This is an optimization exercise on Yosys and OpenROAD, whose aim is small area, a short achievable clock period and few clock cycles, not a production implementation.
Function was checked by simulation only, so behaviour that the tests miss may differ from the original.
The series may have gaps, and a smaller design here may also do less where the tests do not look.
Power and IR drop assume default switching activity.

$ cat flow/run.sh
#!/bin/bash
# synth_recipe.tcl (not shown) runs the flow's synth.tcl, then flattens the netlist and writes it again
# the make line also repeats each setting of config.mk as NAME=value (left out here)
make -C /OpenROAD-flow-scripts/flow DESIGN_CONFIG=/design/flow/config.mk WORK_HOME=/design/flow/orfs CLKGATE_MAP_FILE= SYNTH_SCRIPT=/design/flow/synth_recipe.tcl finish
$ cat flow/config.mk
export PLATFORM = sky130hd
export DESIGN_NAME = veryl_Core
export DESIGN_NICKNAME = veryl_Core
export VERILOG_FILES = /design/flow/design.v
export SDC_FILE = /design/flow/constraint.sdc
export NUM_CORES = 4
export LEC_CHECK = 0
export CAP_MARGIN = 20
export CORE_MARGIN = 2
export CORE_UTILIZATION = 40
export PLACE_DENSITY = 0.6
export SETUP_SLACK_MARGIN = 0.2
export SLEW_MARGIN = 20
$ cat flow/constraint.sdc
create_clock -name core_clock -period 14.0 [get_ports {i_clk}]
set_input_delay 2.8000 -clock core_clock [delete_from_list [all_inputs] [get_ports {i_clk}]]
set_output_delay 2.8000 -clock core_clock [all_outputs]
set_load 0.01 [all_outputs]
$ cat flow/design.v
module veryl_Alu (
    input  logic [8-1:0]  i_command,
    input  logic [32-1:0] i_a      ,
    input  logic [32-1:0] i_b      ,
    output logic [1-1:0]  o_zero   ,
    output logic [32-1:0] o_out
);
    logic signed [32-1:0] i_a_signed; always_comb i_a_signed = i_a;
    logic signed [32-1:0] i_b_signed; always_comb i_b_signed = i_b;
    logic signed [32-1:0] o_sra_out ; always_comb o_sra_out  = i_a_signed >>> i_b_signed[4:0];
    always_comb o_zero = (o_out == 32'b0);
    always_comb o_out = (((i_command) == (8'h1)) ? (
        i_a + i_b
    ) : ((i_command) == (8'h2)) ? (
        i_a - i_b
    ) : ((i_command) == (8'h3)) ? (
        i_a & i_b
    ) : ((i_command) == (8'h4)) ? (
        i_a | i_b
    ) : ((i_command) == (8'h5)) ? (
        i_a ^ i_b
    ) : ((i_command) == (8'h6)) ? (
        i_a >> i_b[4:0]
    ) : ((i_command) == (8'h7)) ? (
        o_sra_out
    ) : ((i_command) == (8'h8)) ? (
        i_a << i_b[4:0]
    ) : (
        32'b0
    ));
endmodule
module veryl_Core (
    input logic i_clk,
    input logic i_rst,
    output logic [32-1:0] o_imem_addr ,
    input  logic [48-1:0] i_imem_rdata,
    output logic [1-1:0]  o_imem_we   ,
    output logic [32-1:0] o_imem_waddr,
    output logic [8-1:0]  o_imem_wdata,
    output logic [32-1:0] o_dmem_addr ,
    output logic [1-1:0]  o_dmem_re   ,
    output logic [4-1:0]  o_dmem_wmask,
    output logic [32-1:0] o_dmem_wdata,
    input  logic [32-1:0] i_dmem_rdata,
    output logic [32-1:0] o_io_addr  ,
    output logic [1-1:0]  o_io_rd    ,
    input  logic [1-1:0]  i_io_rvalid,
    input  logic [32-1:0] i_io_rdata ,
    output logic [1-1:0]  o_io_wr    ,
    output logic [32-1:0] o_io_wdata ,
    input  logic [1-1:0]  i_io_wready
);
    localparam logic [32-1:0] IROM_BASE = 32'h8000_0004;
    logic [32-1:0] i_dev_id;
    logic [1-1:0]  if_io_bus_din_valid ;
    logic [1-1:0]  if_io_bus_din_ready ;
    logic [32-1:0] if_io_bus_din_bits  ;
    logic [1-1:0]  if_io_bus_dout_valid;
    logic [1-1:0]  if_io_bus_dout_ready;
    logic [32-1:0] if_io_bus_dout_bits ;
    typedef struct packed {
        logic [5-1:0]  opcode    ;
        logic [3-1:0]  opcode_sub;
        logic [5-1:0]  rd        ;
        logic [5-1:0]  rs1       ;
        logic [5-1:0]  rs1_i     ;
        logic [5-1:0]  rs1_s     ;
        logic [5-1:0]  rs2       ;
        logic [5-1:0]  rs2_s     ;
        logic [32-1:0] imm       ;
        logic [25-1:0] imm_b     ;
        logic [32-1:0] imm_b_sext;
    } Instructure;
    Instructure w_instr;
    logic [8-1:0]  w_command;
    logic [32-1:0] w_a      ;
    logic [32-1:0] w_b      ;
    logic [1-1:0]  w_zero   ;
    logic [32-1:0] w_out    ;
    logic [32-1:0] m_regfile [0:32-1];
    logic [32-1:0] w_pc_next    ;
    logic [32-1:0] w_pc_fetching;
    logic [32-1:0] r_pc_fetched ;
    logic [48-1:0] w_instr_raw  ;
    logic [1-1:0]  w_is_dmem  ;
    logic [1-1:0]  w_is_imem  ;
    logic [4-1:0]  w_wen      ;
    logic [1-1:0]  w_ren      ;
    logic [32-1:0] w_dmem_read;
    always_comb begin
        o_imem_addr  = w_pc_fetching;
        w_instr_raw  = i_imem_rdata;
        o_imem_we    = (|w_wen) & w_is_imem;
        o_imem_waddr = w_out;
        o_imem_wdata = m_regfile[w_instr.rs2_s][7:0];
        o_dmem_addr  = w_out;
        o_dmem_re    = w_ren;
        o_dmem_wmask = w_wen & {4{w_is_dmem}};
        o_dmem_wdata = m_regfile[w_instr.rs2_s];
        w_dmem_read  = i_dmem_rdata;
        o_io_addr            = i_dev_id;
        o_io_rd              = if_io_bus_din_ready;
        if_io_bus_din_valid  = i_io_rvalid;
        if_io_bus_din_bits   = i_io_rdata;
        o_io_wr              = if_io_bus_dout_valid;
        o_io_wdata           = if_io_bus_dout_bits;
        if_io_bus_dout_ready = i_io_wready;
    end
    logic [1-1:0] r_load_ready  ;
    logic [1-1:0] w_branch_taken;
    always_comb begin
        w_pc_next = ((({w_instr.opcode_sub, w_instr.opcode}) == (BEQ)) ? (
            ((w_branch_taken) ? ( r_pc_fetched + w_instr.imm_b_sext ) : ( r_pc_fetched + 32'h6 ))
        ) : (({w_instr.opcode_sub, w_instr.opcode}) == (BNE)) ? (
            ((w_branch_taken) ? ( r_pc_fetched + w_instr.imm_b_sext ) : ( r_pc_fetched + 32'h6 ))
        ) : (({w_instr.opcode_sub, w_instr.opcode}) == (BLT)) ? (
            ((w_branch_taken) ? ( r_pc_fetched + w_instr.imm_b_sext ) : ( r_pc_fetched + 32'h6 ))
        ) : (({w_instr.opcode_sub, w_instr.opcode}) == (BLE)) ? (
            ((w_branch_taken) ? ( r_pc_fetched + w_instr.imm_b_sext ) : ( r_pc_fetched + 32'h6 ))
        ) : (({w_instr.opcode_sub, w_instr.opcode}) == (JAL)) ? (
            w_out
        ) : (({w_instr.opcode_sub, w_instr.opcode}) == (LW)) ? (
            ((!r_load_ready) ? ( r_pc_fetched ) : ( r_pc_fetched + 32'h6 ))
        ) : (({w_instr.opcode_sub, w_instr.opcode}) == (LH)) ? (
            ((!r_load_ready) ? ( r_pc_fetched ) : ( r_pc_fetched + 32'h6 ))
        ) : (({w_instr.opcode_sub, w_instr.opcode}) == (LB)) ? (
            ((!r_load_ready) ? ( r_pc_fetched ) : ( r_pc_fetched + 32'h6 ))
        ) : (({w_instr.opcode_sub, w_instr.opcode}) == (LHU)) ? (
            ((!r_load_ready) ? ( r_pc_fetched ) : ( r_pc_fetched + 32'h6 ))
        ) : (({w_instr.opcode_sub, w_instr.opcode}) == (LBU)) ? (
            ((!r_load_ready) ? ( r_pc_fetched ) : ( r_pc_fetched + 32'h6 ))
        ) : (({w_instr.opcode_sub, w_instr.opcode}) == (IN)) ? (
            ((!if_io_bus_din_valid) ? ( r_pc_fetched ) : ( r_pc_fetched + 32'h6 ))
        ) : (({w_instr.opcode_sub, w_instr.opcode}) == (OUT)) ? (
            ((!if_io_bus_dout_ready) ? ( r_pc_fetched ) : ( r_pc_fetched + 32'h6 ))
        ) : (
            r_pc_fetched + 32'h6
        ));
    end
    always_comb w_pc_fetching = (i_rst) ? ( IROM_BASE ) : ( w_pc_next );
    always_ff @ (posedge i_clk) begin
        if (i_rst) begin
            r_pc_fetched <= IROM_BASE;
        end else begin
            r_pc_fetched <= w_pc_fetching;
        end
    end
    always_comb w_instr.opcode     = w_instr_raw[4:0];
    always_comb w_instr.opcode_sub = w_instr_raw[7:5];
    always_comb w_instr.rd         = w_instr_raw[12:8];
    always_comb w_instr.rs1        = w_instr_raw[17:13];
    always_comb w_instr.rs1_i      = {2'b0, w_instr_raw[15:13]};
    always_comb w_instr.rs1_s      = {2'b0, w_instr_raw[15:13]};
    always_comb w_instr.rs2        = w_instr_raw[22:18];
    always_comb w_instr.rs2_s      = w_instr_raw[12:8];
    always_comb w_instr.imm        = w_instr_raw[47:16];
    always_comb w_instr.imm_b      = w_instr_raw[47:23];
    always_comb w_instr.imm_b_sext = {{7{w_instr_raw[47]}}, w_instr_raw[47:23]};
    localparam logic [8-1:0] NOP  = (8'h0 << 5) | 8'h0;
    localparam logic [8-1:0] ADD  = (8'h1 << 5) | 8'h1;
    localparam logic [8-1:0] SUB  = (8'h2 << 5) | 8'h1;
    localparam logic [8-1:0] ADDI = (8'h1 << 5) | 8'h2;
    localparam logic [8-1:0] SUBI = (8'h2 << 5) | 8'h2;
    localparam logic [8-1:0] BEQ  = (8'h0 << 5) | 8'h3;
    localparam logic [8-1:0] BNE  = (8'h1 << 5) | 8'h3;
    localparam logic [8-1:0] BLT  = (8'h2 << 5) | 8'h3;
    localparam logic [8-1:0] BLE  = (8'h3 << 5) | 8'h3;
    localparam logic [8-1:0] JAL  = (8'h4 << 5) | 8'h3;
    localparam logic [8-1:0] LW   = (8'h0 << 5) | 8'h4;
    localparam logic [8-1:0] LH   = (8'h1 << 5) | 8'h4;
    localparam logic [8-1:0] LB   = (8'h2 << 5) | 8'h4;
    localparam logic [8-1:0] LHU  = (8'h3 << 5) | 8'h4;
    localparam logic [8-1:0] LBU  = (8'h4 << 5) | 8'h4;
    localparam logic [8-1:0] SW   = (8'h0 << 5) | 8'h5;
    localparam logic [8-1:0] SH   = (8'h1 << 5) | 8'h5;
    localparam logic [8-1:0] SB   = (8'h2 << 5) | 8'h5;
    localparam logic [8-1:0] ISB  = (8'h3 << 5) | 8'h5;
    localparam logic [8-1:0] IN   = (8'h0 << 5) | 8'h6;
    localparam logic [8-1:0] OUT  = (8'h1 << 5) | 8'h6;
    localparam logic [8-1:0] AND  = (8'h0 << 5) | 8'h7;
    localparam logic [8-1:0] OR   = (8'h1 << 5) | 8'h7;
    localparam logic [8-1:0] XOR  = (8'h2 << 5) | 8'h7;
    localparam logic [8-1:0] SRL  = (8'h3 << 5) | 8'h7;
    localparam logic [8-1:0] SRA  = (8'h4 << 5) | 8'h7;
    localparam logic [8-1:0] SLL  = (8'h5 << 5) | 8'h7;
    localparam logic [8-1:0] ANDI = (8'h0 << 5) | 8'h8;
    localparam logic [8-1:0] ORI  = (8'h1 << 5) | 8'h8;
    localparam logic [8-1:0] XORI = (8'h2 << 5) | 8'h8;
    localparam logic [8-1:0] SRLI = (8'h3 << 5) | 8'h8;
    localparam logic [8-1:0] SRAI = (8'h4 << 5) | 8'h8;
    localparam logic [8-1:0] SLLI = (8'h5 << 5) | 8'h8;
    typedef enum logic [3-1:0] {
        InstKind_R = 3'h0,
        InstKind_I = 3'h1,
        InstKind_B = 3'h2,
        InstKind_S = 3'h3,
        InstKind_Nop = 3'h7
    } InstKind;
    InstKind inst_kind; always_comb inst_kind = (((w_instr.opcode) == (1)) ? (
        InstKind_R
    ) : ((w_instr.opcode) == (2)) ? (
        InstKind_I
    ) : ((w_instr.opcode) == (3)) ? (
        (((w_instr.opcode_sub) == (0)) ? (
            InstKind_B
        ) : ((w_instr.opcode_sub) == (1)) ? (
            InstKind_B
        ) : ((w_instr.opcode_sub) == (2)) ? (
            InstKind_B
        ) : ((w_instr.opcode_sub) == (3)) ? (
            InstKind_B
        ) : ((w_instr.opcode_sub) == (4)) ? (
            InstKind_I
        )  
         : (            InstKind_Nop
        ))
    ) : ((w_instr.opcode) == (4)) ? (
        InstKind_I
    ) : ((w_instr.opcode) == (5)) ? (
        InstKind_S
    ) : ((w_instr.opcode) == (6)) ? (
        (((w_instr.opcode_sub) == (0)) ? (
            InstKind_I
        ) : ((w_instr.opcode_sub) == (1)) ? (
            InstKind_S
        )  
         : (            InstKind_Nop
        ))
    ) : ((w_instr.opcode) == (7)) ? (
        InstKind_R
    ) : ((w_instr.opcode) == (8)) ? (
        InstKind_I
    ) : (
        InstKind_Nop
    ));
    always_comb w_is_dmem = ((({w_instr.opcode_sub, w_instr.opcode}) == (LW)) ? (
        1'b1
    ) : (({w_instr.opcode_sub, w_instr.opcode}) == (LH)) ? (
        1'b1
    ) : (({w_instr.opcode_sub, w_instr.opcode}) == (LB)) ? (
        1'b1
    ) : (({w_instr.opcode_sub, w_instr.opcode}) == (LHU)) ? (
        1'b1
    ) : (({w_instr.opcode_sub, w_instr.opcode}) == (LBU)) ? (
        1'b1
    ) : (({w_instr.opcode_sub, w_instr.opcode}) == (SW)) ? (
        1'b1
    ) : (({w_instr.opcode_sub, w_instr.opcode}) == (SH)) ? (
        1'b1
    ) : (({w_instr.opcode_sub, w_instr.opcode}) == (SB)) ? (
        1'b1
    ) : (
        1'b0
    ));
    always_comb w_is_imem = ((({w_instr.opcode_sub, w_instr.opcode}) == (ISB)) ? (
        1'b1
    ) : (
        1'b0
    ));
    always_comb w_command = ((({w_instr.opcode_sub, w_instr.opcode}) == (ADD)) ? (
        8'h1
    ) : (({w_instr.opcode_sub, w_instr.opcode}) == (SUB)) ? (
        8'h2
    ) : (({w_instr.opcode_sub, w_instr.opcode}) == (ADDI)) ? (
        8'h1
    ) : (({w_instr.opcode_sub, w_instr.opcode}) == (SUBI)) ? (
        8'h2
    ) : (({w_instr.opcode_sub, w_instr.opcode}) == (BEQ)) ? (
        8'h2
    ) : (({w_instr.opcode_sub, w_instr.opcode}) == (BNE)) ? (
        8'h2
    ) : (({w_instr.opcode_sub, w_instr.opcode}) == (BLT)) ? (
        8'h2
    ) : (({w_instr.opcode_sub, w_instr.opcode}) == (BLE)) ? (
        8'h2
    ) : (({w_instr.opcode_sub, w_instr.opcode}) == (JAL)) ? (
        8'h1
    ) : (({w_instr.opcode_sub, w_instr.opcode}) == (LW)) ? (
        8'h1
    ) : (({w_instr.opcode_sub, w_instr.opcode}) == (LH)) ? (
        8'h1
    ) : (({w_instr.opcode_sub, w_instr.opcode}) == (LB)) ? (
        8'h1
    ) : (({w_instr.opcode_sub, w_instr.opcode}) == (LHU)) ? (
        8'h1
    ) : (({w_instr.opcode_sub, w_instr.opcode}) == (LBU)) ? (
        8'h1
    ) : (({w_instr.opcode_sub, w_instr.opcode}) == (SW)) ? (
        8'h1
    ) : (({w_instr.opcode_sub, w_instr.opcode}) == (SH)) ? (
        8'h1
    ) : (({w_instr.opcode_sub, w_instr.opcode}) == (SB)) ? (
        8'h1
    ) : (({w_instr.opcode_sub, w_instr.opcode}) == (ISB)) ? (
        8'h1
    ) : (({w_instr.opcode_sub, w_instr.opcode}) == (IN)) ? (
        8'h1
    ) : (({w_instr.opcode_sub, w_instr.opcode}) == (OUT)) ? (
        8'h1
    ) : (({w_instr.opcode_sub, w_instr.opcode}) == (AND)) ? (
        8'h3
    ) : (({w_instr.opcode_sub, w_instr.opcode}) == (OR)) ? (
        8'h4
    ) : (({w_instr.opcode_sub, w_instr.opcode}) == (XOR)) ? (
        8'h5
    ) : (({w_instr.opcode_sub, w_instr.opcode}) == (SRL)) ? (
        8'h6
    ) : (({w_instr.opcode_sub, w_instr.opcode}) == (SRA)) ? (
        8'h7
    ) : (({w_instr.opcode_sub, w_instr.opcode}) == (SLL)) ? (
        8'h8
    ) : (({w_instr.opcode_sub, w_instr.opcode}) == (ANDI)) ? (
        8'h3
    ) : (({w_instr.opcode_sub, w_instr.opcode}) == (ORI)) ? (
        8'h4
    ) : (({w_instr.opcode_sub, w_instr.opcode}) == (XORI)) ? (
        8'h5
    ) : (({w_instr.opcode_sub, w_instr.opcode}) == (SRLI)) ? (
        8'h6
    ) : (({w_instr.opcode_sub, w_instr.opcode}) == (SRAI)) ? (
        8'h7
    ) : (({w_instr.opcode_sub, w_instr.opcode}) == (SLLI)) ? (
        8'h8
    ) : (
        8'h0
    ));
    always_comb w_a = (((inst_kind) == (InstKind_R)) ? (
        m_regfile[w_instr.rs1]
    ) : ((inst_kind) == (InstKind_I)) ? (
        m_regfile[w_instr.rs1_i]
    ) : ((inst_kind) == (InstKind_B)) ? (
        m_regfile[w_instr.rs1]
    ) : ((inst_kind) == (InstKind_S)) ? (
        m_regfile[w_instr.rs1_s]
    ) : (
        0
    ));
    always_comb w_b = (((inst_kind) == (InstKind_R)) ? (
        m_regfile[w_instr.rs2]
    ) : ((inst_kind) == (InstKind_I)) ? (
        w_instr.imm
    ) : ((inst_kind) == (InstKind_B)) ? (
        m_regfile[w_instr.rs2]
    ) : ((inst_kind) == (InstKind_S)) ? (
        w_instr.imm
    ) : (
        0
    ));
    veryl_Alu alu (
        .i_command (w_command),
        .i_a       (w_a      ),
        .i_b       (w_b      ),
        .o_zero    (w_zero   ),
        .o_out     (w_out    )
    );
    always_comb begin
        case (1'b1)
            ({w_instr.opcode_sub, w_instr.opcode}) == (SW                                                  ): w_wen = 4'b1111;
            ({w_instr.opcode_sub, w_instr.opcode}) == (SH                                                  ): w_wen = 4'b0011;
            ({w_instr.opcode_sub, w_instr.opcode}) == (SB), ({w_instr.opcode_sub, w_instr.opcode}) == (ISB): w_wen = 4'b0001;
            default                                                                                          : w_wen = 4'b0000;
        endcase
        case (1'b1)
            ({w_instr.opcode_sub, w_instr.opcode}) == (LW), ({w_instr.opcode_sub, w_instr.opcode}) == (LH), ({w_instr.opcode_sub, w_instr.opcode}) == (LB), ({w_instr.opcode_sub, w_instr.opcode}) == (LHU), ({w_instr.opcode_sub, w_instr.opcode}) == (LBU): w_ren = 1'b1;
            default                                                                                                                                                                                                                                              : w_ren = 1'b0;
        endcase
    end
    always_ff @ (posedge i_clk) begin
        if (i_rst) begin
            r_load_ready <= 0;
        end else begin
            case (1'b1)
                ({w_instr.opcode_sub, w_instr.opcode}) == (LW), ({w_instr.opcode_sub, w_instr.opcode}) == (LH), ({w_instr.opcode_sub, w_instr.opcode}) == (LB), ({w_instr.opcode_sub, w_instr.opcode}) == (LHU), ({w_instr.opcode_sub, w_instr.opcode}) == (LBU): begin
                    if (!r_load_ready) begin
                        r_load_ready <= 1;
                    end else begin
                        r_load_ready <= 0;
                    end
                end
                default: r_load_ready <= 0;
            endcase
        end
    end
    always_comb begin
        i_dev_id = w_out;
        if_io_bus_din_ready = {w_instr.opcode_sub, w_instr.opcode} == IN;
        if_io_bus_dout_valid = {w_instr.opcode_sub, w_instr.opcode} == OUT;
        if_io_bus_dout_bits  = m_regfile[w_instr.rs2_s];
    end
    always_comb begin
        w_branch_taken = ((({w_instr.opcode_sub, w_instr.opcode}) == (BEQ)) ? (
            w_zero
        ) : (({w_instr.opcode_sub, w_instr.opcode}) == (BNE)) ? (
            !w_zero
        ) : (({w_instr.opcode_sub, w_instr.opcode}) == (BLT)) ? (
            w_out[31]
        ) : (({w_instr.opcode_sub, w_instr.opcode}) == (BLE)) ? (
            w_out[31] || w_zero
        ) : (({w_instr.opcode_sub, w_instr.opcode}) == (JAL)) ? (
            1'h1
        ) : (
            1'h0
        ));
    end
    always_ff @ (posedge i_clk) begin
        if (i_rst) begin
            for (int unsigned i = 0; i < 32; i++) begin
                m_regfile[i] <= 32'h0;
            end
        end else if (w_instr.rd != 0) begin
            m_regfile[w_instr.rd] <= ((({w_instr.opcode_sub, w_instr.opcode}) == (BEQ)) ? (
                r_pc_fetched + 32'h6
            ) : (({w_instr.opcode_sub, w_instr.opcode}) == (BNE)) ? (
                r_pc_fetched + 32'h6
            ) : (({w_instr.opcode_sub, w_instr.opcode}) == (BLT)) ? (
                r_pc_fetched + 32'h6
            ) : (({w_instr.opcode_sub, w_instr.opcode}) == (BLE)) ? (
                r_pc_fetched + 32'h6
            ) : (({w_instr.opcode_sub, w_instr.opcode}) == (JAL)) ? (
                r_pc_fetched + 32'h6
            ) : (({w_instr.opcode_sub, w_instr.opcode}) == (LW)) ? (
                w_dmem_read
            ) : (({w_instr.opcode_sub, w_instr.opcode}) == (LH)) ? (
                {{16{w_dmem_read[15]}}, w_dmem_read[0+:16]}
            ) : (({w_instr.opcode_sub, w_instr.opcode}) == (LHU)) ? (
                {16'b0, w_dmem_read[0+:16]}
            ) : (({w_instr.opcode_sub, w_instr.opcode}) == (LB)) ? (
                {{24{w_dmem_read[7]}}, w_dmem_read[0+:8]}
            ) : (({w_instr.opcode_sub, w_instr.opcode}) == (LBU)) ? (
                {24'b0, w_dmem_read[0+:8]}
            ) : (({w_instr.opcode_sub, w_instr.opcode}) == (SW)) ? (
                m_regfile[w_instr.rd]
            ) : (({w_instr.opcode_sub, w_instr.opcode}) == (SH)) ? (
                m_regfile[w_instr.rd]
            ) : (({w_instr.opcode_sub, w_instr.opcode}) == (SB)) ? (
                m_regfile[w_instr.rd]
            ) : (({w_instr.opcode_sub, w_instr.opcode}) == (ISB)) ? (
                m_regfile[w_instr.rd]
            ) : (({w_instr.opcode_sub, w_instr.opcode}) == (IN)) ? (
                ((if_io_bus_din_valid) ? ( if_io_bus_din_bits ) : ( m_regfile[w_instr.rd] ))
            ) : (({w_instr.opcode_sub, w_instr.opcode}) == (OUT)) ? (
                m_regfile[w_instr.rd]
            ) : (
                w_out
            ));
        end
    end
endmodule
run_1/m3.png
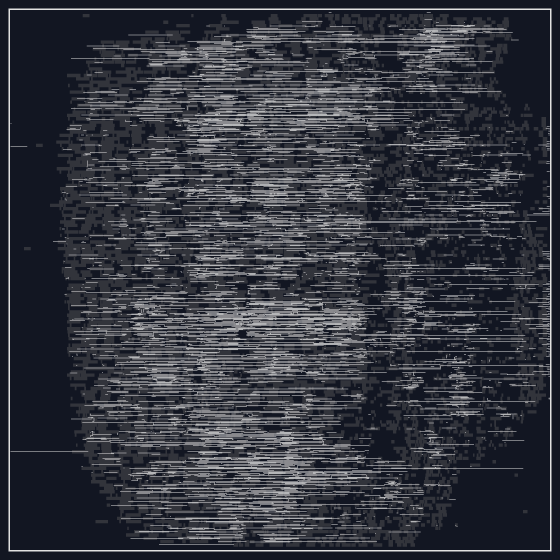
The layer carries 51.9 mm of wire. The longest straight run is 221 um. 1206 nets have wire on it. The layer holds 14% of the routed length.
M3 GR Usage: 0.130
Routed Wire Length: 383 mm
vias: 65969

run_1/layers.png
Only two layers are drawn.
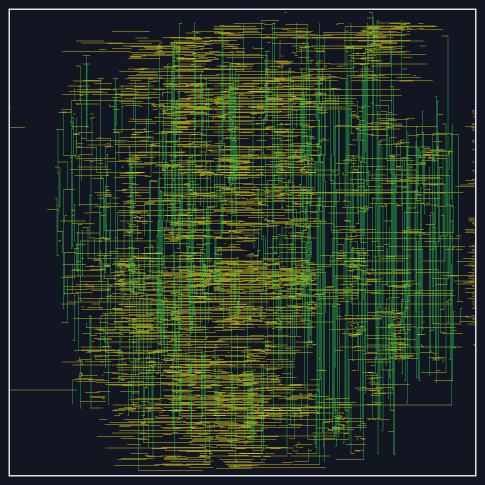
Key: yellow = M3 [wire length 51.9 mm]; green = M4 [wire length 39.7 mm]
Tot GR Track Use: 0.386
routed length per instance: 41.4 um

run_1/ir_map.png
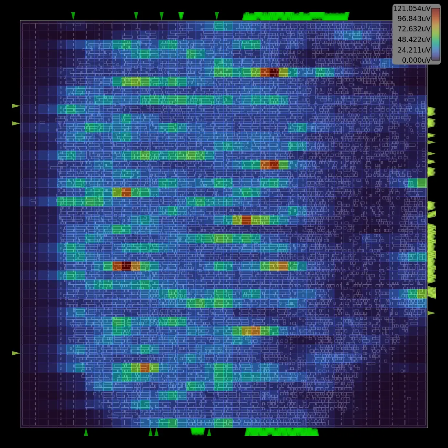
Overall Power: 9.08 mW
PwrDens: 103 nW/um^2

run_1/gates.png
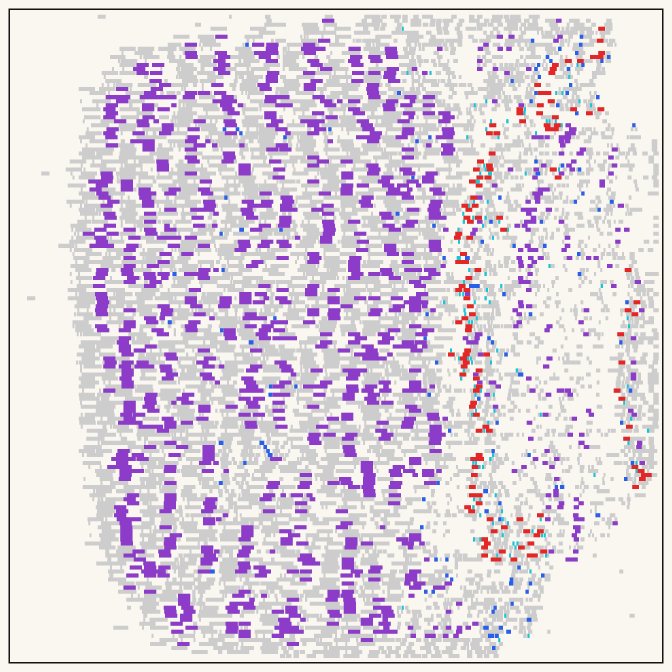
Key: blue = and/or cells [cells 130, most used and3_1]; purple = mux cells [cells 1118, most used mux4_2, where all over the die]; red = fa/ha/maj cells [cells 131, most used ha_1, where a vertical strip on the right]; cyan = inv cells [cells 128, most used inv_1, where a vertical strip on the right]
most common cell after layout, fill and taps aside: nor2_1
multi-input combinational area share: 0.476
fin cells: 9249

==> notes.md, run 1 <==
outcome=timing/DRC/antenna clean; top cell type by total area after synthesis=edfxtp_1; Setup Viol. Count Final=0; num rows=160; cell depth of the worst setup path=29; largest net degree at the start of global routing=134; area grow syn2layout=15.6%; most frequent cells in the layout=nor2_1 (1215), edfxtp_1 (1024), mux4_2 (854); Sw Share=0.327; R2R Path End=m_regfile[28][30]$_SDFFCE_PN0P_; Setup Total Neg Slack=0 ps; Seq pwr share=0.405; CP Capture Type=primary output; clk latency of the worst-skew pair=810 ps; max cap viols=0; pre-CTS setup slack=-240 ps; Clk pwr share=0.332; Die Width=441 um; IO Count=324; Final GP Congestion=1.06; Num CTS Buffers=116; Multi-input comb cells=4495; Bufs on Longest Clock Path=3; Hold Vio Cnt, Final=0; initial antenna violation count=21; Worst Clk Skew=89.6 ps; most used routing layer=met2; adder-cell share of the synthesized area=0.0217; max reg flops=1024; clk root buf=clkbuf_16; CP max stage delay=630 ps; main flop type after synthesis=edfxtp_1; DP Area=84200 sq um; initial drt markers=10178; post-synth top area share=0.402; CTS tree=yes; Max Slew Vio Count=0; setup ws final=420 ps; Synth area leaders=edfxtp_1 (40%), mux4_2 (25%), nor2_1 (6.0%); DRC=0; Seq area share=0.356; syn_area_per_cell=11.9 sq um; CTS Sinks=1057; Max H-tree Level=3; clk tree area frac=0.0407; FF-to-FF path depth=26; Resized Gates After CTS=10; CP top delay family=simple AND/OR/NAND/NOR gates; total net switching power=2.97 mW; internal power=6.11 mW; die height=441 um; Total Die Area=195000 sq um; Seq group=3.68 mW; Post-Route Utilization=0.465; largest family of logic cells by synthesized area=multiplexers; CTS Hold Bufs=0; multi-input logic area=42000 sq um; crit path DAT=10780 ps; Worst-path clk slew=70 ps; Filler cells=16891; largest registers=m_regfile x1024, r_pc_fetched x32, r_load_ready x1; asr flop ratio synth=0; Slew headroom=0.137; grt total ovfl=0; Reg area=31400 sq um; most common cell in the synthesized netlist=nor2_1; Tcrit/Tclk final=0.970; Seq/Total Area, Yosys=0.411; CP max stage cell=mux4_2; Yosys cell types=100; n_diodes=12; Tightest Pin Transition=1280 ps; Logic pwr share=0.263; Hold Startpoint=r_load_ready$_SDFF_PP0_; final non-filler cell area=88300 sq um; Core Area=190000 sq um; Post-Place Cells=9007; WHS Endpoint=r_load_ready$_SDFF_PP0_; vias per cell=7.13; GR Util met2=0.585; Tmin final=13580 ps; Synth Warn #=2; Pre-antenna DRT Iters=8; signal buffers share of area=0.0866; setup slack, reg-to-reg=6330 ps; ANT nets after route=0; register bit total from synthesis=1057; initial core utilization=0.402; share of cells above drive strength 1=0.269; tap cell count=2511; commonest cells in the netlist=nor2_1 (1223), edfxtp_1 (1024), mux4_2 (854); Synth Cell Area=76400 sq um; WL met3=51.9 mm; I/O Buffers=323; Top Layer Used=met5; WL met2=169 mm; Top reg by flops=m_regfile; routing usage on met1=0.440; peak supply drop=125 uV; Main power group=registers; worst hold stages=1; RSZ-0062 raised after global routing=no; global-route wire length before repair=519 mm; XOR/XNOR share of the synthesized area=0.00963; Largest cell class=multi-input gates; FMAX=0.0736 GHz; CP Max Fanout=16; vias in the first global route=64053; Layout Nets=6875; Worst Setup EP=o_imem_addr[26]; worst min path class=flop to flop; buffer and inverter count on the worst path=7; FFs & Latches=1057; Pleak=31.0 nW; # clk buffers=148; hold_ws=431 ps; nature of the critical path startpoint=input port; Post-CTS Setup Bufs=4; Clk. pwr=3.01 mW
Testbench counts for the RTL of run 1, summed over its fixed seeds: cycles 108,608.
## Run 2: files that changed since run 1, shown whole
==> flow/design.v <==
module veryl_Add32 (
    input  logic [32-1:0] i_a  ,
    input  logic [32-1:0] i_b  ,
    input  logic [1-1:0]  i_cin,
    output logic [32-1:0] o_sum
);
    logic [32-1:0] g ;
    logic [32-1:0] p ;
    logic [32-1:0] gg;
    logic [32-1:0] pp;
    always_comb begin
        g  = i_a & i_b;
        p  = i_a ^ i_b;
        gg = g;
        pp = p;
        gg[0] = g[0] | (p[0] & i_cin);
        for (int l = 0; l < 5; l++) begin
            for (int i = 0; i < 32; i++) begin
                if (((i >> l) & 1) == 1) begin
                    gg[i] = gg[i] | (pp[i] & gg[((i >> l) << l) - 1]);
                    pp[i] = pp[i] & pp[((i >> l) << l) - 1];
                end
            end
        end
        o_sum = p ^ {gg[30:0], i_cin};
    end
endmodule
module veryl_Alu (
    input  logic [32-1:0] i_a      ,
    input  logic [32-1:0] i_b      ,  
    input  logic [5-1:0]  i_shamt  ,  
    input  logic [1-1:0]  i_sub    ,
    input  logic [1-1:0]  i_sel_sum,
    input  logic [1-1:0]  i_sel_and,
    input  logic [1-1:0]  i_sel_or ,
    input  logic [1-1:0]  i_sel_xor,
    input  logic [1-1:0]  i_sel_sh ,
    input  logic [1-1:0]  i_sh_left,
    input  logic [1-1:0]  i_sh_arith,
    output logic [32-1:0] o_sum    ,
    output logic [32-1:0] o_out
);
    veryl_Add32 adder (
        .i_a  (i_a                 ),
        .i_b  (i_b                 ),
        .i_cin(i_sub               ),
        .o_sum(o_sum               )
    );
    logic [32-1:0] sh_in ;
    logic [32-1:0] sh_res;
    logic [32-1:0] sh_out;
    always_comb begin
        for (int i = 0; i < 32; i++) sh_in[i] = (i_sh_left) ? ( i_a[31 - i] ) : ( i_a[i] );
    end
    logic signed [33-1:0] sh_src;
    logic signed [33-1:0] sh_ext;
    always_comb sh_src = {i_sh_arith & i_a[31], sh_in};
    always_comb sh_ext = sh_src >>> i_shamt;
    always_comb sh_res = sh_ext[31:0];
    always_comb begin
        for (int i = 0; i < 32; i++) sh_out[i] = (i_sh_left) ? ( sh_res[31 - i] ) : ( sh_res[i] );
    end
    always_comb o_out = ({32{i_sel_sum}} & o_sum)
                      | ({32{i_sel_and}} & (i_a & i_b))
                      | ({32{i_sel_or}}  & (i_a | i_b))
                      | ({32{i_sel_xor}} & (i_a ^ i_b))
                      | ({32{i_sel_sh}}  & sh_out);
endmodule
module veryl_Core (
    input logic i_clk,
    input logic i_rst,
    output logic [32-1:0] o_imem_addr ,
    input  logic [48-1:0] i_imem_rdata,
    output logic [1-1:0]  o_imem_we   ,
    output logic [32-1:0] o_imem_waddr,
    output logic [8-1:0]  o_imem_wdata,
    output logic [32-1:0] o_dmem_addr ,
    output logic [1-1:0]  o_dmem_re   ,
    output logic [4-1:0]  o_dmem_wmask,
    output logic [32-1:0] o_dmem_wdata,
    input  logic [32-1:0] i_dmem_rdata,
    output logic [32-1:0] o_io_addr  ,
    output logic [1-1:0]  o_io_rd    ,
    input  logic [1-1:0]  i_io_rvalid,
    input  logic [32-1:0] i_io_rdata ,
    output logic [1-1:0]  o_io_wr    ,
    output logic [32-1:0] o_io_wdata ,
    input  logic [1-1:0]  i_io_wready
);
    localparam logic [32-1:0] IROM_BASE = 32'h8000_0004;
    logic [32-1:0] m_regfile [1:32-1];
    logic [32-1:0] r_pc_f;    
    logic [32-1:0] r_pc_d;    
    logic [1-1:0]  r_v_d ;    
    logic [1-1:0]  r_v_e      ;
    logic [1-1:0]  r_we_e     ;
    logic [5-1:0]  r_rd_e     ;
    logic [32-1:0] r_a_e      ;
    logic [32-1:0] r_addr_e   ;  
    logic [32-1:0] r_b_e      ;  
    logic [5-1:0]  r_shamt_e  ;  
    logic [32-1:0] r_s_e      ;  
    logic [32-1:0] r_tgt_e    ;  
    logic [1-1:0]  r_sub_e    ;
    logic [1-1:0]  r_sel_sum_e;
    logic [1-1:0]  r_sel_and_e;
    logic [1-1:0]  r_sel_or_e ;
    logic [1-1:0]  r_sel_xor_e;
    logic [1-1:0]  r_sel_sh_e ;
    logic [1-1:0]  r_sh_l_e   ;
    logic [1-1:0]  r_sh_a_e   ;
    logic [1-1:0]  r_link_e   ;
    logic [1-1:0]  r_ld_e     ;
    logic [3-1:0]  r_ldk_e    ;
    logic [4-1:0]  r_mask_e   ;
    logic [1-1:0]  r_isb_e    ;
    logic [1-1:0]  r_in_e     ;
    logic [1-1:0]  r_out_e    ;
    logic [1-1:0]  r_jal_e    ;  
    logic [1-1:0]  r_pred_e   ;  
    logic [1-1:0]  r_br_e     ;
    logic [2-1:0]  r_brk_e    ;
    logic [1-1:0]  r_we_w ;
    logic [5-1:0]  r_rd_w ;
    logic [32-1:0] r_res_w;
    logic [1-1:0]  r_ld_w ;
    logic [3-1:0]  r_ldk_w;
    logic [32-1:0] w_ld_val;
    logic [32-1:0] w_val_w ;
    always_comb begin
        case (r_ldk_w)
            3'd1   : w_ld_val = {{16{i_dmem_rdata[15]}}, i_dmem_rdata[15:0]};
            3'd2   : w_ld_val = {{24{i_dmem_rdata[7]}}, i_dmem_rdata[7:0]};
            3'd3   : w_ld_val = {16'b0, i_dmem_rdata[15:0]};
            3'd4   : w_ld_val = {24'b0, i_dmem_rdata[7:0]};
            default: w_ld_val = i_dmem_rdata;
        endcase
        w_val_w = (r_ld_w) ? ( w_ld_val ) : ( r_res_w );
    end
    logic [32-1:0] w_wdata;
    always_comb w_wdata = (i_rst) ? ( 32'h0 ) : ( w_val_w );
    always_ff @ (posedge i_clk) begin
        for (int i = 1; i < 32; i++) begin
            if (i_rst || (r_we_w && r_rd_w == 5'(i))) begin
                m_regfile[i] <= w_wdata;
            end
        end
    end
    logic [32-1:0] w_sum  ;
    logic [32-1:0] w_alu  ;
    logic [32-1:0] w_res_e;
    veryl_Alu alu (
        .i_a       (r_a_e      ),
        .i_b       (r_b_e      ),
        .i_shamt   (r_shamt_e  ),
        .i_sub     (r_sub_e    ),
        .i_sel_sum (r_sel_sum_e),
        .i_sel_and (r_sel_and_e),
        .i_sel_or  (r_sel_or_e ),
        .i_sel_xor (r_sel_xor_e),
        .i_sel_sh  (r_sel_sh_e ),
        .i_sh_left (r_sh_l_e   ),
        .i_sh_arith(r_sh_a_e   ),
        .o_sum     (w_sum      ),
        .o_out     (w_alu      )
    );
    always_comb w_res_e = (r_link_e) ? ( r_s_e ) : (r_in_e) ? ( i_io_rdata ) : ( w_alu );
    logic [1-1:0] w_eq   ;
    logic [1-1:0] w_taken;
    always_comb begin
        w_eq = &(r_a_e ^ r_b_e);
        case (r_brk_e)
            2'd0   : w_taken = w_eq;
            2'd1   : w_taken = !w_eq;
            2'd2   : w_taken = w_sum[31];
            default: w_taken = w_sum[31] | w_eq;
        endcase
    end
    logic [1-1:0]  w_stall_e ;
    logic [1-1:0]  w_redirect;
    logic [32-1:0] w_tgt     ;
    always_comb begin
        w_stall_e  = r_v_e & ((r_in_e & !i_io_rvalid) | (r_out_e & !i_io_wready));   
        w_redirect = r_v_e & (r_jal_e | (r_br_e & (w_taken != r_pred_e)) | w_stall_e);
        w_tgt      = (r_jal_e) ? ( r_addr_e ) : ( r_tgt_e );
    end
    always_comb begin
        o_dmem_addr  = r_addr_e;
        o_dmem_re    = r_v_e & r_ld_e;
        o_dmem_wmask = r_mask_e & {4{r_v_e}};
        o_dmem_wdata = r_s_e;
        o_imem_we    = r_v_e & r_isb_e;
        o_imem_waddr = r_addr_e;
        o_imem_wdata = r_s_e[7:0];
        o_io_addr    = r_addr_e;
        o_io_rd      = r_v_e & r_in_e;
        o_io_wr      = r_v_e & r_out_e;
        o_io_wdata   = r_s_e;
    end
    logic [32-1:0] w_fetch_next;
    logic [48-1:0] w_ir;
    always_comb w_ir = i_imem_rdata;
    logic [5-1:0]  d_op ;
    logic [3-1:0]  d_sub;
    logic [8-1:0]  d_key;
    logic [5-1:0]  d_rd ;
    logic [32-1:0] d_imm;
    logic [32-1:0] d_off;
    always_comb begin
        d_op  = w_ir[4:0];
        d_sub = w_ir[7:5];
        d_key = {d_sub, d_op};
        d_rd  = w_ir[12:8];
        d_imm = w_ir[47:16];
        d_off = {{7{w_ir[47]}}, w_ir[47:23]};
    end
    localparam logic [8-1:0] ADD  = (8'h1 << 5) | 8'h1;
    localparam logic [8-1:0] SUB  = (8'h2 << 5) | 8'h1;
    localparam logic [8-1:0] ADDI = (8'h1 << 5) | 8'h2;
    localparam logic [8-1:0] SUBI = (8'h2 << 5) | 8'h2;
    localparam logic [8-1:0] BEQ  = (8'h0 << 5) | 8'h3;
    localparam logic [8-1:0] BNE  = (8'h1 << 5) | 8'h3;
    localparam logic [8-1:0] BLT  = (8'h2 << 5) | 8'h3;
    localparam logic [8-1:0] BLE  = (8'h3 << 5) | 8'h3;
    localparam logic [8-1:0] JAL  = (8'h4 << 5) | 8'h3;
    localparam logic [8-1:0] LW   = (8'h0 << 5) | 8'h4;
    localparam logic [8-1:0] LH   = (8'h1 << 5) | 8'h4;
    localparam logic [8-1:0] LB   = (8'h2 << 5) | 8'h4;
    localparam logic [8-1:0] LHU  = (8'h3 << 5) | 8'h4;
    localparam logic [8-1:0] LBU  = (8'h4 << 5) | 8'h4;
    localparam logic [8-1:0] SW   = (8'h0 << 5) | 8'h5;
    localparam logic [8-1:0] SH   = (8'h1 << 5) | 8'h5;
    localparam logic [8-1:0] SB   = (8'h2 << 5) | 8'h5;
    localparam logic [8-1:0] ISB  = (8'h3 << 5) | 8'h5;
    localparam logic [8-1:0] IN   = (8'h0 << 5) | 8'h6;
    localparam logic [8-1:0] OUT  = (8'h1 << 5) | 8'h6;
    localparam logic [8-1:0] AND  = (8'h0 << 5) | 8'h7;
    localparam logic [8-1:0] OR   = (8'h1 << 5) | 8'h7;
    localparam logic [8-1:0] XOR  = (8'h2 << 5) | 8'h7;
    localparam logic [8-1:0] SRL  = (8'h3 << 5) | 8'h7;
    localparam logic [8-1:0] SRA  = (8'h4 << 5) | 8'h7;
    localparam logic [8-1:0] SLL  = (8'h5 << 5) | 8'h7;
    localparam logic [8-1:0] ANDI = (8'h0 << 5) | 8'h8;
    localparam logic [8-1:0] ORI  = (8'h1 << 5) | 8'h8;
    localparam logic [8-1:0] XORI = (8'h2 << 5) | 8'h8;
    localparam logic [8-1:0] SRLI = (8'h3 << 5) | 8'h8;
    localparam logic [8-1:0] SRAI = (8'h4 << 5) | 8'h8;
    localparam logic [8-1:0] SLLI = (8'h5 << 5) | 8'h8;
    logic [1-1:0] d_rb      ;
    logic [1-1:0] d_br      ;
    logic [1-1:0] d_jal     ;
    logic [1-1:0] d_ld      ;
    logic [1-1:0] d_st      ;
    logic [1-1:0] d_isb     ;
    logic [1-1:0] d_in      ;
    logic [1-1:0] d_out     ;
    logic [1-1:0] d_sub_op  ;
    logic [1-1:0] d_sel_sum ;
    logic [1-1:0] d_sel_and ;
    logic [1-1:0] d_sel_or  ;
    logic [1-1:0] d_sel_xor ;
    logic [1-1:0] d_sel_sh  ;
    logic [1-1:0] d_sh_l    ;
    logic [1-1:0] d_sh_a    ;
    logic [1-1:0] d_nowrite ;
    logic [1-1:0] d_use_a   ;
    logic [1-1:0] d_use_b   ;
    logic [3-1:0] d_ldk     ;
    logic [4-1:0] d_mask    ;
    always_comb begin
        d_rb      = (d_op == 5'd1) || (d_op == 5'd7) || (d_op == 5'd3 && d_sub <= 3'd3);
        d_br      = d_op == 5'd3 && d_sub <= 3'd3;
        d_jal     = d_key == JAL;
        d_ld      = d_op == 5'd4 && d_sub <= 3'd4;
        d_st      = d_op == 5'd5 && d_sub <= 3'd2;
        d_isb     = d_key == ISB;
        d_in      = d_key == IN;
        d_out     = d_key == OUT;
        d_sub_op  = d_key == SUB || d_key == SUBI || d_br;
        d_sel_sum = d_key == ADD || d_key == SUB || d_key == ADDI || d_key == SUBI;
        d_sel_and = d_key == AND || d_key == ANDI;
        d_sel_or  = d_key == OR || d_key == ORI;
        d_sel_xor = d_key == XOR || d_key == XORI;
        d_sel_sh  = d_key == SRL || d_key == SRA || d_key == SLL || d_key == SRLI || d_key == SRAI || d_key == SLLI;
        d_sh_l    = d_sub == 3'd5;
        d_sh_a    = d_sub == 3'd4;
        d_nowrite = d_st || d_isb || d_out;
        d_use_a   = (d_op >= 5'd1) && (d_op <= 5'd8);
        d_use_b   = d_rb || d_st || d_isb || d_out;
        d_ldk     = d_sub;
        case (d_sub)
            3'd0   : d_mask = 4'b1111;
            3'd1   : d_mask = 4'b0011;
            default: d_mask = 4'b0001;
        endcase
    end
    logic [5-1:0] d_ra;
    logic [5-1:0] d_rb_addr;
    always_comb begin
        d_ra      = (d_rb) ? ( w_ir[17:13] ) : ( {2'b0, w_ir[15:13]} );
        d_rb_addr = (d_rb) ? ( w_ir[22:18] ) : ( w_ir[12:8] );
    end
    logic [32-1:0] m_rz  [0:32-1];
    logic [32-1:0] d_grp [0:4-1] ;
    always_comb begin
        m_rz[0] = 32'h0;
        for (int i = 1; i < 32; i++) m_rz[i] = m_regfile[i];
        for (int k = 0; k < 4; k++) d_grp[k] = m_rz[{2'(k), w_ir[15:13]}];
    end
    logic [32-1:0] d_rf_a;
    logic [32-1:0] d_rf_b;
    always_comb begin
        d_rf_a = d_grp[d_ra[4:3]];
        d_rf_b = m_rz[d_rb_addr];
    end
    logic [1-1:0]  d_byp_ea;
    logic [1-1:0]  d_byp_wa;
    logic [1-1:0]  d_byp_eb;
    logic [1-1:0]  d_byp_wb;
    logic [1-1:0]  d_byp_ei;
    logic [1-1:0]  d_byp_wi;
    logic [32-1:0] d_base;
    logic [32-1:0] d_addr;
    logic [32-1:0] d_a;
    logic [32-1:0] d_b;
    always_comb begin
        d_byp_ea = r_v_e && r_we_e && r_rd_e == d_ra;
        d_byp_wa = r_we_w && r_rd_w == d_ra;
        d_byp_eb = r_v_e && r_we_e && r_rd_e == d_rb_addr;
        d_byp_wb = r_we_w && r_rd_w == d_rb_addr;
        d_a      = (d_byp_ea) ? ( w_res_e ) : (d_byp_wa) ? ( w_val_w ) : ( d_rf_a );
        d_byp_ei = r_v_e && r_we_e && r_rd_e == {2'b00, w_ir[15:13]};
        d_byp_wi = r_we_w && r_rd_w == {2'b00, w_ir[15:13]};
        d_base   = (d_byp_ei) ? ( w_res_e ) : (d_byp_wi) ? ( w_val_w ) : ( d_grp[0] );
        d_b      = (d_byp_eb) ? ( w_res_e ) : (d_byp_wb) ? ( w_val_w ) : ( d_rf_b );
    end
    veryl_Add32 addr_add (
        .i_a  (d_base),
        .i_b  (d_imm ),
        .i_cin(1'b0  ),
        .o_sum(d_addr)
    );
    logic [1-1:0] d_hazard;
    always_comb d_hazard = r_v_e && r_ld_e && r_we_e && ((d_use_a && r_rd_e == d_ra) || (d_use_b && r_rd_e == d_rb_addr));
    logic [1-1:0]  d_isb_hit ;
    always_comb begin
        d_isb_hit  = (w_ir[15:13] != 3'd0)
                  || (d_imm[31:3] == r_pc_f[31:3] && d_imm[2:0] >= r_pc_f[2:0] && d_imm[2:0] - r_pc_f[2:0] < 3'd6)
                  || (d_imm[31:3] == w_fetch_next[31:3] && r_pc_f[2:0] > {1'b0, d_imm[2:0]} + 4'd2);
    end
    logic [32-1:0] d_br_tgt;
    logic [32-1:0] d_tgt   ;
    veryl_Add32 tgt_add (
        .i_a  (r_pc_d  ),
        .i_b  (d_off   ),
        .i_cin(1'b0    ),
        .o_sum(d_br_tgt)
    );
    always_comb d_tgt = (d_in || d_out) ? ( r_pc_d ) : (d_pred) ? ( r_pc_f ) : ( d_br_tgt );
    logic [1-1:0]  d_jal_abs;
    logic [1-1:0]  d_pred   ;
    logic [1-1:0]  d_redir  ;
    logic [32-1:0] d_redir_pc;
    always_comb begin
        d_jal_abs  = d_jal && w_ir[15:13] == 3'd0;
        d_pred     = d_br && w_ir[47];
        d_redir    = d_jal_abs || d_pred || (d_isb && d_isb_hit);
        d_redir_pc = (d_jal_abs) ? ( d_imm ) : (d_pred) ? ( d_br_tgt ) : ( r_pc_f );
    end
    logic [1-1:0] w_accept;
    logic [1-1:0] w_replay;
    always_comb begin
        w_accept = r_v_d && !w_redirect && !d_hazard;
        w_replay = r_v_d && !w_redirect && d_hazard;
    end
    veryl_Add32 fetch_inc (
        .i_a  (r_pc_f      ),
        .i_b  (32'h6       ),
        .i_cin(1'b0        ),
        .o_sum(w_fetch_next)
    );
    always_comb o_imem_addr = r_pc_f;
    always_ff @ (posedge i_clk) r_pc_d <= r_pc_f;
    always_ff @ (posedge i_clk) begin
        if (i_rst) begin
            r_pc_f <= IROM_BASE;
            r_v_d  <= 1'b0;
        end else if (w_redirect) begin
            r_pc_f <= w_tgt;
            r_v_d  <= 1'b0;
        end else if (w_replay) begin
            r_pc_f <= r_pc_d;
            r_v_d  <= 1'b0;
        end else if (w_accept && d_redir) begin
            r_pc_f <= d_redir_pc;
            r_v_d  <= 1'b0;
        end else begin
            r_pc_f <= w_fetch_next;
            r_v_d  <= 1'b1;
        end
    end
    always_ff @ (posedge i_clk) begin
        if (i_rst) begin
            r_v_e <= 1'b0;
        end else begin
            r_v_e <= w_accept;
        end
    end
    always_ff @ (posedge i_clk) begin
        begin
            r_we_e      <= (d_rd != 5'd0) && !d_nowrite;
            r_rd_e      <= d_rd;
            r_a_e       <= d_a;
            r_addr_e    <= d_addr;
            r_b_e       <= ((d_rb) ? ( d_b ) : ( d_imm )) ^ {32{d_sub_op}};
            r_shamt_e   <= (d_rb) ? ( d_b[4:0] ) : ( d_imm[4:0] );
            r_s_e       <= (d_br || d_jal) ? ( r_pc_f ) : ( d_b );
            r_tgt_e     <= d_tgt;
            r_sub_e     <= d_sub_op;
            r_sel_sum_e <= d_sel_sum;
            r_sel_and_e <= d_sel_and;
            r_sel_or_e  <= d_sel_or;
            r_sel_xor_e <= d_sel_xor;
            r_sel_sh_e  <= d_sel_sh;
            r_sh_l_e    <= d_sh_l;
            r_sh_a_e    <= d_sh_a;
            r_link_e    <= d_br || d_jal;
            r_ld_e      <= d_ld;
            r_ldk_e     <= d_ldk;
            r_mask_e    <= (d_st || d_isb) ? ( ((d_isb) ? ( 4'b0000 ) : ( d_mask )) ) : ( 4'b0000 );
            r_isb_e     <= d_isb;
            r_in_e      <= d_in;
            r_out_e     <= d_out;
            r_jal_e     <= d_jal && !d_jal_abs;
            r_pred_e    <= d_pred;
            r_br_e      <= d_br;
            r_brk_e     <= d_sub[1:0];
        end
    end
    always_ff @ (posedge i_clk) begin
        if (i_rst) begin
            r_we_w <= 1'b0;
        end else begin
            r_we_w <= r_v_e && !w_stall_e && r_we_e;
        end
        r_rd_w  <= r_rd_e;
        r_res_w <= w_res_e;
        r_ld_w  <= r_ld_e;
        r_ldk_w <= r_ldk_e;
    end
endmodule
==> run 2 against run 1 <==
  * Fmax up 53%
  * Via count down 6.7%
  * Final cell count down 7.2%
  * Largest cell class is now sequential cells
  * Wire length down 9.9%
  * Area after synthesis down 12%
  * Synthesized cell count down 4.5%
  * Cell area down 12%
  * Clock skew down 20 ps
  * Flip-flop and latch count up 236
  * Critical endpoint is now r_addr_e[31]$_DFF_P_
  * Sequential share of layout area up 10 points
  * Die area down 12%
==> notes.md, run 2 <==
outcome=timing/DRC/antenna clean; FMAX=0.113 GHz; num rows=150; CP max stage cell=a2111oi_0; multi-input logic area=29400 sq um; most common cell in the synthesized netlist=edfxtp_1; Slew headroom=0.0963; register bit total from synthesis=1293; share of cells above drive strength 1=0.118; Max Slew Vio Count=0; n_diodes=17; WL met3=53.0 mm; R2R Path End=r_addr_e[31]$_DFF_P_; Synth Warn #=6; Max H-tree Level=4; Seq group=4.82 mW; GR Util met2=0.563; tap cell count=2204; nature of the critical path startpoint=input port; adder-cell share of the synthesized area=0.0301; initial antenna violation count=25; cell depth of the worst setup path=26; largest family of logic cells by synthesized area=compound AO/OA/AOI/OAI gates; CTS tree=yes; initial core utilization=0.403; Setup Total Neg Slack=0 ps; Hold Startpoint=r_ldk_e[2]$_DFF_P_; clk tree area frac=0.0569; routing usage on met1=0.453; I/O Buffers=323; Reg area=35800 sq um; crit path DAT=9630 ps; Final GP Congestion=1.02; Routed Wire Length=345 mm; Synth Cell Area=67400 sq um; M3 GR Usage=0.150; # clk buffers=181; Total Die Area=172000 sq um; Seq pwr share=0.455; Clk. pwr=3.73 mW; Setup Viol. Count Final=0; Post-Route Utilization=0.467; max cap viols=0; grt total ovfl=0; RSZ-0062 raised after global routing=no; Seq/Total Area, Yosys=0.531; syn_area_per_cell=11.0 sq um; setup slack, reg-to-reg=6260 ps; WHS Endpoint=r_ldk_w[2]$_DFF_P_; IO Count=324; vias=61572; Pre-antenna DRT Iters=10; main flop type after synthesis=edfxtp_1; initial drt markers=12661; final non-filler cell area=78200 sq um; clk root buf=clkbuf_16; CP max stage delay=810 ps; Die Width=415 um; WL met2=142 mm; Post-CTS Setup Bufs=0; die height=415 um; ANT nets after route=0; most used routing layer=met2; CP Max Fanout=77; Layout Nets=6526; Seq area share=0.458; CP Capture Type=flop; Top Layer Used=met5; Post-Place Cells=8312; Pleak=28.1 nW; setup ws final=5120 ps; Yosys cell types=96; vias in the first global route=56966; peak supply drop=109 uV; Synth area leaders=edfxtp_1 (44%), dfxtp_1 (8.9%), o21ai_0 (3.8%); WL met1=114 mm; Multi-input comb cells=4103; most frequent cells in the layout=edfxtp_1 (992), o21ai_0 (492), nand2_1 (469); asr flop ratio synth=0; FF-to-FF path depth=25; worst hold stages=0; Worst Setup EP=r_addr_e[31]$_DFF_P_; Main power group=registers; post-synth top area share=0.442; clk latency of the worst-skew pair=860 ps; CTS Hold Bufs=0; Num CTS Buffers=140; signal buffers share of area=0.0658; Hold Vio Cnt, Final=0; Worst-path clk slew=60 ps; hold_ws=398 ps; DP Area=73600 sq um; FFs & Latches=1293; XOR/XNOR share of the synthesized area=0.0222; commonest cells in the netlist=edfxtp_1 (992), o21ai_0 (507), nand2_1 (480); worst min path class=flop to flop; Bufs on Longest Clock Path=3; pre-CTS setup slack=4700 ps; max reg flops=992; Largest cell class=sequential cells; Core Area=167000 sq um; routed length per instance=40.2 um; Tightest Pin Transition=1350 ps; Tmin final=8880 ps; CTS Sinks=1293; Tot GR Track Use=0.386; largest net degree at the start of global routing=102; CP top delay family=compound AO/OA/AOI/OAI gates; Top reg by flops=m_regfile; DRC=0; Sw Share=0.311; vias per cell=7.17; Clk pwr share=0.352
Testbench counts for the RTL of run 2, summed over its fixed seeds: cycles 125,356.
run_2/gates.png
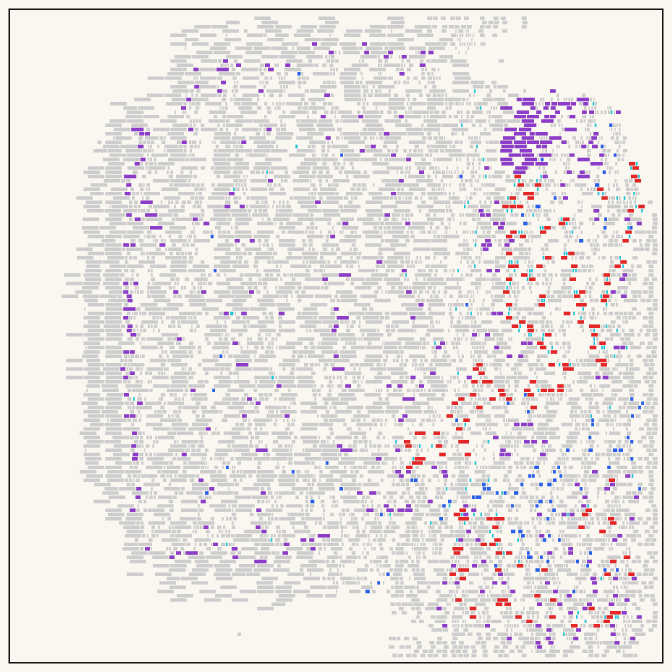
Key: cyan = inv cells [cells 147, most used inv_1]; red = fa/ha/maj cells [cells 152, most used ha_1, where a vertical strip on the right]; blue = and/or cells [cells 100, most used and2_1]; purple = mux cells [cells 372, most used mux2i_1, where all over the die]
fin cells: 8583
multi-input combinational area share: 0.376
most common cell after layout, fill and taps aside: edfxtp_1

run_2/ir_map.png
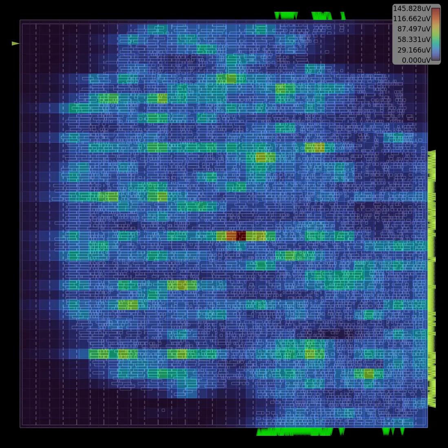
total net switching power: 3.29 mW
Overall Power: 10.6 mW
PwrDens: 136 nW/um^2
internal power: 7.30 mW

==> inputs of run 3 (changes only) <==
==> flow/flow/run.sh (new file) <==
#!/bin/bash
# The standard layout (standard.sh, unchanged synthesis and steps), with
# the resizer's setup repair aiming at a larger slack margin so that it keeps
# shortening the paths well below the 14 ns clock. Each tool's output goes to
# its own log file in the work folder.
set -euo pipefail
export SETUP_SLACK_MARGIN=8
bash standard.sh synth > synth.log 2>&1
bash standard.sh > layout.log 2>&1
==> flow/standard.sh (new file) <==
#!/bin/bash
# synth_recipe.tcl (not shown) runs the flow's synth.tcl, then flattens the netlist and writes it again
# the make line also repeats each setting of config.mk as NAME=value (left out here)
make -C /OpenROAD-flow-scripts/flow DESIGN_CONFIG=/design/flow/config.mk WORK_HOME=/design/flow/orfs CLKGATE_MAP_FILE= SYNTH_SCRIPT=/design/flow/synth_recipe.tcl "${@:-finish}"
--- a/flow/config.mk
+++ b/flow/config.mk
@@ -9,5 +9,4 @@
 export CORE_MARGIN = 2
 export CORE_UTILIZATION = 40
 export PLACE_DENSITY = 0.6
-export SETUP_SLACK_MARGIN = 0.2
 export SLEW_MARGIN = 20
removed: flow/run.sh
run_3/ir_map.png
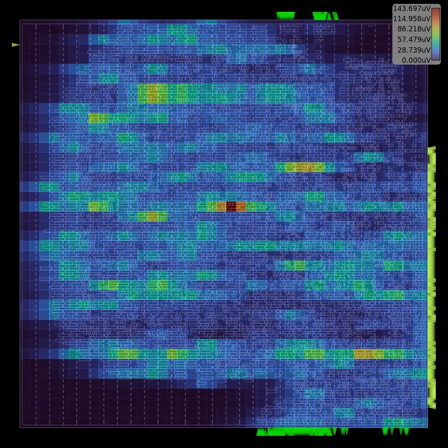
Overall Power: 10.8 mW
internal power: 7.41 mW
total net switching power: 3.44 mW
PwrDens: 132 nW/um^2

run_3/layers.png
Only two layers are drawn.
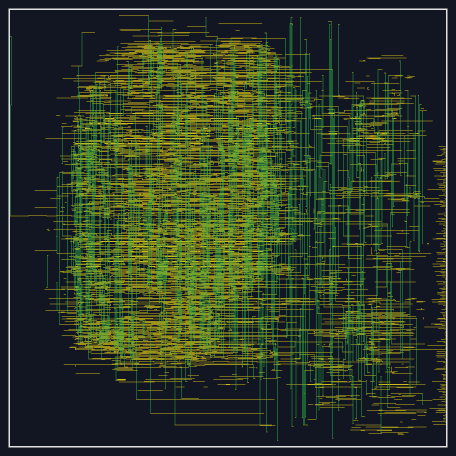
Key: yellow = M3 [wire length 59.5 mm]; green = M4 [wire length 37.6 mm]
Routed Wire Length: 366 mm
vias: 63492
Tot GR Track Use: 0.405

==> run 3 against run 2 <==
  * Hold slack got worse by 23 ps
  * Sequential power hardly changed
  * First-iteration DRC count is 3.3% higher
  * Power is 2.4% higher
  * Global-route usage increased by 1.9 points
  * Die area unchanged
  * Fmax is 35% higher
  * Via count up 3.1%
  * Register-to-register slack improved by 1400 ps
  * Critical path type unchanged
  * Critical endpoint unchanged
  * Largest cell class unchanged
==> notes.md, run 3 <==
hold_ws=374 ps; clk latency of the worst-skew pair=850 ps; share of cells above drive strength 1=0.171; Main power group=registers; Worst-path clk slew=60 ps; crit path DAT=7340 ps; Worst Setup EP=r_addr_e[31]$_DFF_P_; setup ws final=7420 ps; critical setup path kind=input port to flop; Die Width=415 um; routed length per instance=41.8 um; GR Util met2=0.584; CP cell instances=buf_16 > clkinv_16 > buf_4 > nor3_4 > buf_12 > buf_4 > a221o_1 > a221oi_4 > nand2_1 > o211ai_1 > o21ai_1 > ha_1 > a21oi_1 > nand3b_1 > o211a_1 > a311o_1 > nand2_2 > a21boi_2 > o21a_1 > o21a_1 > o21a_1 > nor2_2 > xnor2_1; Non-clock buffers=726; Reg area=35800 sq um; setup slack, reg-to-reg=7650 ps; CP top delay family=compound AO/OA/AOI/OAI gates; IO Count=324; Synth Warn #=6; Post-Route Utilization=0.491; n_diodes=15; M3 GR Usage=0.186; global-route wire length before repair=485 mm; multi-input logic area=30500 sq um; die height=415 um; Setup Total Neg Slack=0 ps; WHS Endpoint=r_ldk_w[2]$_DFF_P_; commonest cells in the netlist=edfxtp_1 (992), o21ai_0 (507), nand2_1 (480); peak supply drop=134 uV; most common cell after layout, fill and taps aside=edfxtp_1; Clk pwr share=0.352; Layout Nets=6689; worst min path class=flop to flop; initial antenna violation count=18; FF-to-FF path depth=25; main flop type after synthesis=edfxtp_1; RSZ-0062 raised after global routing=yes; post-synth top area share=0.442; Gate Count Post-Synth=6110; largest family of logic cells by synthesized area=compound AO/OA/AOI/OAI gates; Sw Share=0.317; register bit total from synthesis=1293; most used routing layer=met2; syn_area_per_cell=11.0 sq um; signal buffers share of area=0.0934; nature of the critical path startpoint=input port; compound-gate portion of the synthesized area=0.212; vias in the first global route=58222; Post-CTS Setup Bufs=94; outcome=timing/DRC/antenna clean; Max H-tree Level=4; CTS Sinks=1293; max cap viols=0; asr flop ratio synth=0; WL met3=59.5 mm; FFs & Latches=1293; Largest cell class=sequential cells; Multi-input comb cells=4108; worst hold stages=0; Resized Gates After CTS=298; Core Area=167000 sq um; R2R Path Start=r_a_e[3]$_DFF_P_; Tcrit/Tclk final=0.470; CP max stage delay=480 ps; DRC=0; buffer and inverter count on the worst path=5; multi-input combinational area share=0.372; most frequent cells in the layout=edfxtp_1 (992), o21ai_0 (459), nand2_1 (458); number of flops mapped to enable cells by yosys=992; pre-CTS setup slack=5170 ps; top cell type by total area after synthesis=edfxtp_1; crit path from=i_imem_rdata[13]; Worst Clk Skew=55.3 ps; area grow syn2layout=21.8%; Filler cells=14764; Critical Path Most Common Cell=o21a_1; Top Layer Used=met5; Setup Viol. Count Final=0; Tmin final=6580 ps; most common cell in the synthesized netlist=edfxtp_1; Max Slew Vio Count=0; Synth Cell Area=67400 sq um; Hold Vio Cnt, Final=0; Clk. pwr=3.81 mW; Seq/Total Area, Yosys=0.531; mux cell area share after synthesis=0.0674; Yosys cell types=96; R2R Path End=r_addr_e[31]$_DFF_P_; Seq group=4.82 mW; Logic pwr share=0.204; DP Area=73700 sq um; routing usage on met1=0.465; CTS Hold Bufs=0; ANT nets after route=0; Synth area leaders=edfxtp_1 (44%), dfxtp_1 (8.9%), o21ai_0 (3.8%); initial drt markers=13076; Seq pwr share=0.445; Seq area share=0.436; num rows=150; adder-cell share of the synthesized area=0.0301; XOR/XNOR share of the synthesized area=0.0222; final non-filler cell area=82100 sq um; max reg flops=992; Slew headroom=0.159; Pre-antenna DRT Iters=9; CTS tree=yes; Top reg by flops=m_regfile; CP Max Fanout=21; Signal inverters=150; Num CTS Buffers=142; I/O Buffers=323; initial core utilization=0.403; clk root buf=clkbuf_16; Hold Startpoint=r_ldk_e[2]$_DFF_P_; Total Die Area=172000 sq um; Post-Place Cells=8312; tap cell count=2204; cell depth of the worst setup path=23; CP Capture Type=flop; WL met2=149 mm; vias per cell=7.25; fin cells=8752; Tightest Pin Transition=1260 ps; clk tree area frac=0.0567; Bufs on Longest Clock Path=3; grt total ovfl=0; WL met1=119 mm; Pleak=29.8 nW; largest net degree at the start of global routing=66; Final GP Congestion=1.02; # clk buffers=179; FMAX=0.152 GHz; CP max stage cell=buf_4
run_3/m3.png
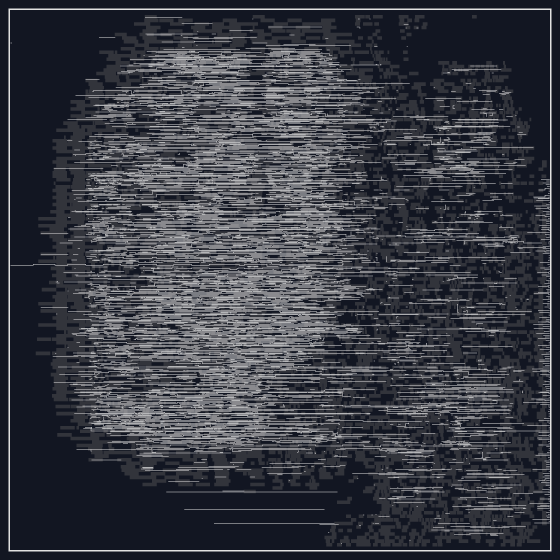

==> inputs of run 4 (changes only) <==
--- a/flow/design.v
+++ b/flow/design.v
@@ -25,6 +25,32 @@
         o_sum = p ^ {gg[30:0], i_cin};
     end
 endmodule
+module veryl_Inc6 (
+    input  logic [32-1:0] i_a  ,
+    output logic [32-1:0] o_sum
+);
+    logic [32-1:0] b ;
+    logic [32-1:0] g ;
+    logic [32-1:0] p ;
+    logic [32-1:0] gg;
+    logic [32-1:0] pp;
+    always_comb begin
+        b  = 32'h6;
+        g  = i_a & b;
+        p  = i_a ^ b;
+        gg = g;
+        pp = p;
+        for (int l = 0; l < 5; l++) begin
+            for (int i = 0; i < 32; i++) begin
+                if (((i >> l) & 1) == 1) begin
+                    gg[i] = gg[i] | (pp[i] & gg[((i >> l) << l) - 1]);
+                    pp[i] = pp[i] & pp[((i >> l) << l) - 1];
+                end
+            end
+        end
+        o_sum = p ^ {gg[30:0], 1'b0};
+    end
+endmodule
 module veryl_Alu (
     input  logic [32-1:0] i_a      ,
     input  logic [32-1:0] i_b      ,  
@@ -92,6 +118,7 @@
     logic [32-1:0] r_pc_f;    
     logic [32-1:0] r_pc_d;    
     logic [1-1:0]  r_v_d ;    
+    logic [1-1:0]  r_fall_d;  
     logic [1-1:0]  r_v_e      ;
     logic [1-1:0]  r_we_e     ;
     logic [5-1:0]  r_rd_e     ;
@@ -182,7 +209,7 @@
     always_comb begin
         w_stall_e  = r_v_e & ((r_in_e & !i_io_rvalid) | (r_out_e & !i_io_wready));   
         w_redirect = r_v_e & (r_jal_e | (r_br_e & (w_taken != r_pred_e)) | w_stall_e);
-        w_tgt      = (r_jal_e) ? ( r_addr_e ) : ( r_tgt_e );
+        w_tgt      = (r_jal_e) ? ( r_addr_e ) : (r_pred_e && !w_keep) ? ( r_s_e ) : ( r_tgt_e );
     end
     always_comb begin
         o_dmem_addr  = r_addr_e;
@@ -265,6 +292,7 @@
     logic [1-1:0] d_nowrite ;
     logic [1-1:0] d_use_a   ;
     logic [1-1:0] d_use_b   ;
+    logic [1-1:0] d_use_base;
     logic [3-1:0] d_ldk     ;
     logic [4-1:0] d_mask    ;
     always_comb begin
@@ -285,8 +313,9 @@
         d_sh_l    = d_sub == 3'd5;
         d_sh_a    = d_sub == 3'd4;
         d_nowrite = d_st || d_isb || d_out;
-        d_use_a   = (d_op >= 5'd1) && (d_op <= 5'd8);
+        d_use_a   = d_rb || d_op == 5'd2 || d_op == 5'd8;
         d_use_b   = d_rb || d_st || d_isb || d_out;
+        d_use_base = d_ld || d_st || d_isb || d_in || d_out || d_jal;
         d_ldk     = d_sub;
         case (d_sub)
             3'd0   : d_mask = 4'b1111;
@@ -297,8 +326,8 @@
     logic [5-1:0] d_ra;
     logic [5-1:0] d_rb_addr;
     always_comb begin
-        d_ra      = (d_rb) ? ( w_ir[17:13] ) : ( {2'b0, w_ir[15:13]} );
-        d_rb_addr = (d_rb) ? ( w_ir[22:18] ) : ( w_ir[12:8] );
+        d_ra      = {w_ir[17:16] & {2{d_op[0]}}, w_ir[15:13]};
+        d_rb_addr = (d_op[0] & (d_op[1] | !d_op[2])) ? ( w_ir[22:18] ) : ( w_ir[12:8] );
     end
     logic [32-1:0] m_rz  [0:32-1];
     logic [32-1:0] d_grp [0:4-1] ;
@@ -341,7 +370,8 @@
         .o_sum(d_addr)
     );
     logic [1-1:0] d_hazard;
-    always_comb d_hazard = r_v_e && r_ld_e && r_we_e && ((d_use_a && r_rd_e == d_ra) || (d_use_b && r_rd_e == d_rb_addr));
+    always_comb d_hazard = r_v_e && r_ld_e && r_we_e && ((d_use_a && r_rd_e == d_ra) || (d_use_b && r_rd_e == d_rb_addr)
+                                                      || (d_use_base && r_rd_e == {2'b00, w_ir[15:13]}));
     logic [1-1:0]  d_isb_hit ;
     always_comb begin
         d_isb_hit  = (w_ir[15:13] != 3'd0)
@@ -356,7 +386,7 @@
         .i_cin(1'b0    ),
         .o_sum(d_br_tgt)
     );
-    always_comb d_tgt = (d_in || d_out) ? ( r_pc_d ) : (d_pred) ? ( r_pc_f ) : ( d_br_tgt );
+    always_comb d_tgt = (d_in || d_out) ? ( r_pc_d ) : (d_pred) ? ( w_fetch_next ) : ( d_br_tgt );
     logic [1-1:0]  d_jal_abs;
     logic [1-1:0]  d_pred   ;
     logic [1-1:0]  d_redir  ;
@@ -367,16 +397,16 @@
         d_redir    = d_jal_abs || d_pred || (d_isb && d_isb_hit);
         d_redir_pc = (d_jal_abs) ? ( d_imm ) : (d_pred) ? ( d_br_tgt ) : ( r_pc_f );
     end
+    logic [1-1:0] w_keep  ;
     logic [1-1:0] w_accept;
     logic [1-1:0] w_replay;
     always_comb begin
-        w_accept = r_v_d && !w_redirect && !d_hazard;
+        w_keep   = r_fall_d && !d_br && !d_jal && !d_isb;
+        w_accept = r_v_d && !d_hazard && ((r_fall_d) ? ( w_redirect && w_keep ) : ( !w_redirect ));
         w_replay = r_v_d && !w_redirect && d_hazard;
     end
-    veryl_Add32 fetch_inc (
+    veryl_Inc6 fetch_inc (
         .i_a  (r_pc_f      ),
-        .i_b  (32'h6       ),
-        .i_cin(1'b0        ),
         .o_sum(w_fetch_next)
     );
     always_comb o_imem_addr = r_pc_f;
@@ -393,7 +423,7 @@
             r_v_d  <= 1'b0;
         end else if (w_accept && d_redir) begin
             r_pc_f <= d_redir_pc;
-            r_v_d  <= 1'b0;
+            r_v_d  <= d_pred;
         end else begin
             r_pc_f <= w_fetch_next;
             r_v_d  <= 1'b1;
@@ -401,6 +431,13 @@
     end
     always_ff @ (posedge i_clk) begin
         if (i_rst) begin
+            r_fall_d <= 1'b0;
+        end else begin
+            r_fall_d <= !w_redirect && !w_replay && w_accept && d_pred;
+        end
+    end
+    always_ff @ (posedge i_clk) begin
+        if (i_rst) begin
             r_v_e <= 1'b0;
         end else begin
             r_v_e <= w_accept;
@@ -412,8 +449,8 @@
             r_rd_e      <= d_rd;
             r_a_e       <= d_a;
             r_addr_e    <= d_addr;
-            r_b_e       <= ((d_rb) ? ( d_b ) : ( d_imm )) ^ {32{d_sub_op}};
-            r_shamt_e   <= (d_rb) ? ( d_b[4:0] ) : ( d_imm[4:0] );
+            r_b_e       <= ((d_op[0]) ? ( d_b ) : ( d_imm )) ^ {32{d_sub_op}};
+            r_shamt_e   <= (d_op[0]) ? ( d_b[4:0] ) : ( d_imm[4:0] );
             r_s_e       <= (d_br || d_jal) ? ( r_pc_f ) : ( d_b );
             r_tgt_e     <= d_tgt;
             r_sub_e     <= d_sub_op;
==> flow/flow/run.sh (replaced) <==
#!/bin/bash
# The standard layout (standard.sh, unchanged synthesis and steps) with two
# changes to how the layout is made:
#  - the resizer's setup repair aims at a larger slack margin, so that it keeps
#    shortening the paths well below the 14 ns clock;
#  - every input and output port still gets its own buffer, but a plain buffer
#    cell rather than the delay cell buffer_ports picks by default.
# Each tool's output goes to its own log file in the work folder.
set -euo pipefail
export SETUP_SLACK_MARGIN=8
export BUFFER_PORTS_ARGS="-buffer_cell sky130_fd_sc_hd__buf_2"
bash standard.sh synth > synth.log 2>&1
bash standard.sh > layout.log 2>&1
--- a/flow/config.mk
+++ b/flow/config.mk
@@ -10,3 +10,5 @@
 export CORE_UTILIZATION = 40
 export PLACE_DENSITY = 0.6
 export SLEW_MARGIN = 20
+export SYNTH_HIERARCHICAL = 1
+export SYNTH_MINIMUM_KEEP_SIZE = 0
run_4/m3.png
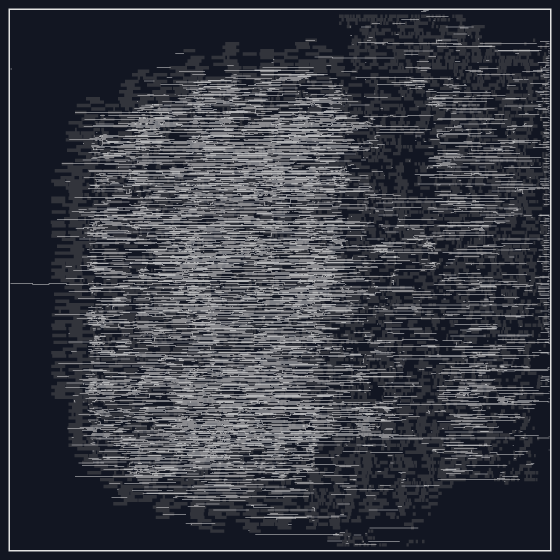
The longest straight run is 190 um. The wires run mostly horizontal. The layer carries 61.7 mm of wire. 1408 nets have wire on it. The layer holds 16% of the routed length.
M3 GR Usage: 0.179
Routed Wire Length: 390 mm

run_4/layers.png
Only two layers are drawn.
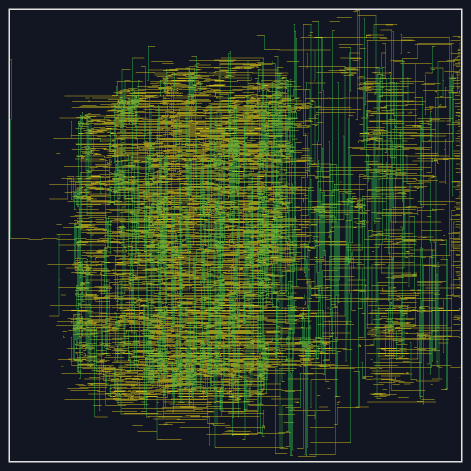
Key: green = M4 [wire length 42.5 mm]; yellow = M3 [wire length 61.7 mm]
vias: 68932
Tot GR Track Use: 0.404
routed length per instance: 41.7 um

==> run 4 against run 3 <==
  * Still clean
  * Register-to-register slack better by 340 ps
  * Cell area is 2.3% higher
  * Global-route usage is 0.17 points lower
  * Setup slack improved by 310 ps
  * Synthesized cell count increased by 9.0%
  * Power up 2.4%
  * Non-clock buffer count fell by 27
  * Clock-buffer cell count rose by 3
  * Area after synthesis increased by 6.6%
  * Wire length grew 6.5%
  * Via count is 8.6% higher
  * Highest routed layer unchanged
==> notes.md, run 4 <==
syn_area_per_cell=10.8 sq um; I/O Buffers=323; Overall Power=11.1 mW; max cap viols=0; area grow syn2layout=16.9%; peak supply drop=147 uV; mux cell area share after synthesis=0.0747; Hold Vio Cnt, Final=0; num rows=155; Tcrit/Tclk final=0.448; CP max stage cell=o21ai_1; GR Util met2=0.575; Post-Place Cells=8892; total net switching power=3.76 mW; Tmin final=6270 ps; number of flops mapped to enable cells by yosys=992; Worst-path clk slew=60 ps; initial core utilization=0.403; initial antenna violation count=34; internal power=7.35 mW; pre-CTS setup slack=5320 ps; Non-clock buffers=699; Core Area=179000 sq um; clk root buf=clkbuf_16; grt total ovfl=0; WL met2=157 mm; compound-gate portion of the synthesized area=0.175; cell depth of the worst setup path=16; die height=428 um; multi-input logic area=33800 sq um; setup ws final=7730 ps; Post-CTS Setup Bufs=58; post-synth top area share=0.414; WHS Endpoint=r_ldk_w[2]$_DFF_P_; vias in the first global route=63294; FF-to-FF path depth=26; Synth Warn #=13; vias per cell=7.38; Tightest Pin Transition=1460 ps; outcome=timing/DRC/antenna clean; Hold Startpoint=r_ldk_e[2]$_DFF_P_; Sw Share=0.339; WL met3=61.7 mm; max reg flops=992; final non-filler cell area=84000 sq um; CP cell instances=buf_16 > buf_16 > nand2b_4 > nor2_4 > buf_12 > buf_4 > buf_4 > a22oi_1 > nand2_1 > a21oi_1 > mux2_2 > o21ai_1 > ha_1 > and3_1 > a211oi_2 > xnor2_1; # clk buffers=182; buffer and inverter count on the worst path=5; Logic pwr share=0.214; main flop type after synthesis=edfxtp_1; critical setup path kind=input port to flop; tap cell count=2355; CTS tree=yes; n_diodes=30; global-route wire length before repair=520 mm; Seq group=4.82 mW; Gate Count Post-Synth=6661; largest family of logic cells by synthesized area=compound AO/OA/AOI/OAI gates; crit path from=i_imem_rdata[13]; Max Slew Vio Count=0; commonest cells in the netlist=edfxtp_1 (992), nand4_1 (549), nand2_1 (517); Multi-input comb cells=4517; Bufs on Longest Clock Path=3; crit path DAT=6950 ps; register bit total from synthesis=1294; top cell type by total area after synthesis=edfxtp_1; CTS Hold Bufs=0; Post-Route Utilization=0.470; Seq/Total Area, Yosys=0.498; Top reg by flops=m_regfile; most common cell in the synthesized netlist=edfxtp_1; CP max stage delay=670 ps; most used routing layer=met2; Synth area leaders=edfxtp_1 (41%), dfxtp_1 (8.4%), nand4_1 (4.8%); Die Width=428 um; most common cell after layout, fill and taps aside=edfxtp_1; most frequent cells in the layout=edfxtp_1 (992), nand4_1 (549), nand2_1 (500); signal buffers share of area=0.0706; Top Layer Used=met5; share of cells above drive strength 1=0.208; Main power group=registers; Resized Gates After CTS=274; multi-input combinational area share=0.402; Reg area=35900 sq um; Setup Viol. Count Final=0; Synth Cell Area=71900 sq um; Largest cell class=sequential cells; FFs & Latches=1294; asr flop ratio synth=0; Slew headroom=0.0226; Seq area share=0.427; Filler cells=16269; Layout Nets=7134; DP Area=75700 sq um; Clk. pwr=3.91 mW; Clk pwr share=0.352; clk tree area frac=0.0563; Signal inverters=183; setup slack, reg-to-reg=7990 ps; Worst Clk Skew=63.2 ps; Pre-antenna DRT Iters=17; CP top delay family=compound AO/OA/AOI/OAI gates; Total Die Area=183000 sq um; ANT nets after route=0; R2R Path End=r_addr_e[30]$_DFF_P_; PwrDens=132 nW/um^2; R2R Path Start=r_a_e[0]$_DFF_P_; clk latency of the worst-skew pair=860 ps; Setup Total Neg Slack=0 ps; Pleak=30.9 nW; initial drt markers=14634; worst min path class=flop to flop; Final GP Congestion=1.00; worst hold stages=0; WL met1=127 mm; routing usage on met1=0.470; DRC=0; Worst Setup EP=r_addr_e[31]$_DFF_P_; Seq pwr share=0.434; hold_ws=336 ps; CP Capture Type=flop; XOR/XNOR share of the synthesized area=0.0294; Max H-tree Level=4; nature of the critical path startpoint=input port; FMAX=0.160 GHz
Testbench counts for the RTL of run 4, summed over its fixed seeds: cycles 123,669.
run_4/ir_map.png
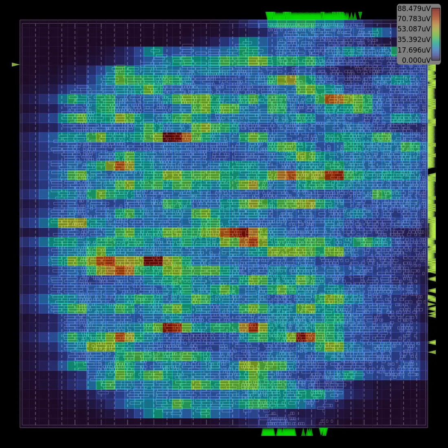

==> inputs of run 5 (changes only) <==
--- a/flow/flow/run.sh
+++ b/flow/flow/run.sh
@@ -7,7 +7,7 @@
 #    cell rather than the delay cell buffer_ports picks by default.
 # Each tool's output goes to its own log file in the work folder.
 set -euo pipefail
-export SETUP_SLACK_MARGIN=8
+export SETUP_SLACK_MARGIN=7.5
 export BUFFER_PORTS_ARGS="-buffer_cell sky130_fd_sc_hd__buf_2"
 bash standard.sh synth > synth.log 2>&1
 bash standard.sh > layout.log 2>&1
run_5/ir_map.png
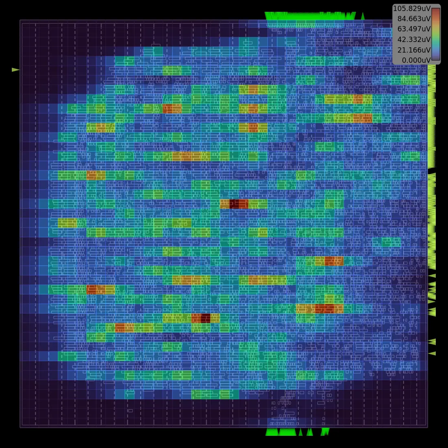
internal power: 7.49 mW
total net switching power: 3.66 mW

==> run 5 against run 4 <==
  * Critical path type unchanged
  * Power rose by 0.41%
  * Clock power rose by 5%
  * Clock skew fell by 2.2 ps
  * Final cell count fell by 1.2%
  * Fmax fell by 6.9%
==> notes.md, run 5 <==
Worst Setup EP=r_s_e[20]$_DFF_P_; Layout Nets=7019; syn_area_per_cell=10.8 sq um; XOR/XNOR share of the synthesized area=0.0294; Max Slew Vio Count=0; register bit total from synthesis=1294; CP max stage cell=o31ai_1; Post-Route Utilization=0.459; CP cell instances=buf_6 > inv_2 > o21ai_1 > nand2_4 > buf_12 > and3_1 > buf_4 > a22o_1 > a221oi_1 > nand4_1 > o31ai_1 > a311oi_1 > a21o_1; Post-CTS Setup Bufs=7; Yosys cell types=111; Bufs on Longest Clock Path=3; most common cell after layout, fill and taps aside=edfxtp_1; R2R Path Start=r_a_e[31]$_DFF_P_; most frequent cells in the layout=edfxtp_1 (992), nand4_1 (549), nand2_1 (503); setup ws final=7270 ps; Core Area=179000 sq um; FF-to-FF path depth=18; signal buffers share of area=0.0511; crit path DAT=7440 ps; Top reg by flops=m_regfile; Max H-tree Level=4; setup slack, reg-to-reg=7640 ps; multi-input logic area=33200 sq um; multi-input combinational area share=0.405; Worst-path clk slew=60 ps; CTS Hold Bufs=0; WL met2=151 mm; Resized Gates After CTS=97; DP Area=75700 sq um; commonest cells in the netlist=edfxtp_1 (992), nand4_1 (549), nand2_1 (517); Multi-input comb cells=4514; Hold Startpoint=r_ldk_e[2]$_DFF_P_; # clk buffers=172; CP Capture Type=flop; WL met3=56.6 mm; Non-clock buffers=586; Pre-antenna DRT Iters=9; worst hold stages=0; final non-filler cell area=81900 sq um; peak supply drop=132 uV; vias per cell=7.26; routing usage on met1=0.454; PwrDens=136 nW/um^2; outcome=timing/DRC/antenna clean; max cap viols=0; max reg flops=992; nature of the critical path startpoint=input port; largest net degree at the start of global routing=121; asr flop ratio synth=0; n_diodes=23; WL met1=124 mm; pre-CTS setup slack=5510 ps; R2R Path End=r_addr_e[27]$_DFF_P_; RSZ-0062 raised after global routing=yes; Num CTS Buffers=145; Setup Viol. Count Final=0; Clk. pwr=4.10 mW; Seq area share=0.438; Top Layer Used=met5; Setup Total Neg Slack=0 ps; die height=428 um; IO Count=324; initial antenna violation count=31; clk latency of the worst-skew pair=830 ps; hold_ws=352 ps; CP max stage delay=690 ps; Filler cells=16339; Synth area leaders=edfxtp_1 (41%), dfxtp_1 (8.4%), nand4_1 (4.8%); CP top delay family=compound AO/OA/AOI/OAI gates; top cell type by total area after synthesis=edfxtp_1; Overall Power=11.2 mW; ANT nets after route=0
run_5/gates.png
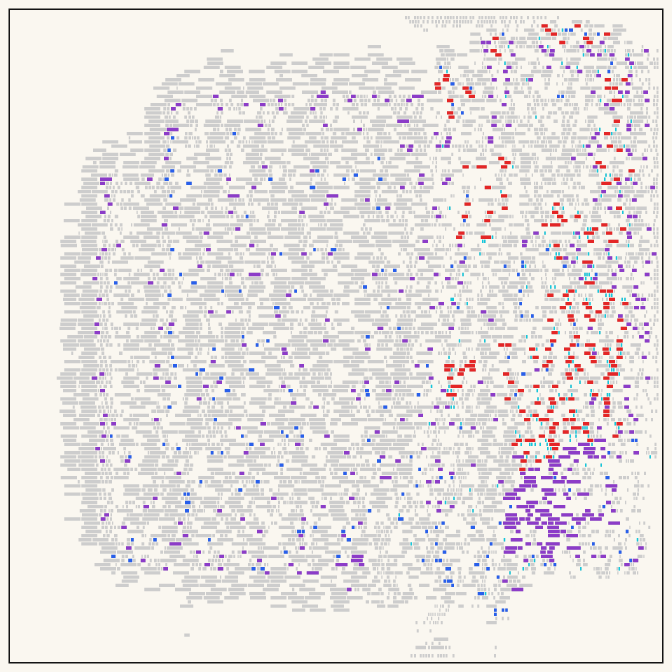
Key: cyan = inv cells [cells 183, most used inv_1]; blue = and/or cells [cells 181, most used and3_1]; purple = mux cells [cells 438, most used mux2i_1, where all over the die]; red = fa/ha/maj cells [cells 179, most used ha_1]

==> inputs of run 6 (changes only) <==
--- a/flow/flow/run.sh
+++ b/flow/flow/run.sh
@@ -7,7 +7,7 @@
 #    cell rather than the delay cell buffer_ports picks by default.
 # Each tool's output goes to its own log file in the work folder.
 set -euo pipefail
-export SETUP_SLACK_MARGIN=7.5
+export SETUP_SLACK_MARGIN=8.25
 export BUFFER_PORTS_ARGS="-buffer_cell sky130_fd_sc_hd__buf_2"
 bash standard.sh synth > synth.log 2>&1
 bash standard.sh > layout.log 2>&1
run_6/m3.png
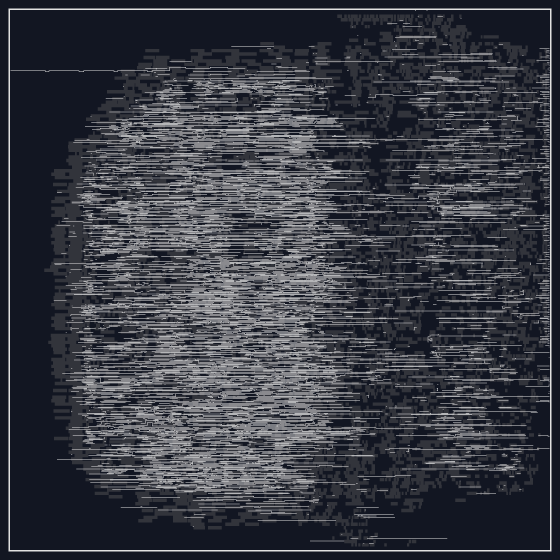
The layer carries 61.0 mm of wire. The wires run mostly horizontal. The layer holds 16% of the routed length.
M3 GR Usage: 0.173
Routed Wire Length: 388 mm
vias: 68453

run_6/gates.png
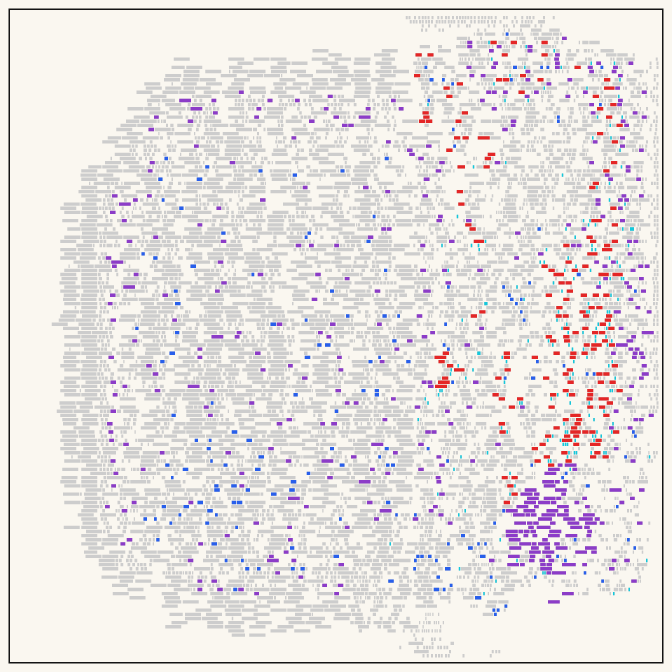
Key: cyan = inv cells [cells 183, most used inv_1]; red = fa/ha/maj cells [cells 179, most used ha_1]; blue = and/or cells [cells 182, most used and3_1]; purple = mux cells [cells 438, most used mux2i_1, where all over the die]
multi-input combinational area share: 0.404
fin cells: 9350

==> run 6 against run 5 <==
  * Clock power down 5.1%
  * Combinational power grew 9.9%
  * Flip-flop and latch count stayed put
  * Largest power group unchanged
  * Cell area is 3.5% higher
  * Sequential share of layout area fell by 1.5 points
  * Final cell count increased by 1.4%
  * Global-route usage rose by 2.0 points
  * Still clean on timing, DRC and antenna
  * Register-to-register slack better by 280 ps
  * Core utilization up 1.6 points
==> notes.md, run 6 <==
Tmin final=6230 ps; Hold Vio Cnt, Final=0; commonest cells in the netlist=edfxtp_1 (992), nand4_1 (549), nand2_1 (517); initial antenna violation count=23; Logic pwr share=0.220; Bufs on Longest Clock Path=3; peak supply drop=147 uV; mux cell area share after synthesis=0.0747; most common cell in the synthesized netlist=edfxtp_1; routed length per instance=41.5 um; CP top delay family=compound AO/OA/AOI/OAI gates; Hold Startpoint=r_ldk_e[2]$_DFF_P_; Gate Count Post-Synth=6661; Max Slew Vio Count=0; Signal inverters=183; Overall Power=11.1 mW; Yosys cell types=111; syn_area_per_cell=10.8 sq um; Worst-path clk slew=60 ps; largest net degree at the start of global routing=84; asr flop ratio synth=0; WL met2=156 mm; GR Util met2=0.574; CP Capture Type=flop; pre-CTS setup slack=5340 ps; DP Area=75800 sq um; Top Layer Used=met5; Synth Cell Area=71900 sq um; Die Width=428 um; XOR/XNOR share of the synthesized area=0.0294; Final GP Congestion=1.01; Clk pwr share=0.349; Post-CTS Setup Bufs=81; initial core utilization=0.403; R2R Path End=r_addr_e[30]$_DFF_P_; Synth area leaders=edfxtp_1 (41%), dfxtp_1 (8.4%), nand4_1 (4.8%); nature of the critical path startpoint=input port; setup ws final=7770 ps; main flop type after synthesis=edfxtp_1; Num CTS Buffers=146; Tightest Pin Transition=1350 ps; initial drt markers=14261; cell depth of the worst setup path=17; total net switching power=3.72 mW; share of cells above drive strength 1=0.216; Tcrit/Tclk final=0.445; CTS Sinks=1294; crit path DAT=6930 ps; Pleak=31.2 nW; Seq/Total Area, Yosys=0.498; internal power=7.41 mW; Tot GR Track Use=0.403; number of flops mapped to enable cells by yosys=992; Core Area=179000 sq um; die height=428 um; final non-filler cell area=84800 sq um; Filler cells=16161; outcome=timing/DRC/antenna clean; RSZ-0062 raised after global routing=yes; Seq area share=0.423; vias per cell=7.32; vias in the first global route=62506; ANT nets after route=0; DRC=0; clk root buf=clkbuf_16; Slew headroom=0.0926; Worst Clk Skew=44.3 ps; Synth Warn #=13; Top reg by flops=m_regfile; Setup Viol. Count Final=0; post-synth top area share=0.414; FMAX=0.160 GHz; Non-clock buffers=715; top cell type by total area after synthesis=edfxtp_1; CP max stage cell=a21oi_1; worst hold stages=0; Largest cell class=sequential cells; CTS Hold Bufs=0; WL met3=61.0 mm; clk tree area frac=0.0555; Multi-input comb cells=4516; area grow syn2layout=17.9%; Max H-tree Level=4; adder-cell share of the synthesized area=0.0331; R2R Path Start=r_a_e[2]$_DFF_P_; crit path from=i_imem_rdata[15]; Seq group=4.79 mW; Sw Share=0.334; Worst Setup EP=r_addr_e[31]$_DFF_P_; largest family of logic cells by synthesized area=compound AO/OA/AOI/OAI gates; hold_ws=330 ps; most frequent cells in the layout=edfxtp_1 (992), nand4_1 (549), nand2_1 (499); Pre-antenna DRT Iters=12; max cap viols=0; critical setup path kind=input port to flop; n_diodes=20; I/O Buffers=323; tap cell count=2355; CP Max Fanout=32; multi-input logic area=34200 sq um; Layout Nets=7151; routing usage on met1=0.472; CP cell instances=buf_16 > buf_16 > buf_12 > mux4_2 > a21oi_1 > mux2i_1 > nor2_1 > a21oi_2 > ha_1 > and3_1 > and3_1 > a32oi_2 > o21ai_2 > a21boi_2 > o21ai_2 > a211oi_2 > xnor2_1; WL met1=129 mm
==> inputs of run 7 (changes only) <==
--- a/flow/flow/run.sh
+++ b/flow/flow/run.sh
@@ -7,7 +7,7 @@
 #    cell rather than the delay cell buffer_ports picks by default.
 # Each tool's output goes to its own log file in the work folder.
 set -euo pipefail
-export SETUP_SLACK_MARGIN=8.25
+export SETUP_SLACK_MARGIN=8
 export BUFFER_PORTS_ARGS="-buffer_cell sky130_fd_sc_hd__buf_2"
 bash standard.sh synth > synth.log 2>&1
 bash standard.sh > layout.log 2>&1
--- a/flow/config.mk
+++ b/flow/config.mk
@@ -7,8 +7,8 @@
 export LEC_CHECK = 0
 export CAP_MARGIN = 20
 export CORE_MARGIN = 2
-export CORE_UTILIZATION = 40
-export PLACE_DENSITY = 0.6
+export CORE_UTILIZATION = 50
+export PLACE_DENSITY = 0.65
 export SLEW_MARGIN = 20
 export SYNTH_HIERARCHICAL = 1
 export SYNTH_MINIMUM_KEEP_SIZE = 0
run_7/layers.png
Only two layers are drawn.
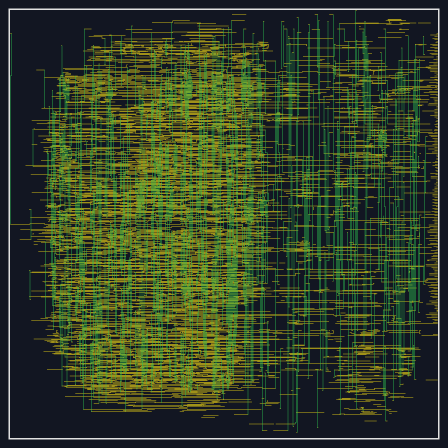
Key: yellow = M3 [wire length 62.5 mm]; green = M4 [wire length 39.0 mm]

run_7/m3.png
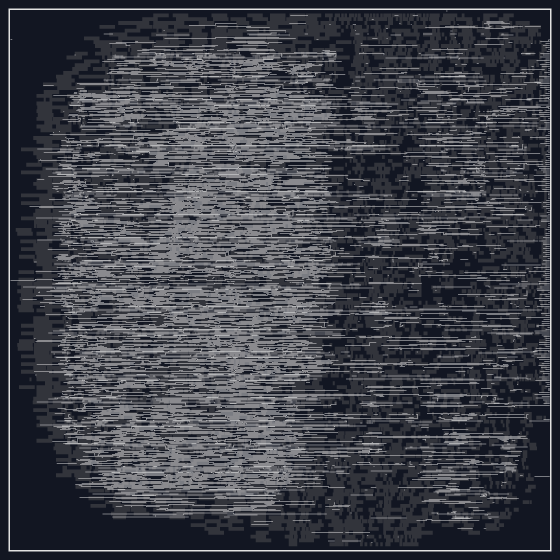
1414 nets have wire on it. The wires run mostly horizontal.

==> run 7 against run 6 <==
  * Final cell count decreased by 5.6%
  * Critical endpoint is now r_a_e[22]$_DFF_P_
  * Die area down 20%
  * Hold slack improved by 7.0 ps
  * Synthesized cell count did not move
  * Still clean
==> notes.md, run 7 <==
Pleak=30.6 nW; buffer and inverter count on the worst path=6; syn_area_per_cell=10.8 sq um; Clk pwr share=0.357; Worst-path clk slew=60 ps; WHS Endpoint=r_ldk_w[2]$_DFF_P_; DRC=0; Largest cell class=sequential cells; Layout Nets=7084; ANT nets after route=0; Top reg by flops=m_regfile; Seq group=4.81 mW; PwrDens=134 nW/um^2; Hold Startpoint=r_ldk_e[2]$_DFF_P_; Tightest Pin Transition=1300 ps; num rows=139; XOR/XNOR share of the synthesized area=0.0294; Tmin final=6290 ps; Slew headroom=0.128; CP cell instances=buf_16 > buf_16 > buf_16 > or3_2 > buf_4 > buf_4 > nand2_2 > buf_4 > or4_1 > a31oi_1 > o21ai_0; routed length per instance=41.8 um; Max H-tree Level=4; Logic pwr share=0.209; die height=383 um; crit path DAT=6900 ps; most used routing layer=met2; I/O Buffers=323; crit path from=i_imem_rdata[15]; Resized Gates After CTS=247; CP max stage delay=750 ps; nature of the critical path startpoint=input port; main flop type after synthesis=edfxtp_1; FMAX=0.159 GHz; Filler cells=11850; Post-Route Utilization=0.579; vias per cell=7.72; Routed Wire Length=369 mm; Sw Share=0.326; vias in the first global route=62440; worst min path class=flop to flop; largest family of logic cells by synthesized area=compound AO/OA/AOI/OAI gates; hold_ws=337 ps; area grow syn2layout=15.2%; CTS Hold Bufs=0; Synth Cell Area=71900 sq um; n_diodes=19; signal buffers share of area=0.0629; multi-input logic area=33800 sq um; clk latency of the worst-skew pair=840 ps; fin cells=8823; register bit total from synthesis=1294; compound-gate portion of the synthesized area=0.175; Gate Count Post-Synth=6661; WL met2=146 mm; Multi-input comb cells=4516; GR Util met2=0.670; Tcrit/Tclk final=0.450; critical setup path kind=input port to flop; outcome=timing/DRC/antenna clean; adder-cell share of the synthesized area=0.0331; global-route wire length before repair=497 mm; M3 GR Usage=0.231; initial antenna violation count=34; CTS tree=yes; CP top delay family=buffers and inverters; CTS Sinks=1294; CP max stage cell=a31oi_1; FF-to-FF path depth=19; Post-CTS Setup Bufs=74; commonest cells in the netlist=edfxtp_1 (992), nand4_1 (549), nand2_1 (517); number of flops mapped to enable cells by yosys=992; Seq area share=0.433; Worst Setup EP=r_a_e[22]$_DFF_P_; clk tree area frac=0.0580; Max Slew Vio Count=0; Synth area leaders=edfxtp_1 (41%), dfxtp_1 (8.4%), nand4_1 (4.8%); Worst Clk Skew=52.3 ps; R2R Path Start=r_shamt_e[2]$_DFF_P_; grt total ovfl=0; Core Area=143000 sq um; Bufs on Longest Clock Path=3; most common cell in the synthesized netlist=edfxtp_1; cell depth of the worst setup path=11; Setup Total Neg Slack=0 ps; multi-input combinational area share=0.409; setup ws final=7710 ps; tap cell count=1903; Total Die Area=147000 sq um; Synth Warn #=13; WL met1=121 mm; peak supply drop=102 uV; final non-filler cell area=82800 sq um; max cap viols=0; most common cell after layout, fill and taps aside=edfxtp_1; Num CTS Buffers=141; internal power=7.46 mW; routing usage on met1=0.574; top cell type by total area after synthesis=edfxtp_1; Setup Viol. Count Final=0

afterwards: timing with drivers on the ports:
The results above use ideal ports. As a check the final layouts listed here were re-extracted and re-timed, cells and wires unchanged. Step 1 (the two cells are an assumption about what drives the block):
set clk [get_ports {i_clk}]
set_driving_cell -lib_cell sky130_fd_sc_hd__clkbuf_16 $clk
set_driving_cell -lib_cell sky130_fd_sc_hd__buf_2 [delete_from_list [all_inputs] $clk]
Step 2 moves the port delays by t, midway between the first and last clock arrival at a register: inputs arrive t later, outputs are due t later. That takes back most of the time a late clock gives input paths. a / b / c = ideal / step 1 / step 2; a / b = the first two.
run | t (ns) | setup slack, ns | worst register clock-pin slew, ns | cell pins on the clock port's net
run 1 | 0.827 | 0.420 / 0.370 / 0.370 | 0.07 / 0.07 | 1
run 2 | 0.905 | 5.120 / 5.167 / 4.262 | 0.07 / 0.07 | 1
run 3 | 0.908 | 7.421 / 7.152 / 6.244 | 0.07 / 0.07 | 1
run 4 | 0.913 | 7.731 / 7.476 / 6.563 | 0.07 / 0.07 | 1
run 5 | 0.885 | 7.265 / 7.295 / 6.409 | 0.07 / 0.07 | 1
run 6 | 0.919 | 7.768 / 7.483 / 6.564 | 0.07 / 0.07 | 1
run 7 | 0.887 | 7.706 / 7.541 / 6.654 | 0.08 / 0.08 | 1
After both steps setup and hold are still met in every run listed. The setup slack of run 6, which loses most, moves by -0.285 ns with the drivers and by -1.204 ns with both steps.
